What follows belongs to an exercise in optimizing a design on an open flow for a short achievable clock period and few clock cycles; a production flow would make more cautious choices. At most, simulation tests tie the RTL to the original design; equivalence was not proved. The series may have gaps, and a smaller design here may also do less where the tests do not look. No functional check of the RTL was part of run 2. Power figures rest on the tool's default switching activity, not on a simulated workload.

### Floorplan with the power grid, run 1

Pins as bars on the die edge.
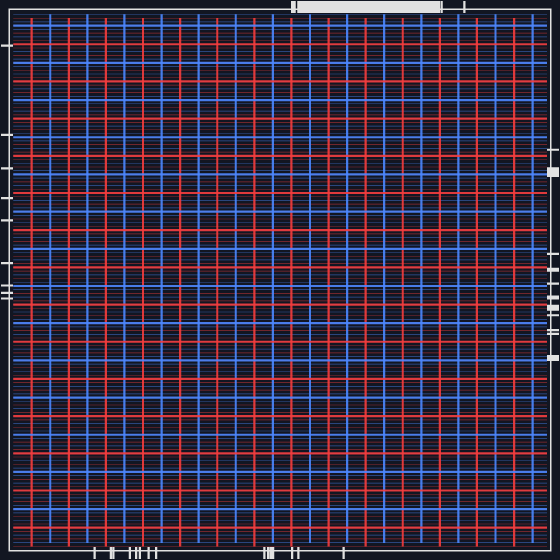
### Cell classes on the final placement, run 1

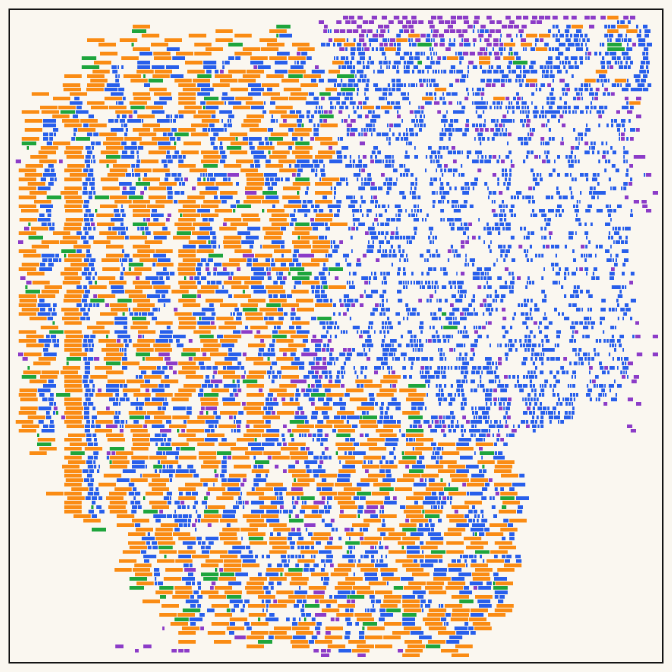
### Clock distribution, run 1

Scale bar: 100 µm.
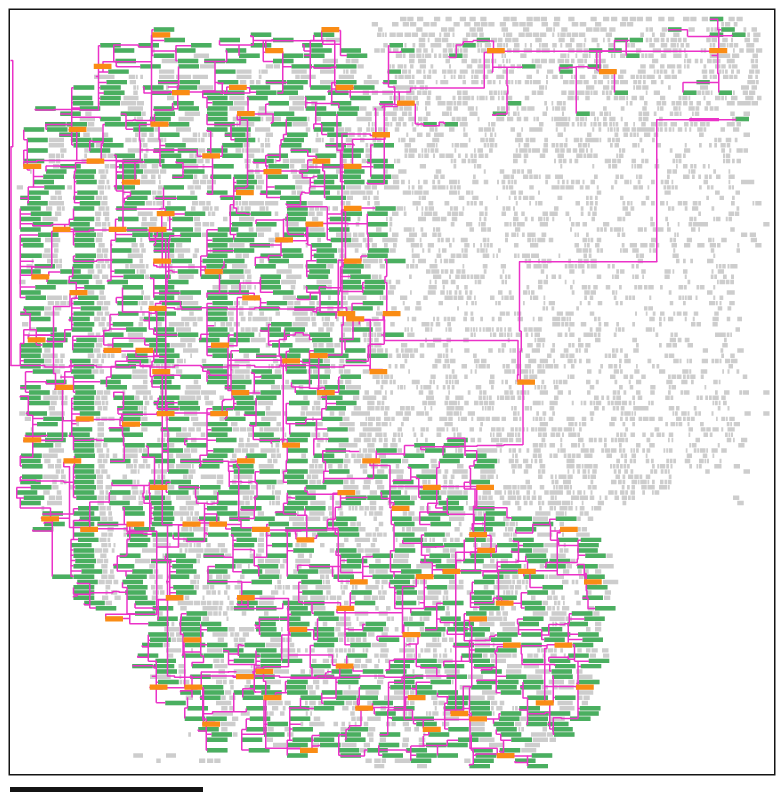
$ cat flow/config.mk
export PLATFORM = sky130hd
export DESIGN_NAME = mips_cpu
export DESIGN_NICKNAME = mips_cpu
export VERILOG_FILES = /design/flow/design.v
export SDC_FILE = /design/flow/constraint.sdc
export NUM_CORES = 4
export LEC_CHECK = 0
export CAP_MARGIN = 20
export CORE_MARGIN = 2
export CORE_UTILIZATION = 40
export SLEW_MARGIN = 20
$ cat flow/constraint.sdc
create_clock -name core_clock -period 12.0 [get_ports {clk}]
set_input_delay 2.4000 -clock core_clock [delete_from_list [all_inputs] [get_ports {clk}]]
set_output_delay 2.4000 -clock core_clock [all_outputs]
set_load 0.01 [all_outputs]
$ cat flow/design.v
module Adder(
	input [31:0] in1,
	input [31:0] in2, 
	output [31:0] out);
	assign out = in1+in2;
endmodule 
module And(
	input a,
	input b,
	output c);
	assign c = a&b;
endmodule 
module BranchPC (
	input [31:0] pcPlus4,
	input [31:0] imm,
	output reg [31:0] branchPc);
	always @(pcPlus4 or imm) begin
		branchPc = pcPlus4 + (imm<<2);
	end
endmodule
module JumpPC(
	input [31:0] nextPc,
	input [31:0] inst,
	output reg [31:0] jumpPc);
	always @(nextPc or inst) begin
		jumpPc[1:0] = 2'b00;
		jumpPc[27:2] = inst[25:0];
		jumpPc[31:28] = nextPc[31:28];
	end 
endmodule 
module Mux5 (
	input [4:0] in1,
	input [4:0] in2, 
	input sel,
	output reg [4:0] out);
	always @(in1 or in2 or sel) begin
		if(sel == 0) begin out = in1; end
		else begin out = in2; end
	end
endmodule 
module Mux32 (
	input [31:0] in1,
	input [31:0] in2, 
	input sel,
	output reg [31:0] out);
	always @(in1 or in2 or sel) begin
		if(sel == 0) begin out = in1; end
		else begin out = in2; end
	end
endmodule 
module SignExtend16(
	input [15:0] in,
	output reg [31:0] out);
	always @(in) begin
		out[15:0] = in;
		out[31:16] = {32{in[15]}};
	end
endmodule
module ALU (
	input signed [31:0] in1,
	input signed [31:0] in2,
	input [5:0] CONTROL_ALU_BITS,
	output reg[31:0] out, 
	output reg zero);
	always @(*) begin
		out = 32'd0; zero = 1'b0;
		case(CONTROL_ALU_BITS) 
			6'b100000:    
				begin out = in1 + in2; zero = 1'b0; end
			6'b100001:    
				begin out = in1 + in2; zero = 1'b0; end 
			6'b100100:    
				begin out = in1 & in2; zero = 1'b0; end
			6'b100101:    
				begin out = in1 | in2; zero = 1'b0; end
			6'b100110:    
				begin out = in1 ^ in2; zero = 1'b0; end
			6'b100010:    
				begin out = in1 - in2; zero = 1'b0; end
			6'b100011:    
				begin out = in1 - in2; zero = 1'b0; end
			6'b000000, 6'b000100:    
				begin out = in1 << in2; zero = 1'b0; end
			6'b000011:    
				begin out = in1 >> in2; zero = 1'b0; end
			6'b000010:    
				begin out = in1 >> in2; zero = 1'b0; end
			6'b000110:    
				begin out = in1 >> in2; zero = 1'b0; end
			6'b101010:   
				begin if (in1<in2) begin out = 32'd1; end else begin out = 32'd0; end zero=1'b0; end
			6'b101011:    
				begin if ($unsigned(in1)<$unsigned(in2)) begin out = 32'd1; end else begin out = 32'd0; end zero=1'b0; end
			6'b001000:  
				begin out = in1; zero=1'b0; end
			6'b111000:  
				begin out = in2; zero=1'b0; end
			6'b110000:  
				begin out = 32'd0; zero = in1 == in2; end
			6'b110001:  
				begin out = 32'd0; zero = in1 != in2; end
			6'b110010:  
				begin out = 32'd0; zero = in1 > 32'd0; end
			6'b110011:  
				begin out = 32'd0; zero = in1 <= 32'd0; end
			6'b110100:  
				begin out = 32'd0; zero = in1 >= 32'd0; end
			6'b110101:  
				begin out = 32'd0; zero = in1 < 32'd0; end
			default: begin out = 32'd0; zero = 1'b0; end
		endcase
	end
endmodule 
module ALU_Control(
	input [5:0] opcode,
	input [5:0] funct,
	output reg[5:0] CONTROL_ALU_BITS);
	always @(opcode or funct) begin
		case(opcode)
			6'b000000:  
				begin CONTROL_ALU_BITS = funct; end
			6'b001000:  
				begin CONTROL_ALU_BITS = 6'b100000; end
			6'b001001:  
				begin CONTROL_ALU_BITS = 6'b100001; end
			6'b001100:  
				begin CONTROL_ALU_BITS = 6'b100100; end
			6'b001101:  
				begin CONTROL_ALU_BITS = 6'b100101; end
			6'b001010:  
				begin CONTROL_ALU_BITS = 6'b101010; end
			6'b001011:  
				begin CONTROL_ALU_BITS = 6'b101011; end
			6'b001110:  
				begin CONTROL_ALU_BITS = 6'b100110; end
			6'b100000, 6'b100011, 6'b101000, 6'b101011:  
				begin CONTROL_ALU_BITS = 6'b100001; end
			6'b001111:  
				begin CONTROL_ALU_BITS = 6'b111000; end
			6'b000100:  
				begin CONTROL_ALU_BITS = 6'b110000; end
			6'b000101:  
				begin CONTROL_ALU_BITS = 6'b110001; end
			6'b000111:  
				begin CONTROL_ALU_BITS = 6'b110010; end
			6'b000110:  
				begin CONTROL_ALU_BITS = 6'b110011; end
			6'b000001:  
				begin CONTROL_ALU_BITS = funct; end
			default: CONTROL_ALU_BITS = 6'b111111;
		endcase
	end
endmodule
module RegisterFile(
	input Clk,
	input [4:0] readReg1,
	input [4:0] readReg2,
	input [4:0] writeReg,
	input [31:0] writeData,
	input CONTROL_REG_WRITE,
	output reg[31:0] readData1,
	output reg[31:0] readData2);
	reg [31:0] memory[31:1];
	always @(*) begin
		readData1 = (readReg1 == 5'd0) ? 32'd0 : memory[readReg1];
		readData2 = (readReg2 == 5'd0) ? 32'd0 : memory[readReg2];
	end
	always @(posedge Clk) begin
		if(CONTROL_REG_WRITE == 1 && writeReg != 5'd0) begin memory[writeReg] <= writeData; end
	end
endmodule 
module Core
(
  input Clk,
  input Reset,
  input [31:0] instruction,
  input [31:0] regData1,
  input [31:0] regData2,
  input [31:0] ramOutput,
  output reg CONTROL_REG_WRITE,
  output reg CONTROL_MEM_READ,
  output reg CONTROL_MEM_WRITE,
  output reg CONTROL_BRANCH,
  output reg [4:0] readReg1,
  output reg [4:0] readReg2,
  output [4:0] writeReg,
  output [31:0] aluOutput,
  output [31:0] writeRegData,
  output reg [31:0] PC
);
	reg CONTROL_REG_DST, CONTROL_ALU_SRC, CONTROL_MEM_TO_REG;
	reg CONTROL_JUMP, CONTROL_JUMP_REGISTER, CONTROL_LINK;
	wire CONTROL_BRANCH_SELECT;
	wire [5:0] CONTROL_ALU_BITS;
	reg [5:0] funct;
	wire [31:0] aluInput1;
	wire [31:0] aluInput2;
	wire aluZero;
	wire [31:0] pcPlus4;
	wire [31:0] jumpPc;
	wire [31:0] branchPc;
	wire [31:0] afterBranchPc;
	wire [31:0] nextPc;
	wire [31:0] afterJumpPc;
	reg [5:0]opcode;reg [4:0]s;reg [4:0]t;reg [4:0]d;reg [15:0]immediate;reg [4:0] shift;
	wire [31:0] signExtendedImmediate;
	Mux5 writeRegMux(t, d, CONTROL_REG_DST, writeReg);
	Mux32 alu1Mux(regData1, 32'd0, 1'b0, aluInput1);
	Mux32 alu2Mux(regData2, signExtendedImmediate, CONTROL_ALU_SRC, aluInput2);
	SignExtend16 immSignExtend(immediate, signExtendedImmediate);
	ALU_Control aluControl(opcode, funct, CONTROL_ALU_BITS);
	ALU alu(aluInput1, aluInput2, CONTROL_ALU_BITS, aluOutput, aluZero);
	wire [31:0] tempPc = PC;
	wire [31:0] tempIns = instruction;
	Adder pcAdder(tempPc, 32'h00000004, pcPlus4);
	JumpPC gettingJumpPc(pcPlus4, tempIns, jumpPc);
	BranchPC gettingBranchPc(pcPlus4, signExtendedImmediate, branchPc);
	And branchAnd(aluZero, CONTROL_BRANCH, CONTROL_BRANCH_SELECT);
	Mux32 branchSelectPC(pcPlus4, branchPc, CONTROL_BRANCH_SELECT, afterBranchPc);
	Mux32 jumpSelectPC(afterBranchPc, jumpPc, CONTROL_JUMP, afterJumpPc);
	Mux32 jumpRegisterSelectPC(afterJumpPc, aluOutput, CONTROL_JUMP_REGISTER, nextPc);
	wire[31:0] afterMemOutput;
	Mux32 writeRegDataMux(aluOutput, ramOutput, CONTROL_MEM_TO_REG, afterMemOutput);
	Mux32 writeLinkPCMux(afterMemOutput, nextPc, CONTROL_LINK, writeRegData);
	always @(*) begin
		opcode = instruction[31:26];
		s = instruction[25:21];
		readReg1 = instruction[25:21];
		readReg2 = instruction[20:16];
		t = instruction[20:16];
		d = instruction[15:11];
		immediate = instruction[15:0];
		shift = instruction[10:6];
		funct = instruction[5:0];
		CONTROL_REG_DST = 0;
		CONTROL_ALU_SRC = 0;
		CONTROL_REG_WRITE = 0;
		CONTROL_MEM_TO_REG = 0;
		CONTROL_MEM_READ = 0;
		CONTROL_MEM_WRITE = 0;
		CONTROL_BRANCH = 0;
		CONTROL_JUMP = 0;
		CONTROL_LINK = 0;
		CONTROL_JUMP_REGISTER = 0;
		case(opcode)
			6'b000000:  begin      
				CONTROL_REG_DST = 1;
				CONTROL_ALU_SRC = 0;
				CONTROL_REG_WRITE = 1;
				CONTROL_MEM_TO_REG = 0;
				CONTROL_MEM_READ = 0;
				CONTROL_MEM_WRITE = 0;
				CONTROL_BRANCH = 0;
				CONTROL_JUMP = 0;
				CONTROL_LINK = 0;
				if(funct == 6'b001000) begin CONTROL_JUMP_REGISTER = 1'b1; CONTROL_REG_WRITE = 1'b0; end
				else begin CONTROL_JUMP_REGISTER = 1'b0; CONTROL_REG_WRITE = 1'b1; end
				end
			6'b001000, 6'b001001, 6'b001100, 6'b001101, 6'b001010, 6'b001011, 6'b001110:  begin      
				CONTROL_REG_DST = 0;
				CONTROL_ALU_SRC = 1;
				CONTROL_REG_WRITE = 1;
				CONTROL_MEM_TO_REG = 0;
				CONTROL_MEM_READ = 0;
				CONTROL_MEM_WRITE = 0;
				CONTROL_BRANCH = 0;
				CONTROL_JUMP = 0;
				CONTROL_LINK = 0;
				CONTROL_JUMP_REGISTER = 0;
				end
			6'b100000, 6'b100011: begin   
				CONTROL_REG_DST = 0;
				CONTROL_ALU_SRC = 1;
				CONTROL_REG_WRITE = 1;
				CONTROL_MEM_TO_REG = 1;
				CONTROL_MEM_READ = 1;
				CONTROL_MEM_WRITE = 0;
				CONTROL_BRANCH = 0;
				CONTROL_JUMP = 0;
				CONTROL_LINK = 0;
				CONTROL_JUMP_REGISTER = 0;
				end
			6'b101000, 6'b101011: begin   
				CONTROL_REG_DST = 0;
				CONTROL_ALU_SRC = 1;
				CONTROL_REG_WRITE = 0;
				CONTROL_MEM_TO_REG = 0;
				CONTROL_MEM_READ = 0;
				CONTROL_MEM_WRITE = 1;
				CONTROL_BRANCH = 0;
				CONTROL_JUMP = 0;
				CONTROL_LINK = 0;
				CONTROL_JUMP_REGISTER = 0;
				end
			6'b001111: begin   
				CONTROL_REG_DST = 0;
				CONTROL_ALU_SRC = 1;
				CONTROL_REG_WRITE = 1;
				CONTROL_MEM_TO_REG = 0;
				CONTROL_MEM_READ = 0;
				CONTROL_MEM_WRITE = 0;
				CONTROL_BRANCH = 0;
				CONTROL_JUMP = 0;
				CONTROL_LINK = 0;
				CONTROL_JUMP_REGISTER = 0;
				end
			6'b000010: begin   
				CONTROL_REG_DST = 0;
				CONTROL_ALU_SRC = 0;
				CONTROL_REG_WRITE = 0;
				CONTROL_MEM_TO_REG = 0;
				CONTROL_MEM_READ = 0;
				CONTROL_MEM_WRITE = 0;
				CONTROL_BRANCH = 0;
				CONTROL_JUMP = 1;
				CONTROL_LINK = 0;
				CONTROL_JUMP_REGISTER = 0;
				end
			6'b000011: begin  
				d = 5'h1f;
				CONTROL_REG_DST = 1;
				CONTROL_ALU_SRC = 0;
				CONTROL_REG_WRITE = 1;
				CONTROL_MEM_TO_REG = 0;
				CONTROL_MEM_READ = 0;
				CONTROL_MEM_WRITE = 0;
				CONTROL_BRANCH = 0;
				CONTROL_JUMP = 1;
				CONTROL_LINK = 1;
				CONTROL_JUMP_REGISTER = 0;
				end
			6'b000100, 6'b000111, 6'b000110, 6'b000101: begin  
				CONTROL_REG_DST = 0;
				CONTROL_ALU_SRC = 0;
				CONTROL_REG_WRITE = 0;
				CONTROL_MEM_TO_REG = 0;
				CONTROL_MEM_READ = 0;
				CONTROL_MEM_WRITE = 0;
				CONTROL_BRANCH = 1;
				CONTROL_JUMP = 0;
				CONTROL_LINK = 0;
				CONTROL_JUMP_REGISTER = 0;
				end
			6'b000001: begin  
				CONTROL_REG_DST = 0;
				CONTROL_ALU_SRC = 0;
				CONTROL_REG_WRITE = 0;
				CONTROL_MEM_TO_REG = 0;
				CONTROL_MEM_READ = 0;
				CONTROL_MEM_WRITE = 0;
				CONTROL_BRANCH = 1;
				CONTROL_JUMP = 0;
				CONTROL_LINK = 0;
				CONTROL_JUMP_REGISTER = 0;
				if (t==5'b00000) begin funct=6'b110100; end
				if (t==5'b00001) begin funct=6'b110101; end
				end
			default: ;
		endcase
	end
	always @(posedge Clk) begin
		if (Reset) PC <= 32'h00000000;
		else PC <= nextPc;
	end
endmodule
module mips_cpu (
	input         clk,
	input         rst,
	output [31:0] imem_addr,
	input  [31:0] imem_data,
	output [31:0] dmem_addr,
	output [31:0] dmem_wdata,
	output        dmem_we,
	output        dmem_re,
	input  [31:0] dmem_rdata
);
	wire [31:0] PC;
	wire [31:0] instruction = imem_data;
	wire [4:0] readReg1;
	wire [4:0] readReg2;
	wire [4:0] writeReg;
	wire [31:0] writeRegData;
	wire [31:0] regData1;
	wire [31:0] regData2; 
	wire [31:0] aluOutput;
	wire CONTROL_MEM_READ, CONTROL_MEM_WRITE, CONTROL_REG_WRITE, CONTROL_BRANCH;
	RegisterFile register(clk, readReg1, readReg2, writeReg, writeRegData, CONTROL_REG_WRITE, regData1, regData2);
	Core core(clk, rst, instruction, regData1, regData2, dmem_rdata, CONTROL_REG_WRITE, CONTROL_MEM_READ, CONTROL_MEM_WRITE,
  		CONTROL_BRANCH, readReg1, readReg2, writeReg, aluOutput, writeRegData, PC);
	assign imem_addr  = PC;
	assign dmem_addr  = aluOutput;
	assign dmem_wdata = regData2;
	assign dmem_we    = CONTROL_MEM_WRITE;
	assign dmem_re    = CONTROL_MEM_READ;
endmodule
$ cat flow/run.sh
#!/bin/bash
# synth_recipe.tcl (not shown) runs the flow's synth.tcl, then flattens the netlist and writes it again
# the make line also repeats each setting of config.mk as NAME=value (left out here)
make -C /OpenROAD-flow-scripts/flow DESIGN_CONFIG=/design/flow/config.mk WORK_HOME=/design/flow/orfs CLKGATE_MAP_FILE= SYNTH_SCRIPT=/design/flow/synth_recipe.tcl finish
==> key figures, run 1 <==
Placement
  • Final HPWL DP: 198.9 mm
  • Placed Area: 67050 µm²
  • Gpl congestion: between 1 and 1.5
  • Placed Cells: 7170

Worst setup path
  • Arrival time worst endpoint: 9.18 ns
  • Cell count along the critical path: 18
  • Worst r2r src: register.memory[7][0]
  • Cell count of the worst reg-to-reg path: 24
  • Reg-to-reg slack, setup: approximately 4.9 ns
  • WS Path Type: in2out

Status
  • Status: no timing/DRC/antenna violations

Power and ir drop
  • Power share of the clock group: 0.349
  • Max IR drop VDD: 123.8 µV
  • Clk pwr: 0.00327 W
  • Leak Pwr: 24.87 nW
  • Power Total: a little over 0.009 W
  • Gate power share: 0.227
  • Pwr per Cell Area: 132.6 nW/µm²

Synthesis
  • Simple-Gate Fraction of Synth Area: 0.09315
  • EDFF count, synth: 992
  • Synth area leader: edfxtp_1
  • Mux cell area share after synthesis: 0.1825
  • Adder-Cell Fraction of Synth Area: 0.02677
  • Synth cell count leaders: edfxtp_1 (992), mux2i_1 (479), nor2_1 (320)
  • Synth top area cells: edfxtp_1 (49%), mux4_2 (9.7%), mux2i_1 (7.8%)
  • Most frequent cell after synthesis: edfxtp_1
  • Main combinational cell family by area after synthesis: multiplexers
  • Top-area cell type share of the netlist area: 0.4872
  • Synthesized flop and latch total: 1024

Min path
  • Hold/Removal Path Class: reg2reg

Clocking
  • Root Driver: clkbuf_16
  • Clk sink count: 1024
  • Hold_buf cts: 0
  • Setup Buffers After CTS: 0

Detailed routing
  • Via-to-Cell Ratio: 6.927
  • Met2 WL: 125.1 mm
  • Routed met1 length: 104.8 mm

Global route
  • M1 GR Usage: 0.4520
  • First-pass GRT wire length: 387.8 mm

STA
  • Final Cycle Share: 0.9646
  • Worst-margin pin slew: 1.295 ns
  • RSZ-0062 raised after global routing: no
  • Slew Limit Fails: 0
  • Peak Freq: 86.39 MHz
  • Total negative slack: 0 ns

Cells and area
  • Max FFs per register: 992
  • Non-clk invs: 129
  • Sequential cell area: 30430 µm²
  • Top Registers: register.memory x992, core.PC x32
  • Fraction of area in multi-input gates: 0.4113
  • Area of the multi-input gates: between 20000 and 30000 µm²
  • Share of cells above drive strength 1: 0.1803

Floorplanning
  • Std cell rows: between 100 and 150
Testbench counts for the RTL of run 1, summed over its fixed seeds: cycles 42,260.
## Picture notes: 'Floorplan with the power grid'
VSS: marked red. VDD: marked blue.
28 straps on met4. 144 met1 rails follow the rows.

## Picture notes: 'Cell classes on the final placement'
clock drivers and dummy loads: marked green, cells 196. all other logic: marked blue, cells 3599. other buffers and delay cells: marked purple, cells 518. flip-flops: marked orange, cells 1024.
Util after Layout: 0.4640
final instance area: 70480 µm²

## Picture notes: 'Clock distribution'
flip-flops: marked green, count 1024. clock wires: marked magenta, length 13000 µm. cells driving clock nets: marked orange, count 108.
There are 109 routed clock nets.

--- run 2 (changed files replaced; the others as in run 1) ---
==> flow/design.v <==
module mips_cpu (
	input         clk,
	input         rst,
	output [31:0] imem_addr,
	input  [31:0] imem_data,
	output [31:0] dmem_addr,
	output [31:0] dmem_wdata,
	output        dmem_we,
	output        dmem_re,
	input  [31:0] dmem_rdata
);
	reg [31:0] pc;                  
	reg [31:0] ir, pcx, pc4x;       
	reg        vx, predx;           
	reg [31:0] m_res, m_wd;         
	reg        m_we, m_re, m_wen;   
	reg [4:0]  m_rd;                
	reg        btb_v;
	reg [31:0] btb_pc, btb_tgt;
	reg [31:0] rf [1:31];
	wire [5:0] op = ir[31:26];
	wire [5:0] fn = ir[5:0];
	wire [4:0] rs = ir[25:21];
	wire [4:0] rt = ir[20:16];
	wire [4:0] rd = ir[15:11];
	wire [31:0] se = {{16{ir[15]}}, ir[15:0]};
	wire is_r    = (op == 6'h00);
	wire is_jr   = is_r && (fn == 6'h08);
	wire is_ialu = (op[5:3] == 3'b001);
	wire is_lui  = (op == 6'h0F);
	wire is_ld   = (op == 6'h20) || (op == 6'h23);
	wire is_st   = (op == 6'h28) || (op == 6'h2B);
	wire is_b4   = (op[5:2] == 4'b0001);         
	wire is_bri  = (op == 6'h01);
	wire is_j    = (op == 6'h02);
	wire is_jal  = (op == 6'h03);
	wire [2:0] iop = op[2:0];
	wire r_add  = is_r && (fn == 6'h20 || fn == 6'h21 || fn == 6'h22 || fn == 6'h23);
	wire r_sub  = is_r && (fn == 6'h22 || fn == 6'h23 || fn == 6'h2A || fn == 6'h2B);
	wire sel_add  = r_add || (is_ialu && iop[2:1] == 2'b00) || is_ld || is_st;
	wire sel_slt  = (is_r && fn == 6'h2A) || (is_ialu && iop == 3'b010);
	wire sel_sltu = (is_r && fn == 6'h2B) || (is_ialu && iop == 3'b011);
	wire do_sub   = r_sub || (is_ialu && iop[2:1] == 2'b01);
	wire sel_and  = (is_r && fn == 6'h24) || (is_ialu && iop == 3'b100);
	wire sel_or   = (is_r && fn == 6'h25) || (is_ialu && iop == 3'b101);
	wire sel_xor  = (is_r && fn == 6'h26) || (is_ialu && iop == 3'b110);
	wire sel_sll  = is_r && (fn == 6'h00 || fn == 6'h04);
	wire sel_srl  = is_r && (fn == 6'h02 || fn == 6'h03 || fn == 6'h06);
	wire sel_b    = (is_r && fn == 6'h38) || is_lui;
	wire use_imm  = is_ialu || is_ld || is_st;
	wire use_rs = is_r || (is_ialu && !is_lui) || is_ld || is_st || is_b4 || is_bri;
	wire use_rt = is_r || (op == 6'h04) || (op == 6'h05) || is_bri;
	wire [4:0] dst = is_jal ? 5'd31 : (is_r ? rd : rt);
	wire wen = ((is_r && !is_jr) || is_ialu || is_ld || is_jal) && (dst != 5'd0);
	wire m_fwd = m_wen && !m_re;
	wire [31:0] rf_rs = (rs == 5'd0) ? 32'd0 : rf[rs];
	wire [31:0] rf_rt = (rt == 5'd0) ? 32'd0 : rf[rt];
	wire [31:0] a  = (m_fwd && m_rd == rs) ? m_res : rf_rs;
	wire [31:0] bv = (m_fwd && m_rd == rt) ? m_res : rf_rt;
	wire [31:0] b  = use_imm ? se : bv;
	wire ld_hit_rs = m_wen && m_re && (m_rd == rs);
	wire ld_hit_rt = m_wen && m_re && (m_rd == rt);
	wire stall = vx && ((use_rs && ld_hit_rs) || (use_rt && ld_hit_rt));
	wire [31:0] b_x = do_sub ? ~b : b;
	wire [32:0] sum = {1'b0, a} + {1'b0, b_x} + {32'd0, do_sub};
	wire lt_s = (a[31] != b[31]) ? a[31] : sum[31];
	wire lt_u = !sum[32];
	wire sh_big = |bv[31:5];
	wire [31:0] shl = a << bv[4:0];
	wire [31:0] shr = a >> bv[4:0];
	wire [31:0] jt = {pc4x[31:28], ir[25:0], 2'b00};
	wire [31:0] bt = pc4x + {se[29:0], 2'b00};
	wire [31:0] result =
		({32{sel_add}} & sum[31:0]) |
		({32{sel_and}} & (a & b)) |
		({32{sel_or}}  & (a | b)) |
		({32{sel_xor}} & (a ^ b)) |
		({32{sel_sll && !sh_big}} & shl) |
		({32{sel_srl && !sh_big}} & shr) |
		({32{sel_b}}   & b) |
		({32{is_jal}}  & jt) |
		{31'd0, (sel_slt && lt_s) || (sel_sltu && lt_u)};
	wire eq = (a == bv);
	wire nz = |a;
	reg cond;
	always @(*) begin
		case (op)
			6'h04: cond = eq;
			6'h05: cond = !eq;
			6'h07: cond = nz;
			6'h06: cond = !nz;
			6'h01:
				if (rt == 5'd0) cond = 1'b1;
				else if (rt == 5'd1) cond = 1'b0;
				else case (fn)
					6'h30: cond = eq;
					6'h31: cond = !eq;
					6'h32: cond = nz;
					6'h33: cond = !nz;
					6'h34: cond = 1'b1;
					default: cond = 1'b0;
				endcase
			default: cond = 1'b0;
		endcase
	end
	wire br_taken = (is_b4 || is_bri) && cond;
	wire taken = br_taken || is_j || is_jal || is_jr;
	wire [31:0] target = is_jr ? a : ((is_j || is_jal) ? jt : bt);
	wire redirect = vx && !stall && (taken != predx);
	wire [31:0] redirect_pc = taken ? target : pc4x;
	wire btb_hit = btb_v && (pc == btb_pc);
	wire [31:0] pc4 = pc + 32'd4;
	wire [31:0] st_data = (m_wen && m_re && m_rd == rt) ? dmem_rdata : bv;
	always @(posedge clk) begin
		if (rst) begin
			pc <= 32'd0;
			vx <= 1'b0;
			predx <= 1'b0;
			btb_v <= 1'b0;
			m_we <= 1'b0;
			m_re <= 1'b0;
			m_wen <= 1'b0;
		end else begin
			if (!stall) begin
				if (redirect) begin
					pc <= redirect_pc;
					vx <= 1'b0;
				end else begin
					pc <= btb_hit ? btb_tgt : pc4;
					ir <= imem_data;
					pcx <= pc;
					pc4x <= pc4;
					vx <= 1'b1;
					predx <= btb_hit;
				end
			end
			if (vx && !stall) begin
				m_res <= result;
				m_wd <= st_data;
				m_we <= is_st;
				m_re <= is_ld;
				m_wen <= wen;
				m_rd <= dst;
			end else begin
				m_we <= 1'b0;
				m_re <= 1'b0;
				m_wen <= 1'b0;
			end
			if (vx && !stall && br_taken && ir[15] && !predx) begin
				btb_v <= 1'b1;
				btb_pc <= pcx;
				btb_tgt <= bt;
			end
		end
	end
	always @(posedge clk) begin
		if (m_wen) rf[m_rd] <= m_re ? dmem_rdata : m_res;
	end
	assign imem_addr  = pc;
	assign dmem_addr  = m_res;
	assign dmem_wdata = m_wd;
	assign dmem_we    = m_we;
	assign dmem_re    = m_re;
endmodule
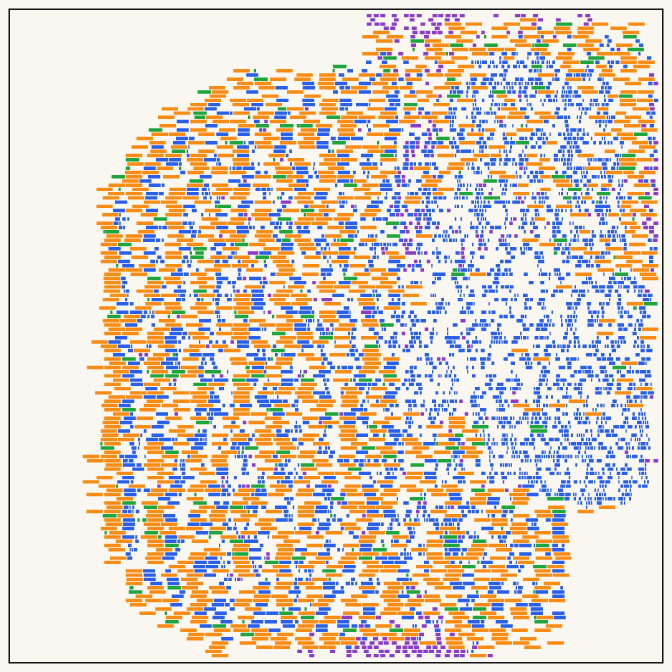
*Cell classes on the final placement, run 2*
Util after Layout: 0.4533
CORE AREA: 171200 µm²
final instance area: 77590 µm²
std cell rows: 152

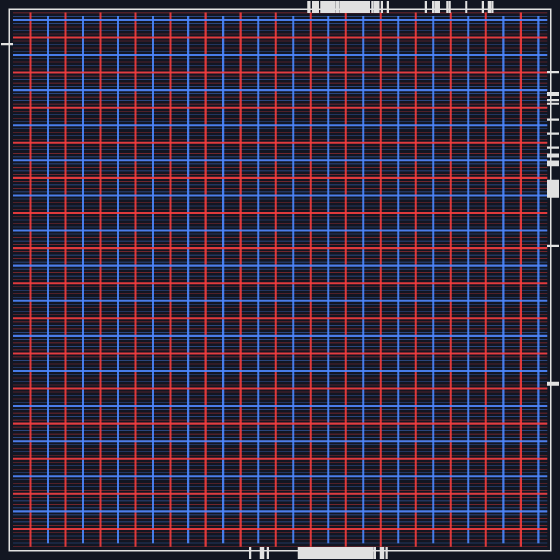
*Floorplan with the power grid, run 2*
Pins as bars on the die edge.
VDD: marked blue. VSS: marked red.
153 met1 rails follow the rows. The core has 152 rows. 30 straps on met4. 164 signal pins sit on the boundary.
Die X: 418.4 µm
Max IR drop VDD: 163.8 µV
die height: 418.4 µm

==> run 2 against run 1 <==
  * Still clean
  * Register-to-register slack lost 1.2 ns
  * Routed wire length shrank 2.1%
  * Clock power grew 28%
  * Total power grew 30%
  * Final cell count grew 1.6%
  * Sequential power grew 28%
  * Flip-flop and latch count grew 241
  * Setup slack gained 3.3 ns
==> key figures, run 2 <==
Status
  • Status: no timing/DRC/antenna violations

Cells and area
  • Non-clk invs: 122
  • Fraction of area in multi-input gates: 0.3785
  • Layout Nets: 5341
  • Sequential cell area: 37530 µm²
  • Max FFs per register: 992
  • Share of cells above drive strength 1: 0.1919
  • Area of the multi-input gates: 29370 µm²

Synthesis
  • Synth top area cells: edfxtp_1 (53%), mux4_2 (14%), mux2i_1 (3.8%)
  • Mux cell area share after synthesis: 0.1944
  • Top-area cell type share of the netlist area: 0.5320
  • Simple-Gate Fraction of Synth Area: 0.07420
  • Most frequent cell after synthesis: edfxtp_1
  • Synth area leader: edfxtp_1
  • Seq/Total Area, Yosys: 0.5460
  • EDFF count, synth: 1217
  • Main combinational cell family by area after synthesis: multiplexers
  • Synth cell count leaders: edfxtp_1 (1217), mux4_2 (420), nor2_1 (347)
  • Adder-Cell Fraction of Synth Area: 0.02353
  • Synthesized flop and latch total: 1265

Clocking
  • Root Driver: clkbuf_16
  • Clk sink count: 1265
  • Setup Buffers After CTS: 0

STA
  • Final Cycle Share: 0.6874
  • Peak Freq: 121.2 MHz
  • RSZ-0062 raised after global routing: no

Worst setup path
  • WS Path Type: reg2reg
  • Cell count of the worst reg-to-reg path: 18
  • Cell count along the critical path: 18
  • Reg-to-reg slack, setup: around 3.8 ns

Detailed routing
  • Via-to-Cell Ratio: 6.723
  • Met2 WL: roughly 130 mm
  • Routed met1 length: between 90 and 100 mm

Min path
  • Hold/Removal Path Class: reg2reg

Power and ir drop
  • Clk pwr: about 0.0042 W
  • Pwr per Cell Area: 156.6 nW/µm²
  • Power share of the clock group: 0.346
  • Leak Pwr: 26.53 nW
  • Power Total: 0.01215 W

Placement
  • Placed Area: 73190 µm²
  • Placed Cells: 7238
  • Final HPWL DP: 180.6 mm
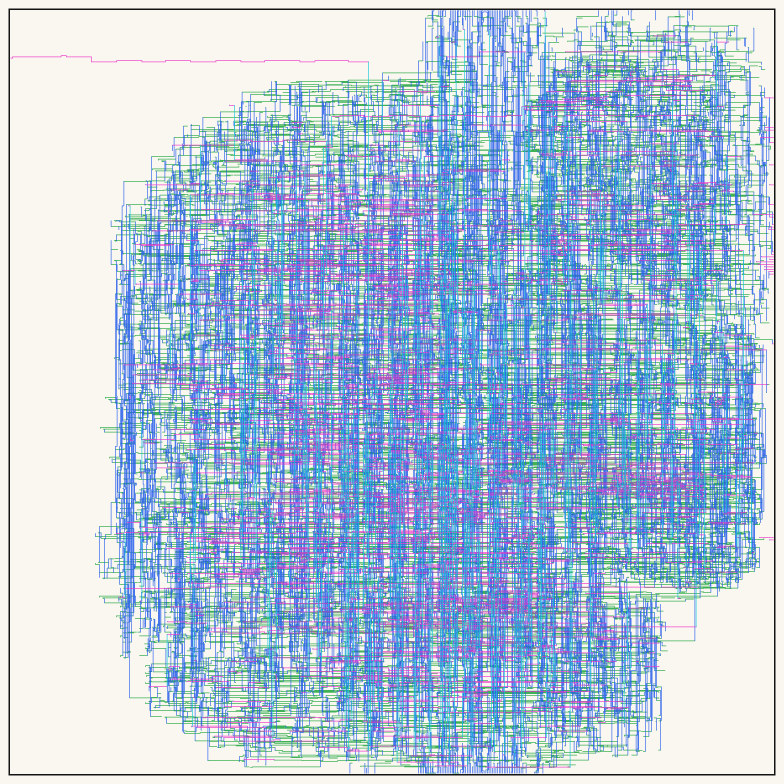
*Signal wires by layer, run 2*
met3: marked magenta, wire length 30.7 mm. met1: marked green, wire length 98.9 mm. met2: marked blue, wire length 126 mm. met4: marked cyan, wire length 21.6 mm.

==> run 3: a larger rewrite; changed files in full <==
removed: flow/run.sh
==> flow/design.v <==
module mips_cpu (
	input         clk,
	input         rst,
	output [31:0] imem_addr,
	input  [31:0] imem_data,
	output [31:0] dmem_addr,
	output [31:0] dmem_wdata,
	output        dmem_we,
	output        dmem_re,
	input  [31:0] dmem_rdata
);
	localparam BEQ = 0, BNE = 1, BNZ = 2, BZ = 3, BALW = 4;
	reg [31:0] pc;
	reg        vx;                        
	reg [31:0] xa, xb, xi;                
	reg        xa_m, xb_m;                
	reg        xa_use, xb_use;            
	reg        xb_imm;                    
	reg        sb_m, sb_r;                
	reg [31:0] x_pc4;
	reg        x_pred, x_br, x_jr;
	reg [4:0]  x_bk;
	reg        x_wen, x_st, x_ld;
	reg [4:0]  x_rd;
	reg        x_add, x_sub, x_slt, x_sltu, x_and, x_or, x_xor, x_sll, x_srl, x_b;
	reg [31:0] m_res, m_wd;
	reg        m_we, m_re, m_wen;
	reg [4:0]  m_rd;
	reg [31:0] rf [1:31];
	wire [31:0] ins = imem_data;
	wire [5:0] op = ins[31:26];
	wire [5:0] fn = ins[5:0];
	wire [4:0] rs = ins[25:21];
	wire [4:0] rt = ins[20:16];
	wire [4:0] rd = ins[15:11];
	wire [31:0] se = {{16{ins[15]}}, ins[15:0]};
	wire is_r    = (op == 6'h00);
	wire is_jr   = is_r && (fn == 6'h08);
	wire is_ialu = (op[5:3] == 3'b001);
	wire is_lui  = (op == 6'h0F);
	wire is_ld   = (op == 6'h20) || (op == 6'h23);
	wire is_st   = (op == 6'h28) || (op == 6'h2B);
	wire is_bri  = (op == 6'h01);
	wire is_br   = (op[5:2] == 4'b0001) || is_bri;
	wire is_j    = (op == 6'h02);
	wire is_jal  = (op == 6'h03);
	wire [2:0] iop = op[2:0];
	wire f_add  = (is_r && (fn == 6'h20 || fn == 6'h21 || fn == 6'h22 || fn == 6'h23)) ||
	              (is_ialu && iop[2:1] == 2'b00) || is_ld || is_st;
	wire f_sub  = (is_r && (fn == 6'h22 || fn == 6'h23 || fn == 6'h2A || fn == 6'h2B)) ||
	              (is_ialu && iop[2:1] == 2'b01);
	wire f_slt  = (is_r && fn == 6'h2A) || (is_ialu && iop == 3'b010);
	wire f_sltu = (is_r && fn == 6'h2B) || (is_ialu && iop == 3'b011);
	wire f_and  = (is_r && fn == 6'h24) || (is_ialu && iop == 3'b100);
	wire f_or   = (is_r && fn == 6'h25) || (is_ialu && iop == 3'b101);
	wire f_xor  = (is_r && fn == 6'h26) || (is_ialu && iop == 3'b110);
	wire f_sll  = is_r && (fn == 6'h00 || fn == 6'h04);
	wire f_srl  = is_r && (fn == 6'h02 || fn == 6'h03 || fn == 6'h06);
	wire f_b    = (is_r && fn == 6'h38) || is_lui || is_jal;
	wire use_imm = is_ialu || is_ld || is_st || is_jal;
	wire use_rs  = is_r || (is_ialu && !is_lui) || is_ld || is_st || is_br;
	wire use_rtb = is_r || (op == 6'h04) || (op == 6'h05) || (is_bri && rt[4:1] != 4'd0);    
	wire [4:0] dst = is_jal ? 5'd31 : (is_r ? rd : rt);
	wire f_wen = ((is_r && !is_jr) || is_ialu || is_ld || is_jal) && (dst != 5'd0);
	reg [4:0] bk;
	always @(*) begin
		bk = 5'd0;
		case (op)
			6'h04: bk[BEQ] = 1'b1;
			6'h05: bk[BNE] = 1'b1;
			6'h07: bk[BNZ] = 1'b1;
			6'h06: bk[BZ]  = 1'b1;
			6'h01:
				if (rt == 5'd0) bk[BALW] = 1'b1;
				else if (rt != 5'd1) case (fn)
					6'h30: bk[BEQ] = 1'b1;
					6'h31: bk[BNE] = 1'b1;
					6'h32: bk[BNZ] = 1'b1;
					6'h33: bk[BZ]  = 1'b1;
					6'h34: bk[BALW] = 1'b1;
					default: ;
				endcase
			default: ;
		endcase
	end
	wire same = (rs == rt);
	wire rs0  = (rs == 5'd0);
	wire [4:0] bkf;
	assign bkf[BEQ]  = bk[BEQ] && !same;
	assign bkf[BNE]  = bk[BNE] && !same;
	assign bkf[BNZ]  = bk[BNZ] && !rs0;
	assign bkf[BZ]   = bk[BZ]  && !rs0;
	assign bkf[BALW] = bk[BALW] || (bk[BEQ] && same) || (bk[BZ] && rs0);
	wire pred_br = is_br && (bkf[BALW] || ((|bkf[BZ:BEQ]) && (ins[15] || bkf[BNE] || bkf[BNZ])));
	wire [31:0] pc4 = pc + 32'd4;
	wire [23:0] hi   = pc4[31:8];
	wire [23:0] hi_p = hi + 24'd1;
	wire [23:0] hi_m = hi - 24'd1;
	wire pos_small = (ins[15:6] == 10'h000);
	wire neg_small = (ins[15:6] == 10'h3FF);
	wire [6:0] lo = {1'b0, pc4[7:2]} + {1'b0, ins[5:0]};
	wire [23:0] bt_hi = pos_small ? (lo[6] ? hi_p : hi) : (lo[6] ? hi : hi_m);
	wire [31:0] bt  = {bt_hi, lo[5:0], pc4[1:0]};
	wire [31:0] jt  = {pc4[31:28], ins[25:0], 2'b00};
	wire f_pred = pred_br && (pos_small || neg_small);
	wire f_selj = is_j || is_jal;
	wire f_selb = f_pred && !f_selj;
	wire f_sel4 = !f_selj && !f_pred;
	wire [31:0] m_val = m_re ? dmem_rdata : m_res;
	wire [31:0] rd_rs = (rs == 5'd0) ? 32'd0 : ((m_wen && m_rd == rs) ? m_val : rf[rs]);
	wire [31:0] rd_rt = (rt == 5'd0) ? 32'd0 : ((m_wen && m_rd == rt) ? m_val : rf[rt]);
	wire x_fw = vx && x_wen;
	wire fa_m = x_fw && (x_rd == rs);
	wire fb_m = x_fw && (x_rd == rt);
	wire [31:0] a  = xa_m ? m_res : xa;
	wire [31:0] bv = xb_m ? m_res : xb;
	wire [31:0] b  = ({32{xb_imm}} & xi) | ({32{sb_m}} & m_res) | ({32{sb_r}} & xb);
	wire stall = vx && m_re && ((xa_m && xa_use) || (xb_m && xb_use));
	wire [31:0] b_x = x_sub ? ~b : b;
	wire [32:0] sum = {1'b0, a} + {1'b0, b_x} + {32'd0, x_sub};
	wire lt_s = (a[31] != b[31]) ? a[31] : sum[31];
	wire lt_u = !sum[32];
	wire sh_big = |b[31:5];
	wire [31:0] shl = a << b[4:0];
	wire [31:0] shr = a >> b[4:0];
	wire [31:0] result =
		({32{x_add}} & sum[31:0]) |
		({32{x_and}} & (a & b)) |
		({32{x_or}}  & (a | b)) |
		({32{x_xor}} & (a ^ b)) |
		({32{x_sll && !sh_big}} & shl) |
		({32{x_srl && !sh_big}} & shr) |
		({32{x_b}}   & b) |
		{31'd0, (x_slt && lt_s) || (x_sltu && lt_u)};
	wire eq = (a == bv);
	wire nz = |a;
	wire cond = (x_bk[BEQ] && eq) || (x_bk[BNE] && !eq) || (x_bk[BNZ] && nz) ||
	            (x_bk[BZ] && !nz) || x_bk[BALW];
	wire redirect = vx && !stall && (x_jr || (x_br && (cond != x_pred)));
	wire [31:0] x_bt = x_pc4 + {xi[29:0], 2'b00};
	wire [31:0] redirect_pc = x_jr ? a : (x_pred ? x_pc4 : x_bt);
	wire go = !stall && !redirect;
	wire [31:0] pc_next = ({32{redirect}} & redirect_pc) | ({32{stall}} & pc) |
		({32{go && f_selj}} & jt) | ({32{go && f_selb}} & bt) | ({32{go && f_sel4}} & pc4);
	wire [31:0] st_data = xb_m ? m_val : xb;
	always @(posedge clk) begin
		if (rst) begin
			pc <= 32'd0;
			vx <= 1'b0;
			m_we <= 1'b0;
			m_re <= 1'b0;
			m_wen <= 1'b0;
		end else begin
			pc <= pc_next;
			if (stall) begin
				if (xa_m) xa <= dmem_rdata;
				if (xb_m) xb <= dmem_rdata;
				xa_m <= 1'b0;
				xb_m <= 1'b0;
				sb_r <= sb_r || sb_m;
				sb_m <= 1'b0;
			end else begin
				vx <= !redirect;
				xa <= rd_rs;
				xb <= rd_rt;
				xi <= is_jal ? jt : se;
				xa_m <= fa_m;
				xb_m <= fb_m;
				xa_use <= use_rs;
				xb_use <= use_rtb;
				xb_imm <= use_imm;
				sb_m <= !use_imm && fb_m;
				sb_r <= !use_imm && !fb_m;
				x_pc4 <= pc4;
				x_pred <= f_pred;
				x_br <= is_br;
				x_jr <= is_jr;
				x_bk <= bkf;
				x_wen <= f_wen;
				x_rd <= dst;
				x_st <= is_st;
				x_ld <= is_ld;
				x_add <= f_add;
				x_sub <= f_sub;
				x_slt <= f_slt;
				x_sltu <= f_sltu;
				x_and <= f_and;
				x_or <= f_or;
				x_xor <= f_xor;
				x_sll <= f_sll;
				x_srl <= f_srl;
				x_b <= f_b;
			end
			m_res <= result;
			m_wd <= st_data;
			m_rd <= x_rd;
			if (vx && !stall) begin
				m_we <= x_st;
				m_re <= x_ld;
				m_wen <= x_wen;
			end else begin
				m_we <= 1'b0;
				m_re <= 1'b0;
				m_wen <= 1'b0;
			end
		end
	end
	always @(posedge clk) begin
		if (m_wen) rf[m_rd] <= m_val;
	end
	assign imem_addr  = pc;
	assign dmem_addr  = m_res;
	assign dmem_wdata = m_wd;
	assign dmem_we    = m_we;
	assign dmem_re    = m_re;
endmodule
==> flow/flow/run.sh <==
#!/bin/bash
# The standard layout (standard synthesis, floorplan, placement, CTS, routing),
# with timing repair aimed at a shorter period than the constraint's: the
# constraint is unchanged, only the repair's setup margin is larger.
set -euo pipefail
bash standard.sh SETUP_SLACK_MARGIN=8.3 TNS_END_PERCENT=5 ABC_CLOCK_PERIOD_IN_PS=1000 finish > standard.log 2>&1
==> flow/standard.sh <==
#!/bin/bash
# synth_recipe.tcl (not shown) runs the flow's synth.tcl, then flattens the netlist and writes it again
# the make line also repeats each setting of config.mk as NAME=value (left out here)
make -C /OpenROAD-flow-scripts/flow DESIGN_CONFIG=/design/flow/config.mk WORK_HOME=/design/flow/orfs CLKGATE_MAP_FILE= SYNTH_SCRIPT=/design/flow/synth_recipe.tcl "${@:-finish}"
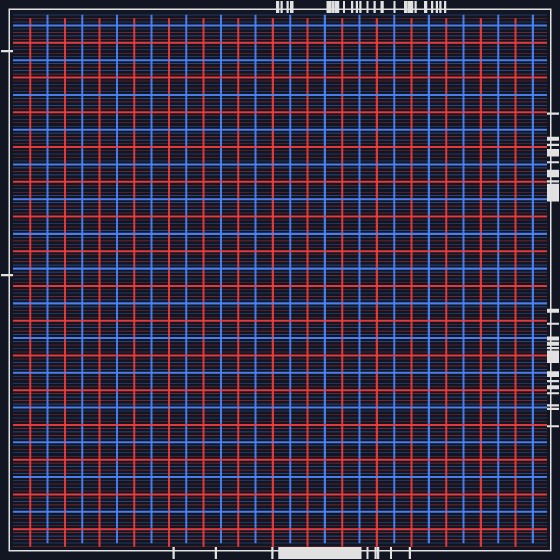
*Floorplan with the power grid, run 3*
Pins as bars on the die edge.
VDD: marked blue. VSS: marked red.
The core has 153 rows. 30 straps on met5.
Max IR drop VDD: 129.5 µV
die height: 422.8 µm
CORE AREA: 174000 µm²

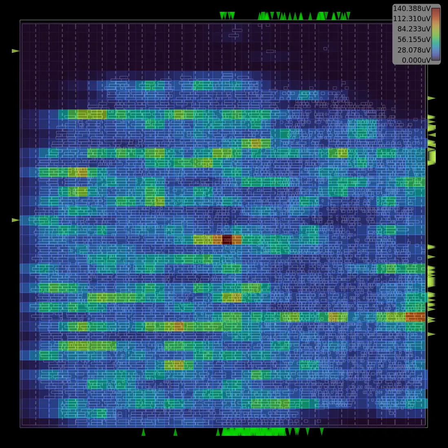
*Supply voltage drop heat map, run 3*
Pwr per Cell Area: 144.5 nW/µm²
NetSw: 0.003692 W

==> run 3 against run 2 <==
  * Synthesized cell count increased by 5.5%
  * Sequential power increased by 3%
  * Maximum frequency increased by 82%
  * Utilization increased by 3.1 points
  * Die area increased by 2.1%
  * Combinational power decreased by 6%
  * Register-to-register slack improved by 3.9 ns
  * Critical path depth decreased by 17
  * Clock skew increased by 0.0031 ns
  * Global-route usage increased by 0.24 points
  * Final cell count increased by 7.6%
  * Via count increased by 8.1%
==> key figures, run 3 <==
Status
  • Status: no timing/DRC/antenna violations

Synthesis
  • XOR/XNOR Fraction of Synth Area: 0.02659
  • Simple-Gate Fraction of Synth Area: 0.07152
  • Synth cell count leaders: edfxtp_1 (1222), mux4_2 (453), nand2_1 (375)
  • Main combinational cell family by area after synthesis: multiplexers
  • Synth top area cells: edfxtp_1 (52%), mux4_2 (15%), mux2i_1 (4.4%)
  • Most frequent cell after synthesis: edfxtp_1
  • EDFF count, synth: 1222
  • Top-area cell type share of the netlist area: 0.5230
  • Synthesized flop and latch total: between 1000 and 1500
  • Seq/Total Area, Yosys: 0.5332
  • Mux cell area share after synthesis: 0.2048
  • Adder-Cell Fraction of Synth Area: 0.02564

Cells and area
  • Largest Register: rf
  • Non-clk invs: around 130
  • Most common cell after layout, fill and taps aside: edfxtp_1
  • Layout Nets: just under 6000
  • Max FFs per register: 992
  • Sequential cell area: between 30000 and 40000 µm²
  • Share of cells above drive strength 1: 0.2455
  • Area of the multi-input gates: 32060 µm²

Detailed routing
  • Met2 WL: about 130 mm
  • Via-to-Cell Ratio: 6.754

Clocking
  • Clk sink count: 1258
  • Root Driver: clkbuf_16
  • Hold_buf cts: 0
  • Setup Buffers After CTS: ~170

Worst setup path
  • Worst r2r src: xa_m
  • Reg-to-reg slack, setup: 7.65 ns
  • Cell count of the worst reg-to-reg path: 11
  • WS Path Type: reg2out

Power and ir drop
  • Clk pwr: 0.00426 W
  • Power Total: 0.01219 W
  • Leak Pwr: 28.86 nW
  • Power share of the clock group: 0.349

Floorplanning
  • Std cell rows: 153
  • Die X: 422.8 µm

STA
  • Total negative slack: 0 ns
  • Final Cycle Share: 0.3787
  • Worst-margin pin slew: 1.195 ns
  • Peak Freq: 220.1 MHz
  • RSZ-0062 raised after global routing: yes

Global route
  • First-pass GRT wire length: ~400 mm
  • Largest net degree at the start of global routing: 78

Placement
  • Placed Cells: 7510
  • Gpl congestion: around 1.0

Min path
  • Hold/Removal Path Class: reg2reg
Testbench counts for the RTL of run 3, summed over its fixed seeds: cycles 44,254.
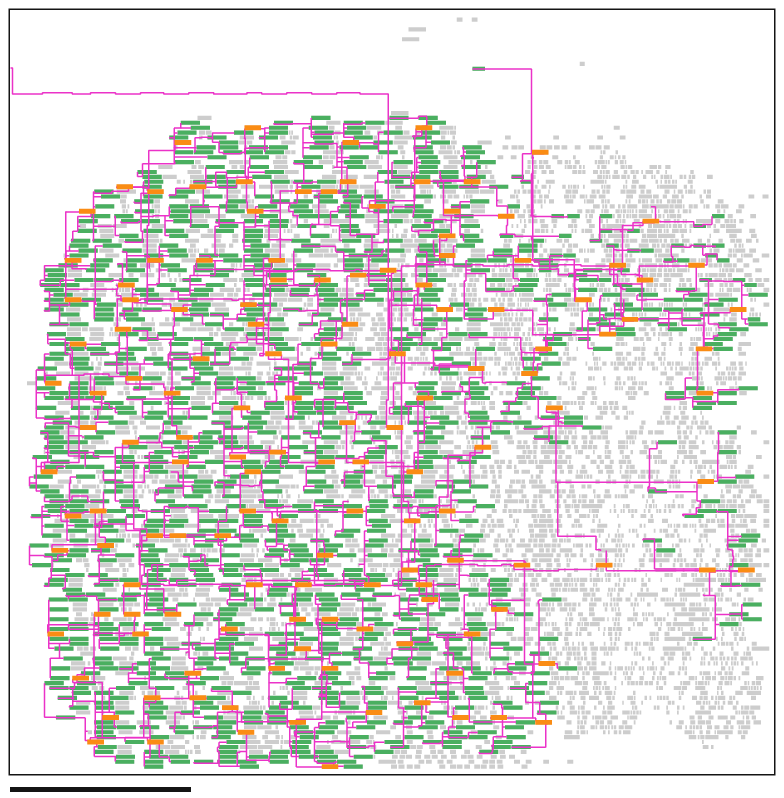
*Clock distribution, run 3*
Scale bar: 100 µm.
cells driving clock nets: marked orange, count 140. clock wires: marked magenta, length 16400 µm. flip-flops: marked green, count 1258.
There are 141 routed clock nets.

==> run 4: a larger rewrite; changed files in full <==
==> flow/design.v <==
module mips_cpu (
	input         clk,
	input         rst,
	output [31:0] imem_addr,
	input  [31:0] imem_data,
	output [31:0] dmem_addr,
	output [31:0] dmem_wdata,
	output        dmem_we,
	output        dmem_re,
	input  [31:0] dmem_rdata
);
	localparam BEQ = 0, BNE = 1, BNZ = 2, BZ = 3, BALW = 4;
	reg [31:0] pc;
	reg        vx;                        
	reg [31:0] xa, xb, xi;                
	reg        xa_m, xb_m;                
	reg        xb_imm;                    
	reg        sb_m, sb_r;                
	reg [31:0] x_pc4;
	reg        x_pred, x_br, x_jr;
	reg [4:0]  x_bk;
	reg        x_wen, x_st, x_ld;
	reg [4:0]  x_rd;
	reg        x_add, x_sub, x_slt, x_sltu, x_and, x_or, x_xor, x_sll, x_srl, x_b;
	reg [31:0] m_res, m_wd;
	reg        m_we, m_re, m_wen;
	reg [4:0]  m_rd;
	reg [31:0] rf [1:31];
	wire [31:0] ins = imem_data;
	wire [5:0] op = ins[31:26];
	wire [5:0] fn = ins[5:0];
	wire [4:0] rs = ins[25:21];
	wire [4:0] rt = ins[20:16];
	wire [4:0] rd = ins[15:11];
	wire [31:0] se = {{16{ins[15]}}, ins[15:0]};
	wire is_r    = (op == 6'h00);
	wire is_jr   = is_r && (fn == 6'h08);
	wire is_ialu = (op[5:3] == 3'b001);
	wire is_lui  = (op == 6'h0F);
	wire is_ld   = (op == 6'h20) || (op == 6'h23);
	wire is_st   = (op == 6'h28) || (op == 6'h2B);
	wire is_bri  = (op == 6'h01);
	wire is_br   = (op[5:2] == 4'b0001) || is_bri;
	wire is_j    = (op == 6'h02);
	wire is_jal  = (op == 6'h03);
	wire [2:0] iop = op[2:0];
	wire f_add  = (is_r && (fn == 6'h20 || fn == 6'h21 || fn == 6'h22 || fn == 6'h23)) ||
	              (is_ialu && iop[2:1] == 2'b00) || is_ld || is_st;
	wire f_sub  = (is_r && (fn == 6'h22 || fn == 6'h23 || fn == 6'h2A || fn == 6'h2B)) ||
	              (is_ialu && iop[2:1] == 2'b01);
	wire f_slt  = (is_r && fn == 6'h2A) || (is_ialu && iop == 3'b010);
	wire f_sltu = (is_r && fn == 6'h2B) || (is_ialu && iop == 3'b011);
	wire f_and  = (is_r && fn == 6'h24) || (is_ialu && iop == 3'b100);
	wire f_or   = (is_r && fn == 6'h25) || (is_ialu && iop == 3'b101);
	wire f_xor  = (is_r && fn == 6'h26) || (is_ialu && iop == 3'b110);
	wire f_sll  = is_r && (fn == 6'h00 || fn == 6'h04);
	wire f_srl  = is_r && (fn == 6'h02 || fn == 6'h03 || fn == 6'h06);
	wire f_b    = (is_r && fn == 6'h38) || is_lui || is_jal;
	wire use_imm = is_ialu || is_ld || is_st || is_jal;
	wire [4:0] dst = is_jal ? 5'd31 : (is_r ? rd : rt);
	wire f_wen = ((is_r && !is_jr) || is_ialu || is_ld || is_jal) && (dst != 5'd0);
	wire [31:0] pc4 = pc + 32'd4;
	wire [23:0] hi_p = pc4[31:8] + 24'd1;
	wire [23:0] hi_m = pc4[31:8] - 24'd1;
	wire [31:0] jt  = {pc4[31:28], ins[25:0], 2'b00};
	wire [4:0] bkf;
	wire f_pred;
	wire [31:0] pc_next;
	wire [31:0] m_val = m_re ? dmem_rdata : m_res;
	wire [31:0] rd_rs = (rs == 5'd0) ? 32'd0 : ((m_wen && m_rd == rs) ? m_val : rf[rs]);
	wire [31:0] rd_rt = (rt == 5'd0) ? 32'd0 : ((m_wen && m_rd == rt) ? m_val : rf[rt]);
	wire x_fw = vx && x_wen;
	wire fa_m = x_fw && (x_rd == rs);
	wire fb_m = x_fw && (x_rd == rt);
	wire [31:0] a  = xa_m ? m_res : xa;
	wire [31:0] bv = xb_m ? m_res : xb;
	wire [31:0] b  = ({32{xb_imm}} & xi) | ({32{sb_m}} & m_res) | ({32{sb_r}} & xb);
	wire [31:0] b_x = x_sub ? ~b : b;
	wire [32:0] sum = {1'b0, a} + {1'b0, b_x} + {32'd0, x_sub};
	wire lt_s = (a[31] != b[31]) ? a[31] : sum[31];
	wire lt_u = !sum[32];
	wire sh_big = |b[31:5];
	wire [31:0] shl = a << b[4:0];
	wire [31:0] shr = a >> b[4:0];
	wire [31:0] result =
		({32{x_add}} & sum[31:0]) |
		({32{x_and}} & (a & b)) |
		({32{x_or}}  & (a | b)) |
		({32{x_xor}} & (a ^ b)) |
		({32{x_sll && !sh_big}} & shl) |
		({32{x_srl && !sh_big}} & shr) |
		({32{x_b}}   & b) |
		{31'd0, (x_slt && lt_s) || (x_sltu && lt_u)};
	wire eq_rr = (xa == xb);
	wire eq_mr = (m_res == xb);
	wire eq_rm = (xa == m_res);
	wire eq = xa_m ? (xb_m || eq_mr) : (xb_m ? eq_rm : eq_rr);
	wire nz = xa_m ? (|m_res) : (|xa);
	wire cond = (x_bk[BEQ] && eq) || (x_bk[BNE] && !eq) || (x_bk[BNZ] && nz) ||
	            (x_bk[BZ] && !nz) || x_bk[BALW];
	wire redirect = vx && (x_jr || (x_br && (cond != x_pred)));
	wire [31:0] x_bt = x_pc4 + {xi[29:0], 2'b00};
	wire [31:0] redirect_pc = x_jr ? a : (x_pred ? x_pc4 : x_bt);
	wire [4:0] ld_rd = (vx && x_ld && x_wen) ? x_rd : 5'd0;
	wire hazard;
	mips_next_pc next_pc (.ins(ins), .pc(pc), .pc4(pc4), .hi_p(hi_p), .hi_m(hi_m),
		.ld_rd(ld_rd), .redirect(redirect), .redirect_pc(redirect_pc),
		.bkf(bkf), .f_pred(f_pred), .hazard(hazard), .pc_next(pc_next));
	wire [31:0] st_data = xb_m ? m_val : xb;
	always @(posedge clk) begin
		if (rst) begin
			pc <= 32'd0;
			vx <= 1'b0;
			m_we <= 1'b0;
			m_re <= 1'b0;
			m_wen <= 1'b0;
		end else begin
			pc <= pc_next;
			vx <= !redirect && !hazard;
			m_we <= vx && x_st;
			m_re <= vx && x_ld;
			m_wen <= vx && x_wen;
		end
	end
	always @(posedge clk) begin
		xa <= rd_rs;
		xb <= rd_rt;
		xi <= is_jal ? jt : se;
		xa_m <= fa_m;
		xb_m <= fb_m;
		xb_imm <= use_imm;
		sb_m <= !use_imm && fb_m;
		sb_r <= !use_imm && !fb_m;
		x_pc4 <= pc4;
		x_pred <= f_pred;
		x_br <= is_br;
		x_jr <= is_jr;
		x_bk <= bkf;
		x_wen <= f_wen;
		x_rd <= dst;
		x_st <= is_st;
		x_ld <= is_ld;
		x_add <= f_add;
		x_sub <= f_sub;
		x_slt <= f_slt;
		x_sltu <= f_sltu;
		x_and <= f_and;
		x_or <= f_or;
		x_xor <= f_xor;
		x_sll <= f_sll;
		x_srl <= f_srl;
		x_b <= f_b;
		m_res <= result;
		m_wd <= st_data;
		m_rd <= x_rd;
	end
	always @(posedge clk) begin
		if (m_wen) rf[m_rd] <= m_val;
	end
	assign imem_addr  = pc;
	assign dmem_addr  = m_res;
	assign dmem_wdata = m_wd;
	assign dmem_we    = m_we;
	assign dmem_re    = m_re;
endmodule
module mips_next_pc (
	input  [31:0] ins,
	input  [31:0] pc,
	input  [31:0] pc4,
	input  [23:0] hi_p,
	input  [23:0] hi_m,
	input  [4:0]  ld_rd,
	input         redirect,
	input  [31:0] redirect_pc,
	output [4:0]  bkf,
	output        f_pred,
	output        hazard,
	output [31:0] pc_next
);
	localparam BEQ = 0, BNE = 1, BNZ = 2, BZ = 3, BALW = 4;
	wire [5:0] op = ins[31:26];
	wire [5:0] fn = ins[5:0];
	wire [4:0] rs = ins[25:21];
	wire [4:0] rt = ins[20:16];
	wire is_br  = (op[5:2] == 4'b0001) || (op == 6'h01);
	wire f_selj = (op == 6'h02) || (op == 6'h03);
	reg [4:0] bk;
	always @(*) begin
		bk = 5'd0;
		case (op)
			6'h04: bk[BEQ] = 1'b1;
			6'h05: bk[BNE] = 1'b1;
			6'h07: bk[BNZ] = 1'b1;
			6'h06: bk[BZ]  = 1'b1;
			6'h01:
				if (rt == 5'd0) bk[BALW] = 1'b1;
				else if (rt != 5'd1) case (fn)
					6'h30: bk[BEQ] = 1'b1;
					6'h31: bk[BNE] = 1'b1;
					6'h32: bk[BNZ] = 1'b1;
					6'h33: bk[BZ]  = 1'b1;
					6'h34: bk[BALW] = 1'b1;
					default: ;
				endcase
			default: ;
		endcase
	end
	wire same = (rs == rt);
	wire rs0  = (rs == 5'd0);
	assign bkf[BEQ]  = bk[BEQ] && !same;
	assign bkf[BNE]  = bk[BNE] && !same;
	assign bkf[BNZ]  = bk[BNZ] && !rs0;
	assign bkf[BZ]   = bk[BZ]  && !rs0;
	assign bkf[BALW] = bk[BALW] || (bk[BEQ] && same) || (bk[BZ] && rs0);
	wire pred_br = is_br && (bkf[BALW] || ((|bkf[BZ:BEQ]) && (ins[15] || bkf[BNE] || bkf[BNZ])));
	wire pos_small = (ins[15:6] == 10'h000);
	wire neg_small = (ins[15:6] == 10'h3FF);
	wire [6:0] lo = {1'b0, pc4[7:2]} + {1'b0, ins[5:0]};
	wire [23:0] bt_hi = pos_small ? (lo[6] ? hi_p : pc4[31:8]) : (lo[6] ? pc4[31:8] : hi_m);
	wire [31:0] bt = {bt_hi, lo[5:0], pc4[1:0]};
	wire [31:0] jt = {pc4[31:28], ins[25:0], 2'b00};
	assign f_pred = pred_br && (pos_small || neg_small);
	wire f_selb = f_pred && !f_selj;
	wire f_sel4 = !f_selj && !f_pred;
	wire is_r   = (op == 6'h00);
	wire is_lui = (op == 6'h0F);
	wire use_rs = is_r || (op[5:3] == 3'b001 && !is_lui) || (op == 6'h20) || (op == 6'h23) ||
	              (op == 6'h28) || (op == 6'h2B) || is_br;
	wire use_rt = is_r || (op == 6'h04) || (op == 6'h05) || (op == 6'h01 && rt[4:1] != 4'd0);
	assign hazard = (ld_rd != 5'd0) && ((use_rs && rs == ld_rd) || (use_rt && rt == ld_rd));
	wire hold = hazard && !redirect;
	wire go = !hazard && !redirect;
	assign pc_next = ({32{redirect}} & redirect_pc) | ({32{hold}} & pc) |
		({32{go && f_selj}} & jt) | ({32{go && f_selb}} & bt) | ({32{go && f_sel4}} & pc4);
endmodule
==> flow/config.mk <==
export PLATFORM = sky130hd
export DESIGN_NAME = mips_cpu
export DESIGN_NICKNAME = mips_cpu
export VERILOG_FILES = /design/flow/design.v
export SDC_FILE = /design/flow/constraint.sdc
export NUM_CORES = 4
export LEC_CHECK = 0
export CAP_MARGIN = 20
export CORE_MARGIN = 2
export CORE_UTILIZATION = 40
export SLEW_MARGIN = 20
export SYNTH_HIERARCHICAL = 1
export SYNTH_MINIMUM_KEEP_SIZE = 0
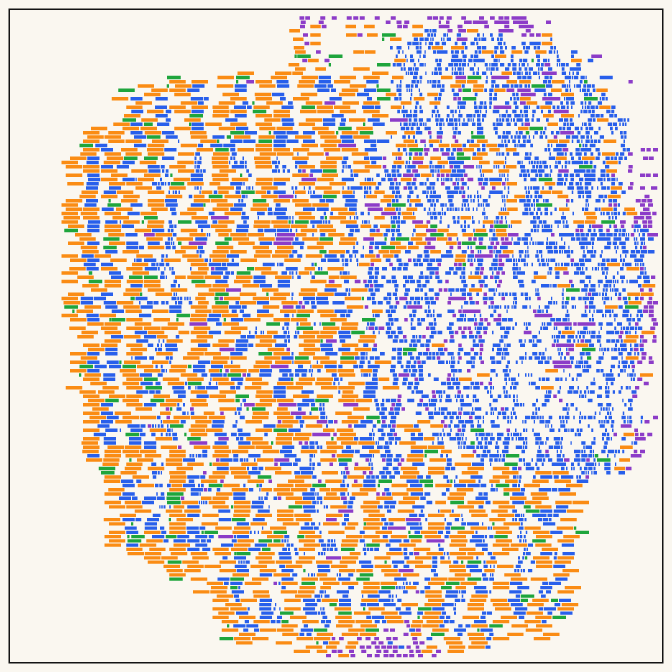
*Cell classes on the final placement, run 4*
fraction of area in registers: 0.4341
std cell rows: 151

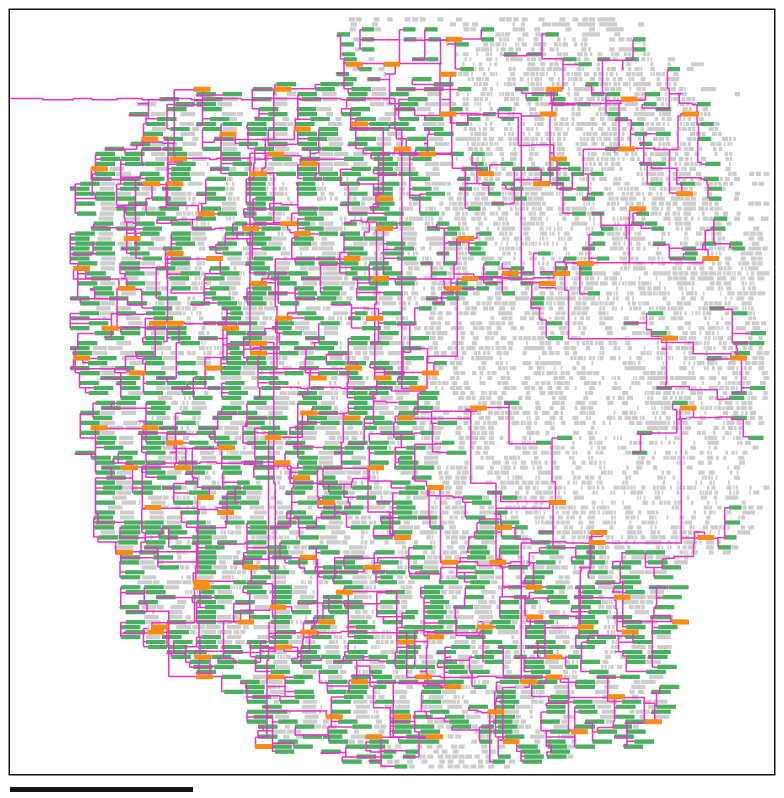
*Clock distribution, run 4*
Scale bar: 100 µm.
clock wires: marked magenta, length 16400 µm. cells driving clock nets: marked orange, count 140. flip-flops: marked green, count 1256.
There are 141 routed clock nets.
power share of the clock group: 0.375
clk pwr: 0.00431 W
clk_skew: 0.04846 ns
Clk Latency, worst-skew pair: 0.82 ns

==> run 4 against run 3 <==
  * Still clean on timing, DRC and antenna
  * Setup slack gained 0.081 ns
  * Design area fell by 3.7%
  * Synthesized cell count fell by 0.74%
  * Critical endpoint is now xa[27]
  * Largest cell class unchanged
==> key figures, run 4 <==
Clocking
  • Clk sink count: around 1300
  • Root Driver: clkbuf_16

Synthesis
  • XOR/XNOR Fraction of Synth Area: 0.03244
  • EDFF count, synth: 992
  • Simple-Gate Fraction of Synth Area: 0.07136
  • Main combinational cell family by area after synthesis: multiplexers
  • Top-area cell type share of the netlist area: 0.4362
  • Most frequent cell after synthesis: edfxtp_1
  • Adder-Cell Fraction of Synth Area: 0.02634

Power and ir drop
  • Pwr per Cell Area: 141.5 nW/µm²
  • Leak Pwr: 28.93 nW
  • Gate power share: 0.193

STA
  • Total negative slack: 0 ns
  • Final Cycle Share: 0.3720
  • Worst-margin pin slew: 1.236 ns
  • Slew Limit Fails: 0

Placement
  • Placed Area: 72830 µm²
  • Placed Cells: 7392
  • Gpl congestion: roughly 0.98

Cells and area
  • Fraction of area in multi-input gates: 0.3962
  • Final instance area: 81210 µm²
  • Max FFs per register: approximately 990
  • Area of the multi-input gates: 32170 µm²
  • Non-clk invs: 163

Global route
  • Largest net degree at the start of global routing: 104
  • First-pass GRT wire length: 388.1 mm

Worst setup path
  • Worst r2r src: xb_imm
  • Cell count along the critical path: 7
  • Arrival time worst endpoint: between 5 and 6 ns

Min path
  • Hold/Removal Path Class: reg2reg

Detailed routing
  • Met2 WL: 122.5 mm

Status
  • Status: no timing/DRC/antenna violations
Testbench counts for the RTL of run 4, summed over its fixed seeds: cycles 44,254.
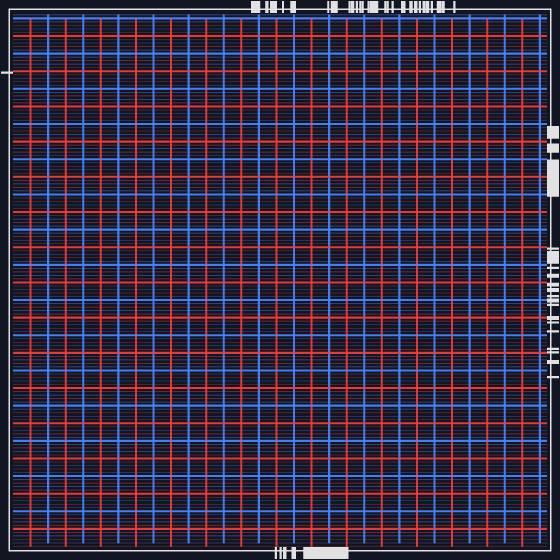
*Floorplan with the power grid, run 4*
Pins as bars on the die edge.
VDD: marked blue. VSS: marked red.
164 signal pins sit on the boundary. The core has 151 rows. 30 straps on met5. 30 straps on met4. 152 met1 rails follow the rows.
Die X: 417.2 µm
Max IR drop VDD: 122.8 µV
CORE AREA: 169500 µm²

## Run 5: what changed since run 4
--- a/flow/design.v
+++ b/flow/design.v
@@ -60,9 +60,37 @@
 	wire [4:0] dst = is_jal ? 5'd31 : (is_r ? rd : rt);
 	wire f_wen = ((is_r && !is_jr) || is_ialu || is_ld || is_jal) && (dst != 5'd0);
+	reg [4:0] bk;
+	wire [4:0] bkf;
+	always @(*) begin
+		bk = 5'd0;
+		case (op)
+			6'h04: bk[BEQ] = 1'b1;
+			6'h05: bk[BNE] = 1'b1;
+			6'h07: bk[BNZ] = 1'b1;
+			6'h06: bk[BZ]  = 1'b1;
+			6'h01:
+				if (rt == 5'd0) bk[BALW] = 1'b1;
+				else if (rt != 5'd1) case (fn)
+					6'h30: bk[BEQ] = 1'b1;
+					6'h31: bk[BNE] = 1'b1;
+					6'h32: bk[BNZ] = 1'b1;
+					6'h33: bk[BZ]  = 1'b1;
+					6'h34: bk[BALW] = 1'b1;
+					default: ;
+				endcase
+			default: ;
+		endcase
+	end
+	wire same = (rs == rt);
+	wire rs0  = (rs == 5'd0);
+	assign bkf[BEQ]  = bk[BEQ] && !same;
+	assign bkf[BNE]  = bk[BNE] && !same;
+	assign bkf[BNZ]  = bk[BNZ] && !rs0;
+	assign bkf[BZ]   = bk[BZ]  && !rs0;
+	assign bkf[BALW] = bk[BALW] || (bk[BEQ] && same) || (bk[BZ] && rs0);
 	wire [31:0] pc4 = pc + 32'd4;
 	wire [23:0] hi_p = pc4[31:8] + 24'd1;
 	wire [23:0] hi_m = pc4[31:8] - 24'd1;
 	wire [31:0] jt  = {pc4[31:28], ins[25:0], 2'b00};
-	wire [4:0] bkf;
 	wire f_pred;
 	wire [31:0] pc_next;
@@ -102,9 +130,13 @@
 	wire [31:0] x_bt = x_pc4 + {xi[29:0], 2'b00};
 	wire [31:0] redirect_pc = x_jr ? a : (x_pred ? x_pc4 : x_bt);
+	wire [31:0] axb = a ^ b;
+	wire [31:0] aob = a | b;
+	wire x_zero = (axb == {aob[30:0], 1'b0});
+	wire [4:0] xz_rd = (vx && x_wen && x_add && !x_sub && !x_ld) ? x_rd : 5'd0;
 	wire [4:0] ld_rd = (vx && x_ld && x_wen) ? x_rd : 5'd0;
 	wire hazard;
 	mips_next_pc next_pc (.ins(ins), .pc(pc), .pc4(pc4), .hi_p(hi_p), .hi_m(hi_m),
-		.ld_rd(ld_rd), .redirect(redirect), .redirect_pc(redirect_pc),
-		.bkf(bkf), .f_pred(f_pred), .hazard(hazard), .pc_next(pc_next));
+		.ld_rd(ld_rd), .xz_rd(xz_rd), .x_zero(x_zero), .redirect(redirect), .redirect_pc(redirect_pc),
+		.f_pred(f_pred), .hazard(hazard), .pc_next(pc_next));
 	wire [31:0] st_data = xb_m ? m_val : xb;
 	always @(posedge clk) begin
@@ -171,7 +203,8 @@
 	input  [23:0] hi_m,
 	input  [4:0]  ld_rd,
+	input  [4:0]  xz_rd,
+	input         x_zero,
 	input         redirect,
 	input  [31:0] redirect_pc,
-	output [4:0]  bkf,
 	output        f_pred,
 	output        hazard,
@@ -185,33 +218,8 @@
 	wire is_br  = (op[5:2] == 4'b0001) || (op == 6'h01);
 	wire f_selj = (op == 6'h02) || (op == 6'h03);
-	reg [4:0] bk;
-	always @(*) begin
-		bk = 5'd0;
-		case (op)
-			6'h04: bk[BEQ] = 1'b1;
-			6'h05: bk[BNE] = 1'b1;
-			6'h07: bk[BNZ] = 1'b1;
-			6'h06: bk[BZ]  = 1'b1;
-			6'h01:
-				if (rt == 5'd0) bk[BALW] = 1'b1;
-				else if (rt != 5'd1) case (fn)
-					6'h30: bk[BEQ] = 1'b1;
-					6'h31: bk[BNE] = 1'b1;
-					6'h32: bk[BNZ] = 1'b1;
-					6'h33: bk[BZ]  = 1'b1;
-					6'h34: bk[BALW] = 1'b1;
-					default: ;
-				endcase
-			default: ;
-		endcase
-	end
 	wire same = (rs == rt);
 	wire rs0  = (rs == 5'd0);
-	assign bkf[BEQ]  = bk[BEQ] && !same;
-	assign bkf[BNE]  = bk[BNE] && !same;
-	assign bkf[BNZ]  = bk[BNZ] && !rs0;
-	assign bkf[BZ]   = bk[BZ]  && !rs0;
-	assign bkf[BALW] = bk[BALW] || (bk[BEQ] && same) || (bk[BZ] && rs0);
-	wire pred_br = is_br && (bkf[BALW] || ((|bkf[BZ:BEQ]) && (ins[15] || bkf[BNE] || bkf[BNZ])));
+	wire pred_br = is_br && (ins[15] || (op == 6'h04 && same) || (op == 6'h05 && !same) ||
+	                         (op == 6'h07 && !rs0) || (op == 6'h06 && rs0) || (op == 6'h01 && !rt[0]));
 	wire pos_small = (ins[15:6] == 10'h000);
 	wire neg_small = (ins[15:6] == 10'h3FF);
@@ -220,12 +228,11 @@
 	wire [31:0] bt = {bt_hi, lo[5:0], pc4[1:0]};
 	wire [31:0] jt = {pc4[31:28], ins[25:0], 2'b00};
-	assign f_pred = pred_br && (pos_small || neg_small);
+	wire zk = (op == 6'h07 || op == 6'h06) && (xz_rd != 5'd0) && (rs == xz_rd);
+	wire z_taken = op[0] ? !x_zero : x_zero;
+	assign f_pred = (zk ? z_taken : pred_br) && (pos_small || neg_small);
 	wire f_selb = f_pred && !f_selj;
 	wire f_sel4 = !f_selj && !f_pred;
-	wire is_r   = (op == 6'h00);
-	wire is_lui = (op == 6'h0F);
-	wire use_rs = is_r || (op[5:3] == 3'b001 && !is_lui) || (op == 6'h20) || (op == 6'h23) ||
-	              (op == 6'h28) || (op == 6'h2B) || is_br;
-	wire use_rt = is_r || (op == 6'h04) || (op == 6'h05) || (op == 6'h01 && rt[4:1] != 4'd0);
+	wire use_rs = !(op == 6'h02 || op == 6'h03 || op == 6'h0F);
+	wire use_rt = (op == 6'h00) || (op == 6'h04) || (op == 6'h05) || (op == 6'h01);
 	assign hazard = (ld_rd != 5'd0) && ((use_rs && rs == ld_rd) || (use_rt && rt == ld_rd));
 	wire hold = hazard && !redirect;
==> flow/flow/run.sh (replaced) <==
#!/bin/bash
# The standard layout (standard synthesis, floorplan, placement, CTS, routing),
# with timing repair aimed at a shorter period than the constraint's: the
# constraint is unchanged, only the repair's setup margin is larger. The resizer
# may change a cell's footprint, and ports are buffered with buf_8.
set -euo pipefail
bash standard.sh SETUP_SLACK_MARGIN=8.3 TNS_END_PERCENT=30 ABC_CLOCK_PERIOD_IN_PS=1000 \
  MATCH_CELL_FOOTPRINT=0 "BUFFER_PORTS_ARGS=-buffer_cell sky130_fd_sc_hd__buf_8" finish > standard.log 2>&1
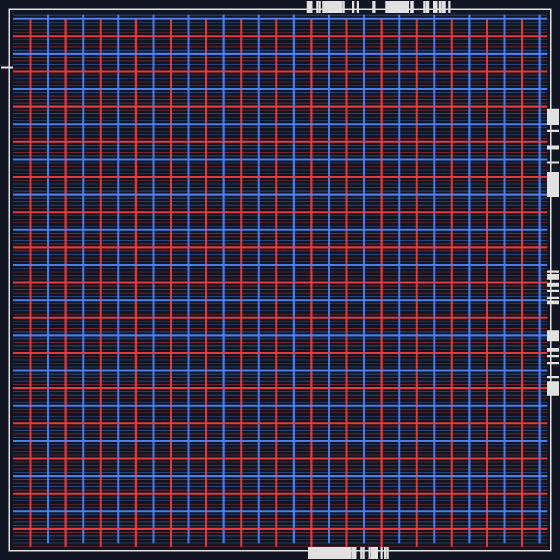
*Floorplan with the power grid, run 5*
Pins as bars on the die edge.
VSS: marked red. VDD: marked blue.
30 straps on met4. 164 signal pins sit on the boundary. 152 met1 rails follow the rows.
CORE AREA: 169700 µm²
Max IR drop VDD: 159.0 µV
die height: 417.4 µm

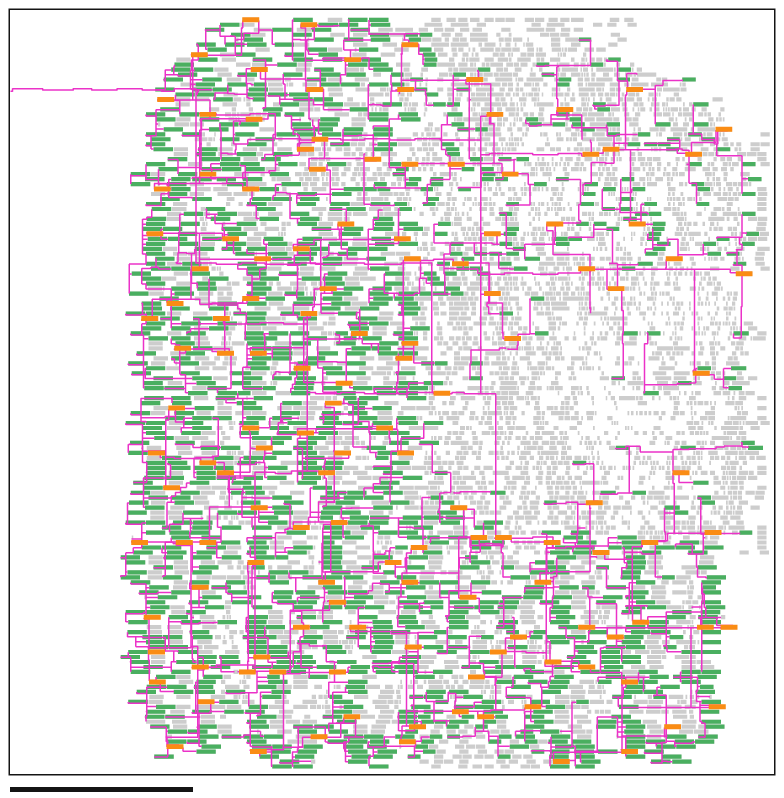
*Clock distribution, run 5*
Scale bar: 100 µm.
clock wires: marked magenta, length 16400 µm. cells driving clock nets: marked orange, count 136. flip-flops: marked green, count 1256.
There are 137 routed clock nets.
clk_skew: 0.02846 ns
power share of the clock group: 0.365
clk pwr: 0.00432 W
Clk Latency, worst-skew pair: 0.81 ns

==> run 5 against run 4 <==
  * Via count shrank 3.2%
  * Routed wire length shrank 1.7%
  * Clock power is essentially flat
  * Flip-flop and latch count is the same
  * Sequential share of layout area shrank 1.2 points
  * Setup slack gained 0.37 ns
  * Critical path type is now reg2reg
  * Sequential power grew 1%
==> key figures, run 5 <==
Status
  • Status: no timing/DRC/antenna violations

Cells and area
  • Layout Nets: between 5000 and 6000
  • Largest Register: rf
  • Sequential cell area: 35200 µm²
  • Most common cell after layout, fill and taps aside: edfxtp_1
  • Max FFs per register: ~990
  • Final instance area: 83460 µm²
  • Share of cells above drive strength 1: 0.3102
  • Diodes inserted: 1
  • Fraction of area in registers: 0.4218
  • Fraction of area in multi-input gates: 0.3985
  • Util after Layout: 0.4919
  • Clock buffers: approximately 180
  • Area of the multi-input gates: ~33000 µm²
  • Non-clk invs: 184

Placement
  • Gpl congestion: 1.034
  • Placed Cells: around 7200

Synthesis
  • Seq/Total Area, Yosys: 0.5130
  • Async SR Flop Fraction: 0
  • Main combinational cell family by area after synthesis: multiplexers
  • Most frequent cell after synthesis: edfxtp_1
  • Synth cell count leaders: edfxtp_1 (992), mux4_2 (544), nor2_1 (345)
  • EDFF count, synth: 992
  • XOR/XNOR Fraction of Synth Area: 0.03741
  • Simple-Gate Fraction of Synth Area: 0.06874
  • Synth area leader: edfxtp_1
  • Synthesized flop and latch total: 1256
  • Top-area cell type share of the netlist area: 0.4357
  • Adder-Cell Fraction of Synth Area: 0.02632

Global route
  • M1 GR Usage: 0.3835
  • Largest net degree at the start of global routing: 73

STA
  • Final WS setup: 7.902 ns
  • Peak Freq: 244.0 MHz
  • Total negative slack: 0 ns
  • Slew Limit Fails: 0
  • Worst-margin pin slew: 1.202 ns

Min path
  • Hold/Removal Path Class: reg2reg

Clocking
  • Setup Buffers After CTS: 143
  • Clk sink count: 1256
  • Hold_buf cts: 0

Detailed routing
  • Via-to-Cell Ratio: around 6.7
  • Routed met1 length: 98.83 mm
  • Met2 WL: ~130 mm

Worst setup path
  • WS Path Type: reg2reg
  • Reg-to-reg slack, setup: 7.90 ns
  • Arrival time worst endpoint: around 4.7 ns
  • Critical R2R Capture: m_res[22]
  • Cell count along the critical path: 16
  • Worst r2r src: sb_m

Floorplanning
  • Std cell rows: 151
  • Die X: between 400 and 500 µm

Power and ir drop
  • Gate power share: 0.211
  • Pwr per Cell Area: 141.8 nW/µm²
Testbench counts for the RTL of run 5, summed over its fixed seeds: cycles 43,327.
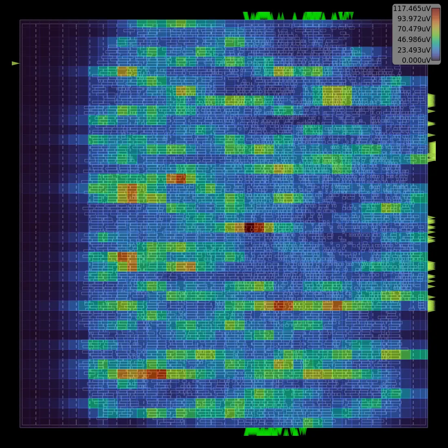
*Supply voltage drop heat map, run 5*
Power Total: 0.01183 W
Int Pwr: 0.008319 W

## Run 6: what changed since run 5
--- a/flow/design.v
+++ b/flow/design.v
@@ -24,4 +24,6 @@
 	reg        x_add, x_sub, x_slt, x_sltu, x_and, x_or, x_xor, x_sll, x_srl, x_b;
 	reg [31:0] m_res, m_wd;
+	reg [31:0] m_addr;                    
+	reg        m_ld;                      
 	reg        m_we, m_re, m_wen;
 	reg [4:0]  m_rd;
@@ -95,5 +97,5 @@
 	wire f_pred;
 	wire [31:0] pc_next;
-	wire [31:0] m_val = m_re ? dmem_rdata : m_res;
+	wire [31:0] m_val = m_ld ? dmem_rdata : m_res;
 	wire [31:0] rd_rs = (rs == 5'd0) ? 32'd0 : ((m_wen && m_rd == rs) ? m_val : rf[rs]);
 	wire [31:0] rd_rt = (rt == 5'd0) ? 32'd0 : ((m_wen && m_rd == rt) ? m_val : rf[rt]);
@@ -101,36 +103,15 @@
 	wire fa_m = x_fw && (x_rd == rs);
 	wire fb_m = x_fw && (x_rd == rt);
-	wire [31:0] a  = xa_m ? m_res : xa;
-	wire [31:0] bv = xb_m ? m_res : xb;
-	wire [31:0] b  = ({32{xb_imm}} & xi) | ({32{sb_m}} & m_res) | ({32{sb_r}} & xb);
-	wire [31:0] b_x = x_sub ? ~b : b;
-	wire [32:0] sum = {1'b0, a} + {1'b0, b_x} + {32'd0, x_sub};
-	wire lt_s = (a[31] != b[31]) ? a[31] : sum[31];
-	wire lt_u = !sum[32];
-	wire sh_big = |b[31:5];
-	wire [31:0] shl = a << b[4:0];
-	wire [31:0] shr = a >> b[4:0];
-	wire [31:0] result =
-		({32{x_add}} & sum[31:0]) |
-		({32{x_and}} & (a & b)) |
-		({32{x_or}}  & (a | b)) |
-		({32{x_xor}} & (a ^ b)) |
-		({32{x_sll && !sh_big}} & shl) |
-		({32{x_srl && !sh_big}} & shr) |
-		({32{x_b}}   & b) |
-		{31'd0, (x_slt && lt_s) || (x_sltu && lt_u)};
-	wire eq_rr = (xa == xb);
-	wire eq_mr = (m_res == xb);
-	wire eq_rm = (xa == m_res);
-	wire eq = xa_m ? (xb_m || eq_mr) : (xb_m ? eq_rm : eq_rr);
-	wire nz = xa_m ? (|m_res) : (|xa);
-	wire cond = (x_bk[BEQ] && eq) || (x_bk[BNE] && !eq) || (x_bk[BNZ] && nz) ||
-	            (x_bk[BZ] && !nz) || x_bk[BALW];
-	wire redirect = vx && (x_jr || (x_br && (cond != x_pred)));
-	wire [31:0] x_bt = x_pc4 + {xi[29:0], 2'b00};
-	wire [31:0] redirect_pc = x_jr ? a : (x_pred ? x_pc4 : x_bt);
-	wire [31:0] axb = a ^ b;
-	wire [31:0] aob = a | b;
-	wire x_zero = (axb == {aob[30:0], 1'b0});
+	wire [31:0] a, result, addr;
+	wire x_zero;
+	mips_alu alu (.xa(xa), .xb(xb), .xi(xi), .m_res(m_res), .xa_m(xa_m), .xb_imm(xb_imm),
+		.sb_m(sb_m), .sb_r(sb_r), .x_add(x_add), .x_sub(x_sub), .x_slt(x_slt), .x_sltu(x_sltu),
+		.x_and(x_and), .x_or(x_or), .x_xor(x_xor), .x_sll(x_sll), .x_srl(x_srl), .x_b(x_b),
+		.x_mem(x_st || x_ld), .a(a), .result(result), .addr(addr), .x_zero(x_zero));
+	wire redirect;
+	wire [31:0] redirect_pc;
+	mips_branch branch (.vx(vx), .xa(xa), .xb(xb), .m_res(m_res), .a(a), .xa_m(xa_m), .xb_m(xb_m),
+		.x_bk(x_bk), .x_pred(x_pred), .x_br(x_br), .x_jr(x_jr), .x_pc4(x_pc4), .xi(xi),
+		.redirect(redirect), .redirect_pc(redirect_pc));
 	wire [4:0] xz_rd = (vx && x_wen && x_add && !x_sub && !x_ld) ? x_rd : 5'd0;
 	wire [4:0] ld_rd = (vx && x_ld && x_wen) ? x_rd : 5'd0;
@@ -184,4 +165,6 @@
 		x_b <= f_b;
 		m_res <= result;
+		m_addr <= addr;
+		m_ld <= x_ld;
 		m_wd <= st_data;
 		m_rd <= x_rd;
@@ -191,5 +174,5 @@
 	end
 	assign imem_addr  = pc;
-	assign dmem_addr  = m_res;
+	assign dmem_addr  = m_addr;
 	assign dmem_wdata = m_wd;
 	assign dmem_we    = m_we;
@@ -241,2 +224,56 @@
 		({32{go && f_selj}} & jt) | ({32{go && f_selb}} & bt) | ({32{go && f_sel4}} & pc4);
 endmodule
+module mips_alu (
+	input  [31:0] xa, xb, xi, m_res,
+	input         xa_m, xb_imm, sb_m, sb_r,
+	input         x_add, x_sub, x_slt, x_sltu, x_and, x_or, x_xor, x_sll, x_srl, x_b, x_mem,
+	output [31:0] a,
+	output [31:0] result,
+	output [31:0] addr,
+	output        x_zero
+);
+	assign a = xa_m ? m_res : xa;
+	wire [31:0] b = ({32{xb_imm}} & xi) | ({32{sb_m}} & m_res) | ({32{sb_r}} & xb);
+	wire [31:0] b_x = x_sub ? ~b : b;
+	wire [32:0] sum = {1'b0, a} + {1'b0, b_x} + {32'd0, x_sub};
+	wire lt_s = (a[31] != b[31]) ? a[31] : sum[31];
+	wire lt_u = !sum[32];
+	wire sh_big = |b[31:5];
+	wire [31:0] shl = a << b[4:0];
+	wire [31:0] shr = a >> b[4:0];
+	assign result =
+		({32{x_add}} & sum[31:0]) |
+		({32{x_and}} & (a & b)) |
+		({32{x_or}}  & (a | b)) |
+		({32{x_xor}} & (a ^ b)) |
+		({32{x_sll && !sh_big}} & shl) |
+		({32{x_srl && !sh_big}} & shr) |
+		({32{x_b}}   & b) |
+		{31'd0, (x_slt && lt_s) || (x_sltu && lt_u)};
+	assign addr = {32{x_mem}} & sum[31:0];
+	wire [31:0] axb = a ^ b;
+	wire [31:0] aob = a | b;
+	assign x_zero = (axb == {aob[30:0], 1'b0});
+endmodule
+module mips_branch (
+	input         vx,
+	input  [31:0] xa, xb, m_res, a,
+	input         xa_m, xb_m,
+	input  [4:0]  x_bk,
+	input         x_pred, x_br, x_jr,
+	input  [31:0] x_pc4, xi,
+	output        redirect,
+	output [31:0] redirect_pc
+);
+	localparam BEQ = 0, BNE = 1, BNZ = 2, BZ = 3, BALW = 4;
+	wire eq_rr = (xa == xb);
+	wire eq_mr = (m_res == xb);
+	wire eq_rm = (xa == m_res);
+	wire eq = xa_m ? (xb_m || eq_mr) : (xb_m ? eq_rm : eq_rr);
+	wire nz = xa_m ? (|m_res) : (|xa);
+	wire cond = (x_bk[BEQ] && eq) || (x_bk[BNE] && !eq) || (x_bk[BNZ] && nz) ||
+	            (x_bk[BZ] && !nz) || x_bk[BALW];
+	assign redirect = vx && (x_jr || (x_br && (cond != x_pred)));
+	wire [31:0] x_bt = x_pc4 + {xi[29:0], 2'b00};
+	assign redirect_pc = x_jr ? a : (x_pred ? x_pc4 : x_bt);
+endmodule
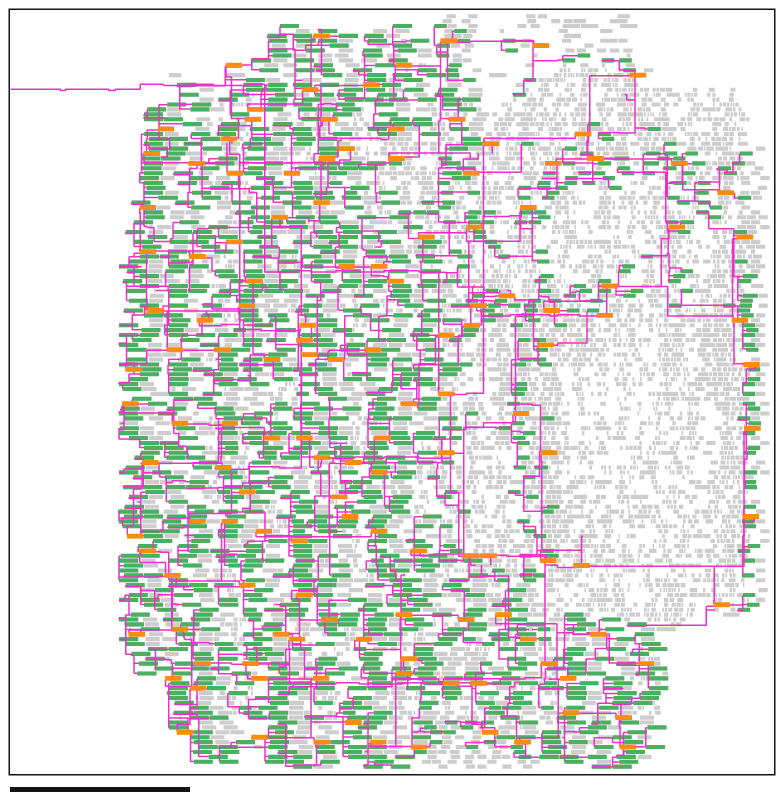
*Clock distribution, run 6*
Scale bar: 100 µm.
flip-flops: marked green, count 1289. cells driving clock nets: marked orange, count 138. clock wires: marked magenta, length 16400 µm.
There are 139 routed clock nets.
power share of the clock group: 0.358
clk_skew: 0.03417 ns
clk pwr: 0.00434 W
Clk Latency, worst-skew pair: 0.82 ns

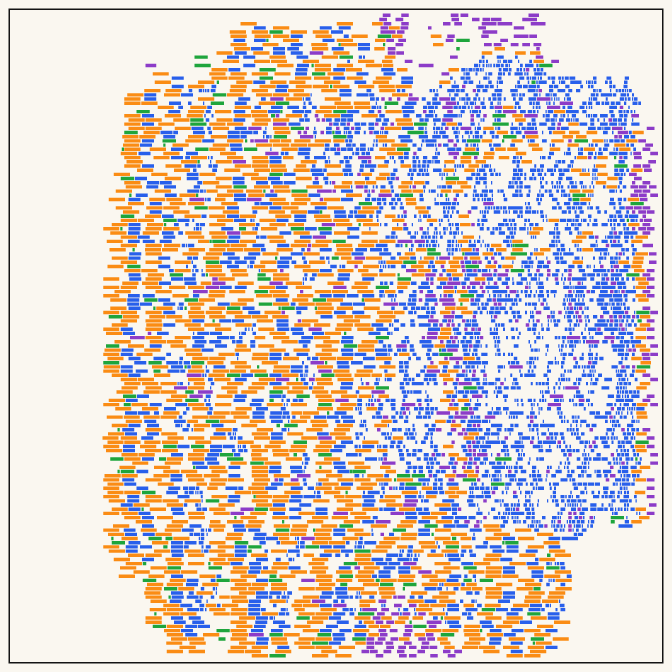
*Cell classes on the final placement, run 6*
fraction of area in registers: 0.4173
Util after Layout: 0.4890
CORE AREA: 175500 µm²

==> run 6 against run 5 <==
  * Synthesized cell count is 4.1% higher
  * Sequential power up 2%
  * Combinational power increased by 6%
  * Clock skew rose by 0.0057 ns
  * Flip-flop and latch count up 33
  * Die area is 3.0% higher
  * Largest cell class unchanged
  * Largest power group unchanged
==> key figures, run 6 <==
Status
  • Status: no timing/DRC/antenna violations

Placement
  • Placed Area: 75670 µm²
  • Final HPWL DP: 163.6 mm
  • Placed Cells: 7506
  • Gpl congestion: 1.061

STA
  • Total negative slack: 0 ns
  • Slew Limit Fails: 0
  • Final WS setup: slightly below 8 ns
  • RSZ-0062 raised after global routing: yes
  • Worst-margin pin slew: 1.066 ns
  • Peak Freq: ~250 MHz

Synthesis
  • Main combinational cell family by area after synthesis: multiplexers
  • Synth top area cells: edfxtp_1 (42%), mux4_2 (17%), dfxtp_1 (8.4%)
  • EDFF count, synth: 992
  • Synth area leader: edfxtp_1
  • Simple-Gate Fraction of Synth Area: 0.07620
  • Top-area cell type share of the netlist area: 0.4228
  • Synthesized flop and latch total: 1289
  • Most frequent cell after synthesis: edfxtp_1
  • Seq/Total Area, Yosys: 0.5072
  • XOR/XNOR Fraction of Synth Area: 0.03664
  • Adder-Cell Fraction of Synth Area: 0.02554

Detailed routing
  • Met2 WL: 130.5 mm
  • Via-to-Cell Ratio: 6.635

Cells and area
  • Diodes inserted: 1
  • Non-clk invs: 181
  • Sequential cell area: 35820 µm²
  • Max FFs per register: 992
  • Fraction of area in multi-input gates: 0.3994
  • Largest Register: rf
  • Area of the multi-input gates: 34290 µm²

Power and ir drop
  • Power Total: approximately 0.012 W
  • Pwr per Cell Area: 141.4 nW/µm²

Floorplanning
  • Std cell rows: around 150

Worst setup path
  • Arrival time worst endpoint: 4.79 ns
  • Cell count along the critical path: 13
  • Cell count of the worst reg-to-reg path: 13
  • WS Path Type: in2reg

Clocking
  • Root Driver: clkbuf_16
  • Hold_buf cts: 0
  • Clk sink count: 1289
  • Setup Buffers After CTS: 99

Global route
  • Largest net degree at the start of global routing: 71
Testbench counts for the RTL of run 6, summed over its fixed seeds: cycles 43,327.
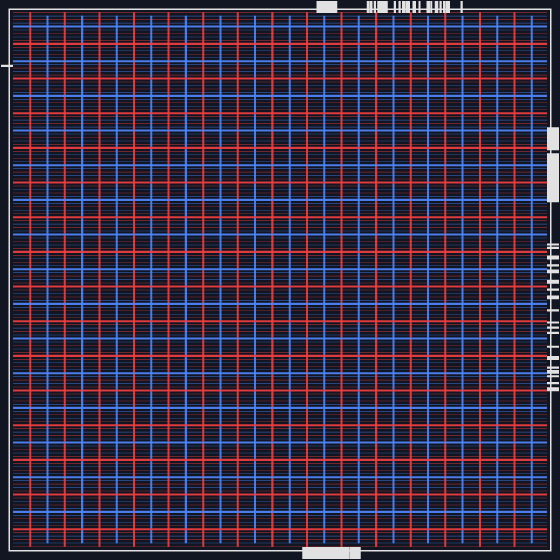
*Floorplan with the power grid, run 6*
Pins as bars on the die edge.
die height: 423.7 µm
Max IR drop VDD: 122.6 µV
Die X: 423.7 µm

## Run 7: what changed since run 6
--- a/flow/design.v
+++ b/flow/design.v
@@ -15,6 +15,6 @@
 	reg [31:0] xa, xb, xi;                
 	reg        xa_m, xb_m;                
-	reg        xb_imm;                    
-	reg        sb_m, sb_r;                
+	reg [31:0] xbi, xbix;                 
+	reg        sb_m;                      
 	reg [31:0] x_pc4;
 	reg        x_pred, x_br, x_jr;
@@ -100,4 +100,5 @@
 	wire [31:0] rd_rs = (rs == 5'd0) ? 32'd0 : ((m_wen && m_rd == rs) ? m_val : rf[rs]);
 	wire [31:0] rd_rt = (rt == 5'd0) ? 32'd0 : ((m_wen && m_rd == rt) ? m_val : rf[rt]);
+	wire [31:0] f_bi = use_imm ? (is_jal ? jt : se) : rd_rt;
 	wire x_fw = vx && x_wen;
 	wire fa_m = x_fw && (x_rd == rs);
@@ -105,6 +106,6 @@
 	wire [31:0] a, result, addr;
 	wire x_zero;
-	mips_alu alu (.xa(xa), .xb(xb), .xi(xi), .m_res(m_res), .xa_m(xa_m), .xb_imm(xb_imm),
-		.sb_m(sb_m), .sb_r(sb_r), .x_add(x_add), .x_sub(x_sub), .x_slt(x_slt), .x_sltu(x_sltu),
+	mips_alu alu (.xa(xa), .xb(xb), .xbi(xbi), .xbix(xbix), .m_res(m_res), .xa_m(xa_m),
+		.sb_m(sb_m), .x_add(x_add), .x_sub(x_sub), .x_slt(x_slt), .x_sltu(x_sltu),
 		.x_and(x_and), .x_or(x_or), .x_xor(x_xor), .x_sll(x_sll), .x_srl(x_srl), .x_b(x_b),
 		.x_mem(x_st || x_ld), .a(a), .result(result), .addr(addr), .x_zero(x_zero));
@@ -114,5 +115,5 @@
 		.x_bk(x_bk), .x_pred(x_pred), .x_br(x_br), .x_jr(x_jr), .x_pc4(x_pc4), .xi(xi),
 		.redirect(redirect), .redirect_pc(redirect_pc));
-	wire [4:0] xz_rd = (vx && x_wen && x_add && !x_sub && !x_ld) ? x_rd : 5'd0;
+	wire [4:0] xz_rd = (vx && x_wen && x_add && !x_sub && !x_ld && !xa_m && !sb_m) ? x_rd : 5'd0;
 	wire [4:0] ld_rd = (vx && x_ld && x_wen) ? x_rd : 5'd0;
 	wire hazard;
@@ -142,7 +143,7 @@
 		xa_m <= fa_m;
 		xb_m <= fb_m;
-		xb_imm <= use_imm;
+		xbi <= f_bi;
+		xbix <= f_bi ^ {32{f_sub}};
 		sb_m <= !use_imm && fb_m;
-		sb_r <= !use_imm && !fb_m;
 		x_pc4 <= pc4;
 		x_pred <= f_pred;
@@ -225,6 +226,6 @@
 endmodule
 module mips_alu (
-	input  [31:0] xa, xb, xi, m_res,
-	input         xa_m, xb_imm, sb_m, sb_r,
+	input  [31:0] xa, xb, xbi, xbix, m_res,
+	input         xa_m, sb_m,
 	input         x_add, x_sub, x_slt, x_sltu, x_and, x_or, x_xor, x_sll, x_srl, x_b, x_mem,
 	output [31:0] a,
@@ -234,14 +235,14 @@
 );
 	assign a = xa_m ? m_res : xa;
-	wire [31:0] b = ({32{xb_imm}} & xi) | ({32{sb_m}} & m_res) | ({32{sb_r}} & xb);
-	wire [31:0] b_x = x_sub ? ~b : b;
-	wire [32:0] sum = {1'b0, a} + {1'b0, b_x} + {32'd0, x_sub};
+	wire [31:0] b  = sb_m ? m_res : xbi;
+	wire [31:0] bx = sb_m ? (m_res ^ {32{x_sub}}) : xbix;    
+	wire [32:0] sum = {1'b0, a} + {1'b0, bx} + {32'd0, x_sub};
 	wire lt_s = (a[31] != b[31]) ? a[31] : sum[31];
 	wire lt_u = !sum[32];
-	wire sh_big = |b[31:5];
-	wire [31:0] shl = a << b[4:0];
-	wire [31:0] shr = a >> b[4:0];
-	assign result =
-		({32{x_add}} & sum[31:0]) |
+	wire [4:0] sh = sb_m ? m_res[4:0] : xb[4:0];
+	wire sh_big = sb_m ? (|m_res[31:5]) : (|xb[31:5]);
+	wire [31:0] shl = a << sh;
+	wire [31:0] shr = a >> sh;
+	wire [31:0] others =
 		({32{x_and}} & (a & b)) |
 		({32{x_or}}  & (a | b)) |
@@ -249,9 +250,10 @@
 		({32{x_sll && !sh_big}} & shl) |
 		({32{x_srl && !sh_big}} & shr) |
-		({32{x_b}}   & b) |
-		{31'd0, (x_slt && lt_s) || (x_sltu && lt_u)};
+		({32{x_b}}   & b);
+	wire slt = (x_slt && lt_s) || (x_sltu && lt_u);
+	assign result = x_add ? sum[31:0] : {others[31:1], others[0] | slt};
 	assign addr = {32{x_mem}} & sum[31:0];
-	wire [31:0] axb = a ^ b;
-	wire [31:0] aob = a | b;
+	wire [31:0] axb = xa ^ xbi;
+	wire [31:0] aob = xa | xbi;
 	assign x_zero = (axb == {aob[30:0], 1'b0});
 endmodule
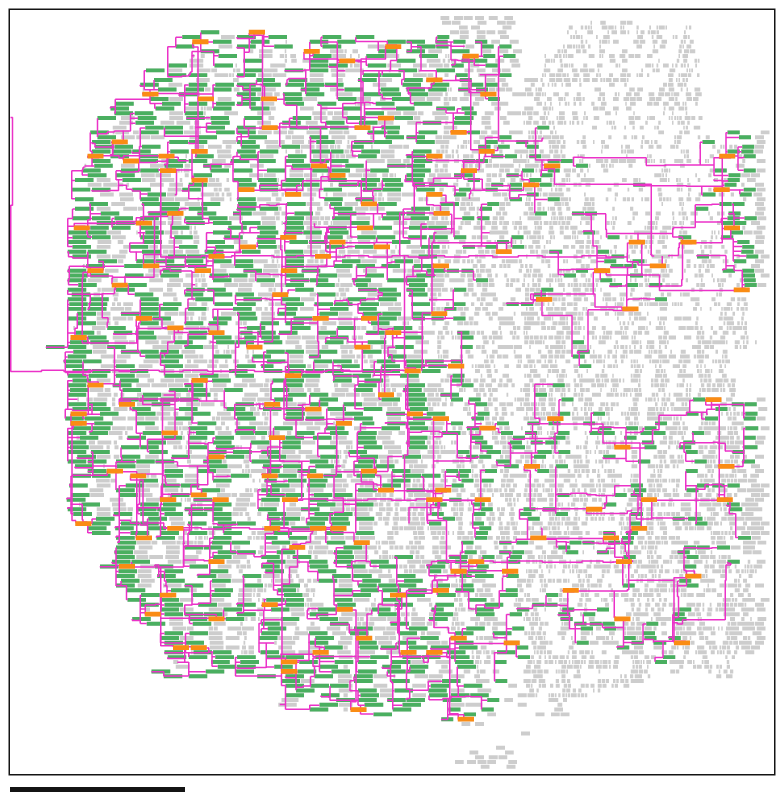
*Clock distribution, run 7*
Scale bar: 100 µm.
cells driving clock nets: marked orange, count 151. clock wires: marked magenta, length 17200 µm. flip-flops: marked green, count 1349.
Position of the flops: spread over the die.
Clk Latency, worst-skew pair: 0.83 ns
clk pwr: 0.00475 W
clk_skew: 0.06374 ns
power share of the clock group: 0.376

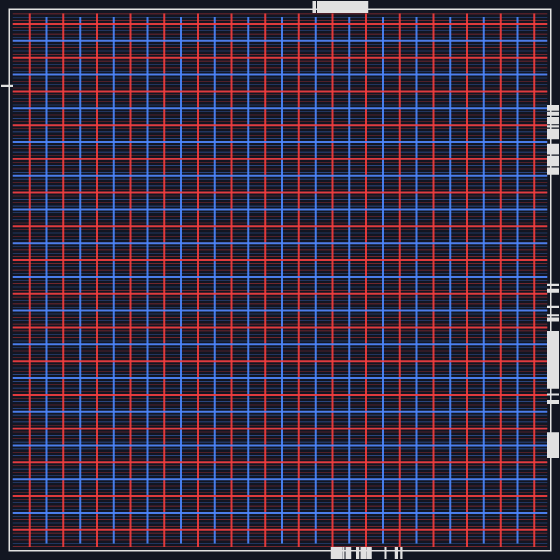
*Floorplan with the power grid, run 7*
Pins as bars on the die edge.
die height: 435.6 µm
CORE AREA: 185200 µm²
Max IR drop VDD: 159.7 µV

==> run 7 against run 6 <==
  * Sequential power up 4%
  * Largest power group unchanged
  * Utilization down 0.31 points
  * Design area up 4.9%
  * Still clean on timing, DRC and antenna
  * Critical endpoint is now xbix[29]
  * Largest cell class unchanged
  * Critical path type unchanged
==> key figures, run 7 <==
Placement
  • Gpl congestion: 0.9990
  • Placed Area: 79490 µm²
  • Final HPWL DP: 178.0 mm
  • Placed Cells: between 8000 and 9000

Power and ir drop
  • Int Pwr: 0.008865 W
  • Power Total: 0.01262 W
  • NetSw: between 0.003 and 0.004 W
  • Leak Pwr: 32.18 nW
  • Pwr per Cell Area: roughly 140 nW/µm²
  • Gate power share: 0.201

Detailed routing
  • Met2 WL: 138.0 mm
  • Via-to-Cell Ratio: 6.514

Global route
  • Largest net degree at the start of global routing: 85
  • M1 GR Usage: 0.3889
  • First-pass GRT wire length: roughly 410 mm

STA
  • Worst-margin pin slew: 1.084 ns
  • RSZ-0062 raised after global routing: yes
  • Peak Freq: 242.7 MHz
  • Total negative slack: 0 ns
  • Final Cycle Share: 0.3434
  • Final WS setup: 7.880 ns

Cells and area
  • Fraction of area in registers: 0.4109
  • Sequential cell area: ~37000 µm²
  • Clock buffers: 196
  • Util after Layout: 0.4859
  • Max FFs per register: 992
  • Diodes inserted: 9
  • Non-clk invs: 216
  • Final instance area: 90010 µm²
  • Fraction of area in multi-input gates: 0.4049

Worst setup path
  • Reg-to-reg slack, setup: 8.02 ns
  • Critical R2R Capture: pc[18]
  • Cell count along the critical path: 9
  • Cell count of the worst reg-to-reg path: 11
  • Worst r2r src: m_res[21]
  • Arrival time worst endpoint: 4.80 ns
  • WS Path Type: in2reg

Clocking
  • Setup Buffers After CTS: 78
  • Root Driver: clkbuf_16
  • Clk sink count: 1349

Status
  • Status: no timing/DRC/antenna violations

Floorplanning
  • Std cell rows: 158
  • Die X: around 440 µm

Min path
  • Hold/Removal Path Class: reg2reg
Testbench counts for the RTL of run 7, summed over its fixed seeds: cycles 43,327.
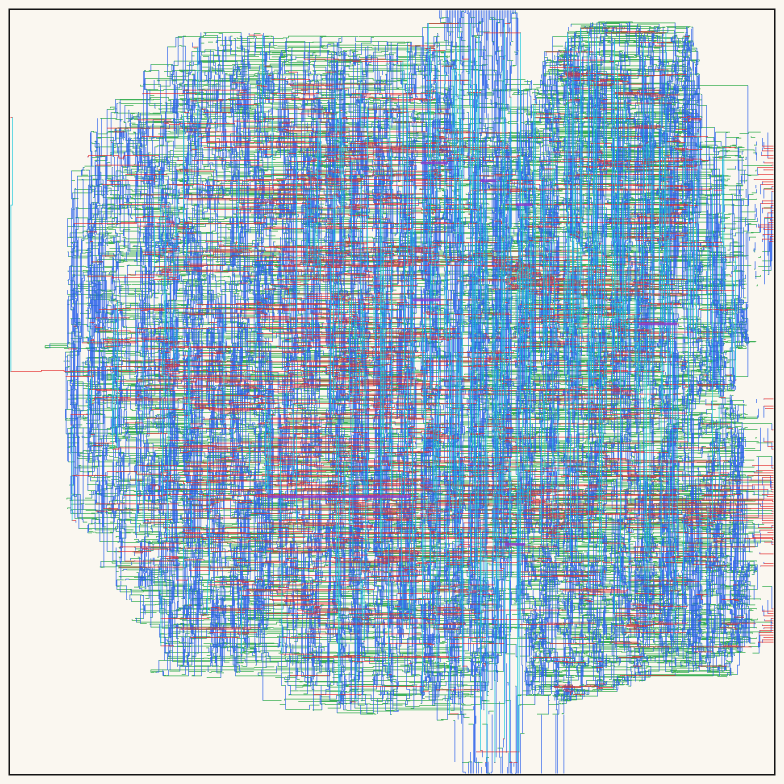
*Signal wires by layer, run 7*
met4: marked cyan, wire length 23.8 mm. met1: marked green, wire length 112 mm. met3: marked red, wire length 33.1 mm. met2: marked blue, wire length 138 mm. met5: marked purple, wire length 153 µm.

## Run 8: what changed since run 7
--- a/flow/config.mk
+++ b/flow/config.mk
@@ -8,5 +8,5 @@
 export CAP_MARGIN = 20
 export CORE_MARGIN = 2
-export CORE_UTILIZATION = 40
+export CORE_UTILIZATION = 60
 export SLEW_MARGIN = 20
 export SYNTH_HIERARCHICAL = 1
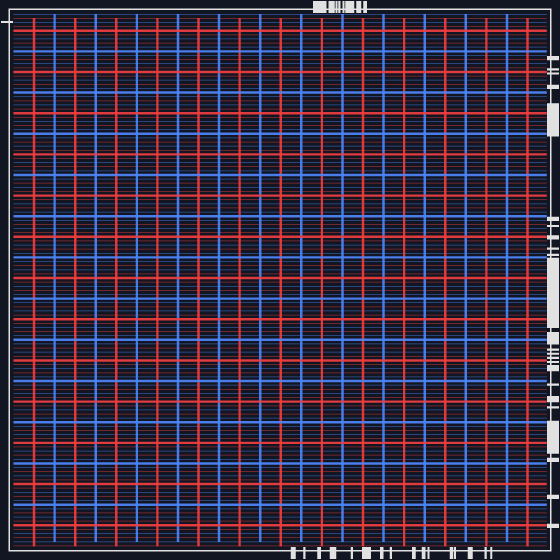
*Floorplan with the power grid, run 8*
Pins as bars on the die edge.
VSS: marked red. VDD: marked blue.
130 met1 rails follow the rows. The core has 129 rows.

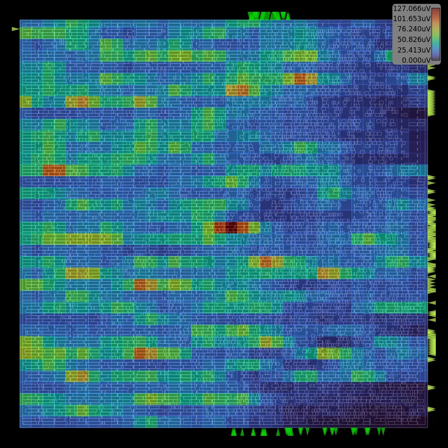
*Supply voltage drop heat map, run 8*
Pwr per Cell Area: 139.9 nW/µm²
NetSw: 0.003686 W

==> run 8 against run 7 <==
  * Critical path depth is 4 higher
  * Worst hold slack better by 0.0089 ns
  * Design area shrank 1.3%
  * Combinational power is essentially flat
  * Critical endpoint is now pc[8]
==> key figures, run 8 <==
Status
  • Status: no timing/DRC/antenna violations

Placement
  • Final HPWL DP: 173.6 mm
  • Placed Area: just under 80000 µm²
  • Placed Cells: between 7000 and 8000
  • Gpl congestion: 1.019

Worst setup path
  • Cell count of the worst reg-to-reg path: 13
  • Arrival time worst endpoint: 4.80 ns
  • Crit path max-delay family: compound AO/OA/AOI/OAI gates
  • Cell count along the critical path: 13
  • Reg-to-reg slack, setup: 8.04 ns
  • WS Path Type: in2reg
  • Worst r2r src: xb_m

STA
  • Clk_skew: 0.03540 ns
  • RSZ-0062 raised after global routing: yes
  • Slew Limit Fails: 0
  • Worst hold margin: 0.4174 ns
  • Peak Freq: about 250 MHz
  • Total negative slack: 0 ns
  • Final Cycle Share: 0.3398
  • Worst-margin pin slew: ~1.1 ns

Detailed routing
  • Routed met1 length: between 90 and 100 mm
  • Via-to-Cell Ratio: 7.474
  • Met2 WL: 129.2 mm

Cells and area
  • Largest Register: rf
  • Sequential cell area: 37000 µm²
  • Non-clk invs: 216
  • Max-area cell class: flip-flops and latches
  • Diodes inserted: 8
  • Clock buffers: 180
  • Final instance area: 88800 µm²
  • Area of the multi-input gates: 36480 µm²
  • Most common cell after layout, fill and taps aside: edfxtp_1
  • Max FFs per register: between 900 and 1000
  • Fraction of area in registers: 0.4167
  • Fraction of area in multi-input gates: 0.4108

Floorplanning
  • Die X: 356.4 µm
  • Die height: 356.4 µm
  • Std cell rows: ~130
  • CORE AREA: 123500 µm²

Power and ir drop
  • Clk pwr: ~0.0045 W
  • Max IR drop VDD: 171.8 µV
  • Power Total: 0.01242 W
  • Seq. pwr: 0.00534 W
  • Int Pwr: a little under 0.009 W
  • Gate power share: 0.206
  • Leak Pwr: 31.88 nW
  • Power share of the clock group: 0.364

Min path
  • Hold/Removal Path Class: reg2reg

Global route
  • M1 GR Usage: 0.5837
  • First-pass GRT wire length: 410.3 mm
  • Largest net degree at the start of global routing: a little under 70

Clocking
  • Setup Buffers After CTS: 107
  • Hold_buf cts: 0
  • Clk sink count: 1349
  • Root Driver: clkbuf_16

Synthesis
  • Number of standard cells after synthesis: about 5700
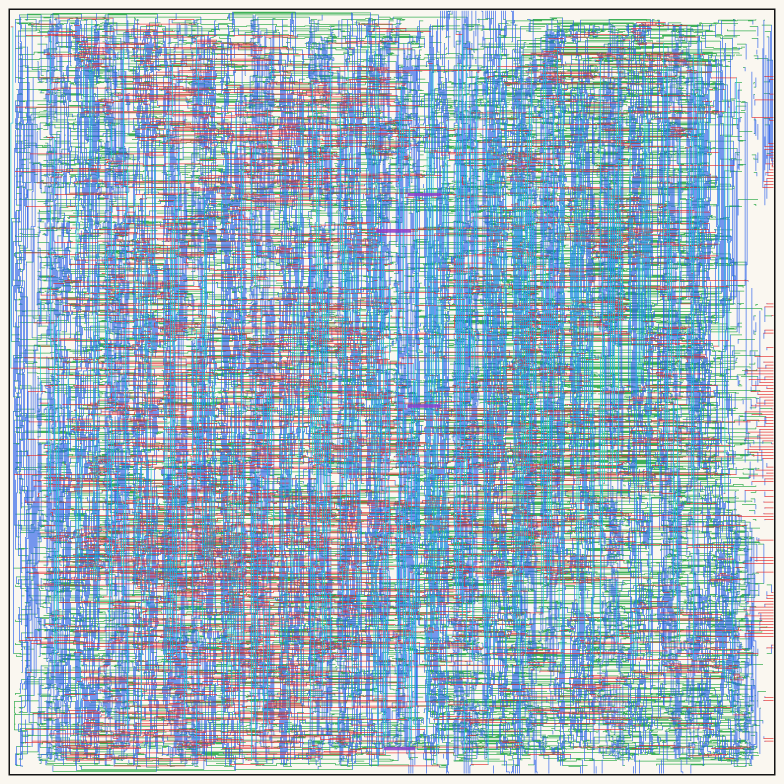
*Signal wires by layer, run 8*
DRT Wirelength: 300.5 mm
vias: 58038
All-Layer GR Usage: 0.4608
drt wl/cell: 38.70 µm

## Run 9: what changed since run 8
--- a/flow/design.v
+++ b/flow/design.v
@@ -15,6 +15,6 @@
 	reg [31:0] xa, xb, xi;                
 	reg        xa_m, xb_m;                
-	reg [31:0] xbi, xbix;                 
-	reg        sb_m;                      
+	reg [31:0] xix;                       
+	reg        sb_m, sb_i, sb_r, sb_rn;   
 	reg [31:0] x_pc4;
 	reg        x_pred, x_br, x_jr;
@@ -100,5 +100,4 @@
 	wire [31:0] rd_rs = (rs == 5'd0) ? 32'd0 : ((m_wen && m_rd == rs) ? m_val : rf[rs]);
 	wire [31:0] rd_rt = (rt == 5'd0) ? 32'd0 : ((m_wen && m_rd == rt) ? m_val : rf[rt]);
-	wire [31:0] f_bi = use_imm ? (is_jal ? jt : se) : rd_rt;
 	wire x_fw = vx && x_wen;
 	wire fa_m = x_fw && (x_rd == rs);
@@ -106,6 +105,6 @@
 	wire [31:0] a, result, addr;
 	wire x_zero;
-	mips_alu alu (.xa(xa), .xb(xb), .xbi(xbi), .xbix(xbix), .m_res(m_res), .xa_m(xa_m),
-		.sb_m(sb_m), .x_add(x_add), .x_sub(x_sub), .x_slt(x_slt), .x_sltu(x_sltu),
+	mips_alu alu (.xa(xa), .xb(xb), .xi(xi), .xix(xix), .m_res(m_res), .xa_m(xa_m),
+		.sb_m(sb_m), .sb_i(sb_i), .sb_r(sb_r), .sb_rn(sb_rn), .x_add(x_add), .x_sub(x_sub), .x_slt(x_slt), .x_sltu(x_sltu),
 		.x_and(x_and), .x_or(x_or), .x_xor(x_xor), .x_sll(x_sll), .x_srl(x_srl), .x_b(x_b),
 		.x_mem(x_st || x_ld), .a(a), .result(result), .addr(addr), .x_zero(x_zero));
@@ -143,7 +142,9 @@
 		xa_m <= fa_m;
 		xb_m <= fb_m;
-		xbi <= f_bi;
-		xbix <= f_bi ^ {32{f_sub}};
+		xix <= (is_jal ? jt : se) ^ {32{f_sub}};
 		sb_m <= !use_imm && fb_m;
+		sb_i <= use_imm;
+		sb_r <= !use_imm && !fb_m && !f_sub;
+		sb_rn <= !use_imm && !fb_m && f_sub;
 		x_pc4 <= pc4;
 		x_pred <= f_pred;
@@ -226,6 +227,6 @@
 endmodule
 module mips_alu (
-	input  [31:0] xa, xb, xbi, xbix, m_res,
-	input         xa_m, sb_m,
+	input  [31:0] xa, xb, xi, xix, m_res,
+	input         xa_m, sb_m, sb_i, sb_r, sb_rn,
 	input         x_add, x_sub, x_slt, x_sltu, x_and, x_or, x_xor, x_sll, x_srl, x_b, x_mem,
 	output [31:0] a,
@@ -235,6 +236,7 @@
 );
 	assign a = xa_m ? m_res : xa;
-	wire [31:0] b  = sb_m ? m_res : xbi;
-	wire [31:0] bx = sb_m ? (m_res ^ {32{x_sub}}) : xbix;    
+	wire [31:0] b  = ({32{sb_m}} & m_res) | ({32{sb_i}} & xi) | ({32{sb_r || sb_rn}} & xb);
+	wire [31:0] bx = ({32{sb_m}} & (m_res ^ {32{x_sub}})) | ({32{sb_i}} & xix) |
+	                 ({32{sb_r}} & xb) | ({32{sb_rn}} & ~xb);
 	wire [32:0] sum = {1'b0, a} + {1'b0, bx} + {32'd0, x_sub};
 	wire lt_s = (a[31] != b[31]) ? a[31] : sum[31];
@@ -254,7 +256,9 @@
 	assign result = x_add ? sum[31:0] : {others[31:1], others[0] | slt};
 	assign addr = {32{x_mem}} & sum[31:0];
-	wire [31:0] axb = xa ^ xbi;
-	wire [31:0] aob = xa | xbi;
-	assign x_zero = (axb == {aob[30:0], 1'b0});
+	wire [31:0] axi = xa ^ xi;
+	wire [31:0] aoi = xa | xi;
+	wire [31:0] axr = xa ^ xb;
+	wire [31:0] aor = xa | xb;
+	assign x_zero = sb_i ? (axi == {aoi[30:0], 1'b0}) : (axr == {aor[30:0], 1'b0});
 endmodule
 module mips_branch (
--- a/flow/config.mk
+++ b/flow/config.mk
@@ -8,5 +8,5 @@
 export CAP_MARGIN = 20
 export CORE_MARGIN = 2
-export CORE_UTILIZATION = 60
+export CORE_UTILIZATION = 40
 export SLEW_MARGIN = 20
 export SYNTH_HIERARCHICAL = 1
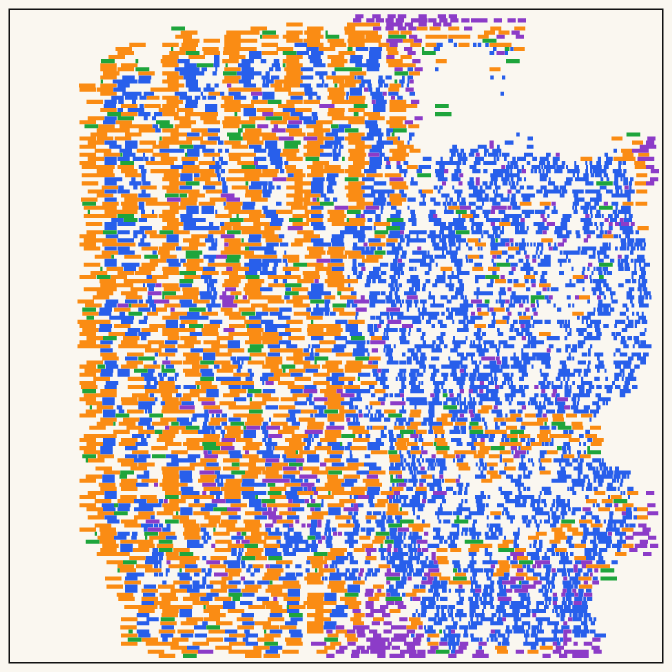
*Cell classes on the final placement, run 9*
flip-flops: marked orange, cells 1322. other buffers and delay cells: marked purple, cells 509. all other logic: marked blue, cells 3926. clock drivers and dummy loads: marked green, cells 264.

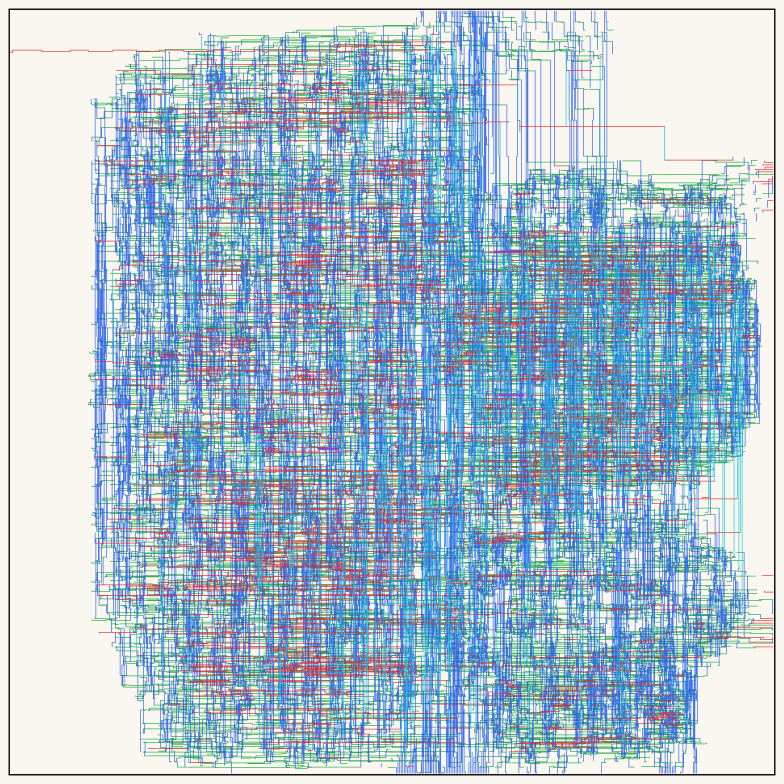
*Signal wires by layer, run 9*
vias: 55830
drt wl/cell: 35.69 µm
DRT Wirelength: 303.6 mm

==> run 9 against run 8 <==
  * Still clean on timing, DRC and antenna
  * Critical path depth is the same
  * Sequential share of layout area shrank 0.48 points
  * Utilization shrank 24 points
  * Final cell count grew 9.5%
  * Setup slack gained 0.029 ns
  * Register-to-register slack lost 0.02 ns
  * Global-route usage shrank 15 points
  * Non-clock buffer count shrank 35
  * Worst hold slack gained 0.0066 ns
  * Combinational power shrank 6%
  * Critical path type unchanged
==> key figures, run 9 <==
Cells and area
  • Fraction of area in multi-input gates: 0.4103
  • Util after Layout: 0.4789
  • Most common cell after layout, fill and taps aside: edfxtp_1
  • Layout Nets: ~6000
  • Non-clk invs: 260
  • Largest Register: rf
  • Clock buffers: approximately 190
  • Diodes inserted: 5

Power and ir drop
  • Pwr per Cell Area: 138.0 nW/µm²
  • Power Total: roughly 0.012 W
  • Power share of the clock group: 0.374
  • NetSw: 0.003573 W
  • Gate power share: 0.197
  • Clk pwr: 0.00458 W
  • Seq. pwr: about 0.0053 W
  • Leak Pwr: 31.87 nW
  • Int Pwr: 0.008668 W
  • Max IR drop VDD: 150.0 µV

Synthesis
  • EDFF count, synth: between 900 and 1000
  • Most frequent cell after synthesis: edfxtp_1
  • Synth cell count leaders: edfxtp_1 (992), mux4_2 (512), nand2_1 (369)
  • Synth top area cells: edfxtp_1 (40%), mux4_2 (15%), dfxtp_1 (8.9%)
  • Synthesized flop and latch total: 1322
  • Adder-Cell Fraction of Synth Area: 0.03386
  • XOR/XNOR Fraction of Synth Area: 0.03951

Floorplanning
  • CORE AREA: roughly 190000 µm²

STA
  • Worst-margin pin slew: ~1.2 ns
  • Total negative slack: 0 ns
  • RSZ-0062 raised after global routing: yes
  • Worst hold margin: 0.4240 ns
  • Clk_skew: roughly 0.035 ns

Clocking
  • Hold_buf cts: 0
  • Clk sink count: between 1000 and 1500
  • Setup Buffers After CTS: around 90
  • Clk Latency, worst-skew pair: between 0.8 and 0.9 ns
  • Root Driver: clkbuf_16

Worst setup path
  • Cell count along the critical path: 13
  • Cell count of the worst reg-to-reg path: 16
  • Arrival time worst endpoint: 4.77 ns
  • Crit path max-delay family: compound AO/OA/AOI/OAI gates
  • Reg-to-reg slack, setup: 8.02 ns

Placement
  • Gpl congestion: 1.019
  • Placed Area: 79480 µm²

Global route
  • Largest net degree at the start of global routing: 67
  • All-Layer GR Usage: 0.3079

Status
  • Status: no timing/DRC/antenna violations

Detailed routing
  • Via-to-Cell Ratio: 6.564
  • Met2 WL: roughly 140 mm
Testbench counts for the RTL of run 9, summed over its fixed seeds: cycles 43,327.
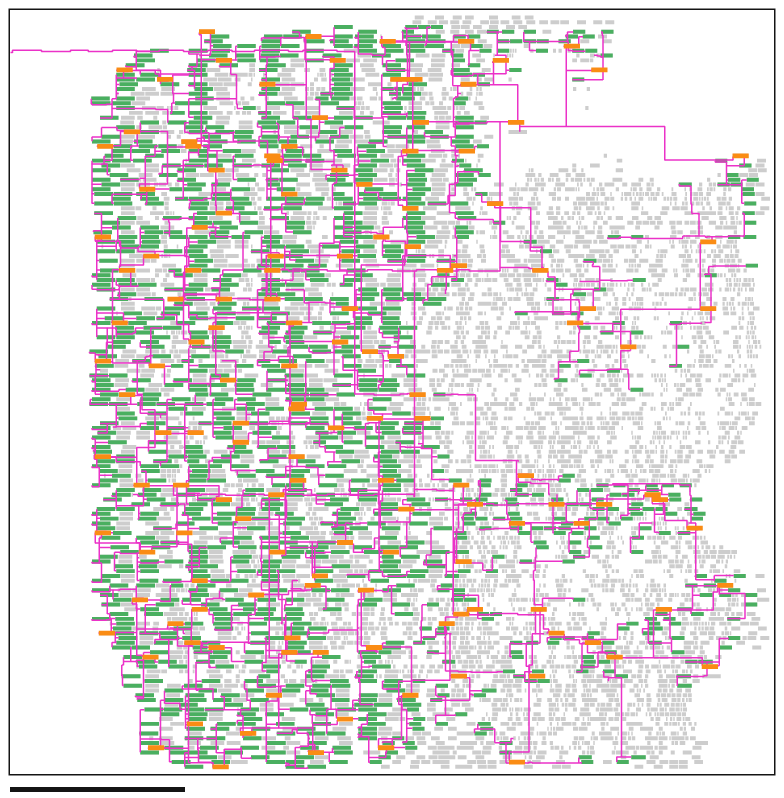
*Clock distribution, run 9*
Scale bar: 100 µm.
clock wires: marked magenta, length 16900 µm. flip-flops: marked green, count 1322. cells driving clock nets: marked orange, count 145.
There are 146 routed clock nets.

## Run 10: what changed since run 9
--- a/flow/config.mk
+++ b/flow/config.mk
@@ -8,5 +8,5 @@
 export CAP_MARGIN = 20
 export CORE_MARGIN = 2
-export CORE_UTILIZATION = 40
+export CORE_UTILIZATION = 60
 export SLEW_MARGIN = 20
 export SYNTH_HIERARCHICAL = 1
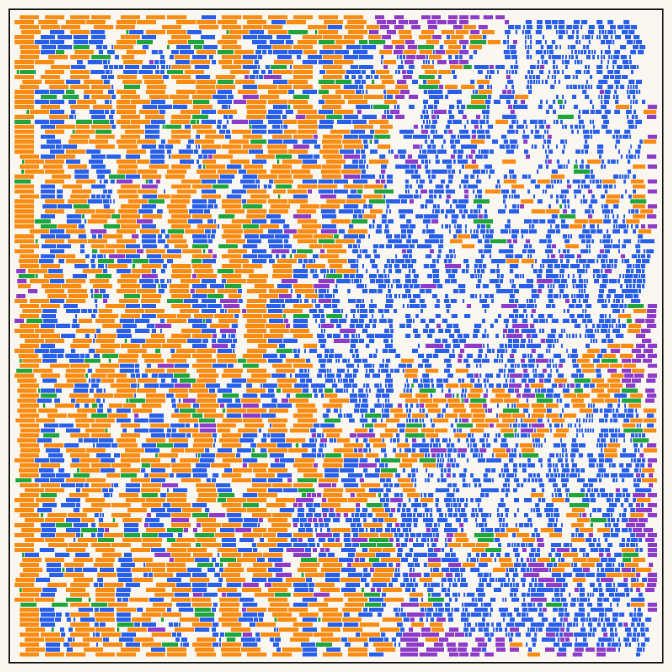
*Cell classes on the final placement, run 10*
flip-flops: marked orange, cells 1322. clock drivers and dummy loads: marked green, cells 261. all other logic: marked blue, cells 3926. other buffers and delay cells: marked purple, cells 472.

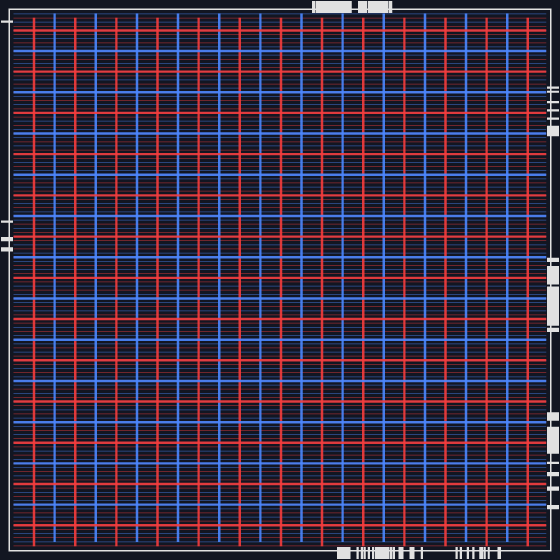
*Floorplan with the power grid, run 10*
Pins as bars on the die edge.
VSS: marked red. VDD: marked blue.
25 straps on met5. 25 straps on met4.
Max IR drop VDD: 173.0 µV
die height: 356.2 µm
CORE AREA: 123300 µm²
Die X: 356.2 µm

==> run 10 against run 9 <==
  * Sequential share of layout area up 0.80 points
  * First-iteration DRC count up 27%
  * Critical path depth is the same
  * Area after synthesis is the same
  * Non-clock buffer count decreased by 37
  * Largest power group unchanged
==> key figures, run 10 <==
Synthesis
  • Main combinational cell family by area after synthesis: multiplexers
  • Top-area cell type share of the netlist area: 0.4003
  • Mux cell area share after synthesis: 0.2107
  • EDFF count, synth: 992
  • Synth cell count leaders: edfxtp_1 (992), mux4_2 (512), nand2_1 (369)
  • Synthesized flop and latch total: 1322
  • Synth area leader: edfxtp_1
  • Synth top area cells: edfxtp_1 (40%), mux4_2 (15%), dfxtp_1 (8.9%)
  • XOR/XNOR Fraction of Synth Area: 0.03951
  • Async SR Flop Fraction: 0

Power and ir drop
  • NetSw: roughly 0.0035 W
  • Int Pwr: approximately 0.0086 W
  • Seq. pwr: 0.00527 W
  • Leak Pwr: 31.61 nW
  • Gate power share: 0.193

Placement
  • Gpl congestion: 1.072
  • Placed Area: 78410 µm²
  • Placed Cells: roughly 7000

Floorplanning
  • Std cell rows: between 100 and 150

Clocking
  • Clk sink count: 1322
  • Hold_buf cts: 0

Worst setup path
  • Cell count of the worst reg-to-reg path: 13
  • Worst r2r src: m_res[25]
  • WS Path Type: in2reg
  • Cell count along the critical path: 13
  • Crit path max-delay family: compound AO/OA/AOI/OAI gates

STA
  • Final WS setup: 8.001 ns
  • RSZ-0062 raised after global routing: yes
  • Total negative slack: 0 ns
  • Slew Limit Fails: 0

Detailed routing
  • Routed met1 length: a little under 100 mm

Global route
  • First-pass GRT wire length: 402.0 mm
  • Largest net degree at the start of global routing: 70

Status
  • Status: no timing/DRC/antenna violations

Cells and area
  • Share of cells above drive strength 1: 0.2765
  • Non-clk invs: 260
  • Largest Register: rf
  • Max-area cell class: flip-flops and latches
  • Max FFs per register: a little under 1000
  • Clock buffers: 193
  • Layout Nets: ~6000
  • Util after Layout: 0.7056
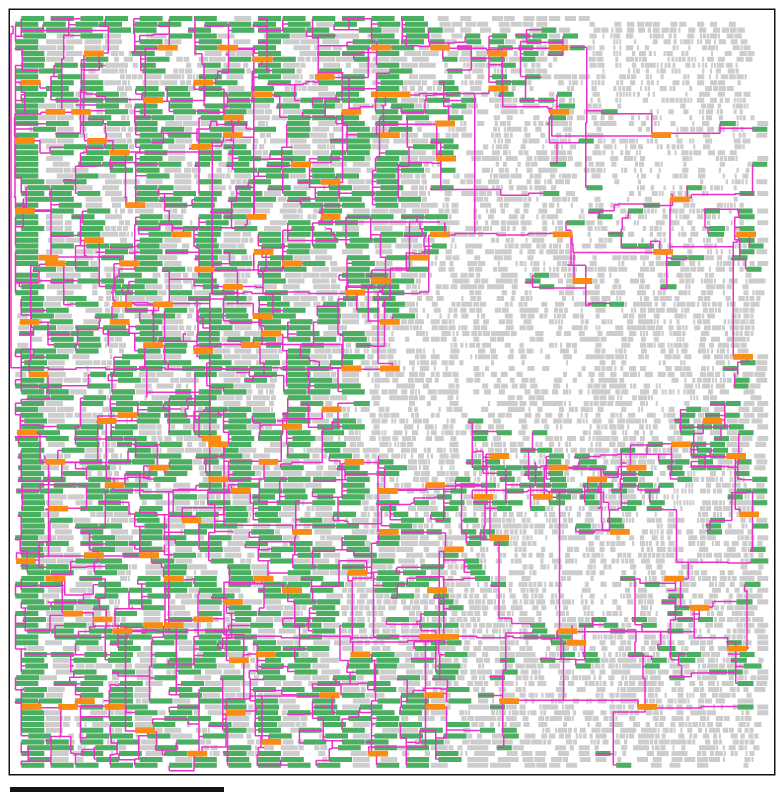
*Clock distribution, run 10*
Scale bar: 100 µm.
Clk Latency, worst-skew pair: 0.82 ns
clk_skew: 0.05965 ns
clk pwr: 0.00451 W

==> what the ideal ports hide <==
In the flow no input, the clock included, has a driving cell. The finished layouts below were timed again as built, in two steps. Step 1 assumes that a clkbuf_16 drives the clock port and a buf_2 every other input. Step 2 times the ports against the registers' clock, not the clock port: input delays grow and output delays shrink by t, the midpoint of the rising clock arrivals with the driver on. a / b / c = no drivers / after step 1 / after step 2; a / b = the first two.
| run | t, ns | slack for setup (ns) | latest minus earliest clock arrival (ns) | worst register clock-pin slew, ns | pins driven straight from the clock port |
|---|---|---|---|---|---|
| run 1 | 0.819 | 0.425 / 0.369 / 0.369 | 0.076 / 0.076 | 0.10 / 0.10 | 1 |
| run 2 | 0.879 | 3.751 / 3.751 / 3.751 | 0.029 / 0.030 | 0.07 / 0.07 | 1 |
| run 3 | 0.849 | 7.456 / 7.278 / 6.428 | 0.035 / 0.035 | 0.07 / 0.07 | 1 |
| run 4 | 0.887 | 7.537 / 7.541 / 6.654 | 0.051 / 0.050 | 0.07 / 0.07 | 1 |
| run 5 | 0.886 | 7.902 / 7.832 / 6.946 | 0.034 / 0.034 | 0.07 / 0.07 | 1 |
| run 6 | 0.897 | 7.958 / 7.985 / 7.089 | 0.035 / 0.035 | 0.07 / 0.07 | 1 |
| run 7 | 0.877 | 7.880 / 7.451 / 6.574 | 0.065 / 0.065 | 0.07 / 0.07 | 1 |
| run 8 | 0.877 | 7.923 / 7.621 / 6.743 | 0.037 / 0.037 | 0.07 / 0.07 | 1 |
| run 9 | 0.887 | 7.952 / 7.996 / 7.109 | 0.034 / 0.035 | 0.07 / 0.07 | 1 |
| run 10 | 0.863 | 8.001 / 7.927 / 7.065 | 0.060 / 0.059 | 0.07 / 0.07 | 1 |
After both steps setup and hold are still met in every run listed. For run 7, which loses most, drivers alone change the setup slack by -0.429 ns; drivers and shift together by -1.306 ns.
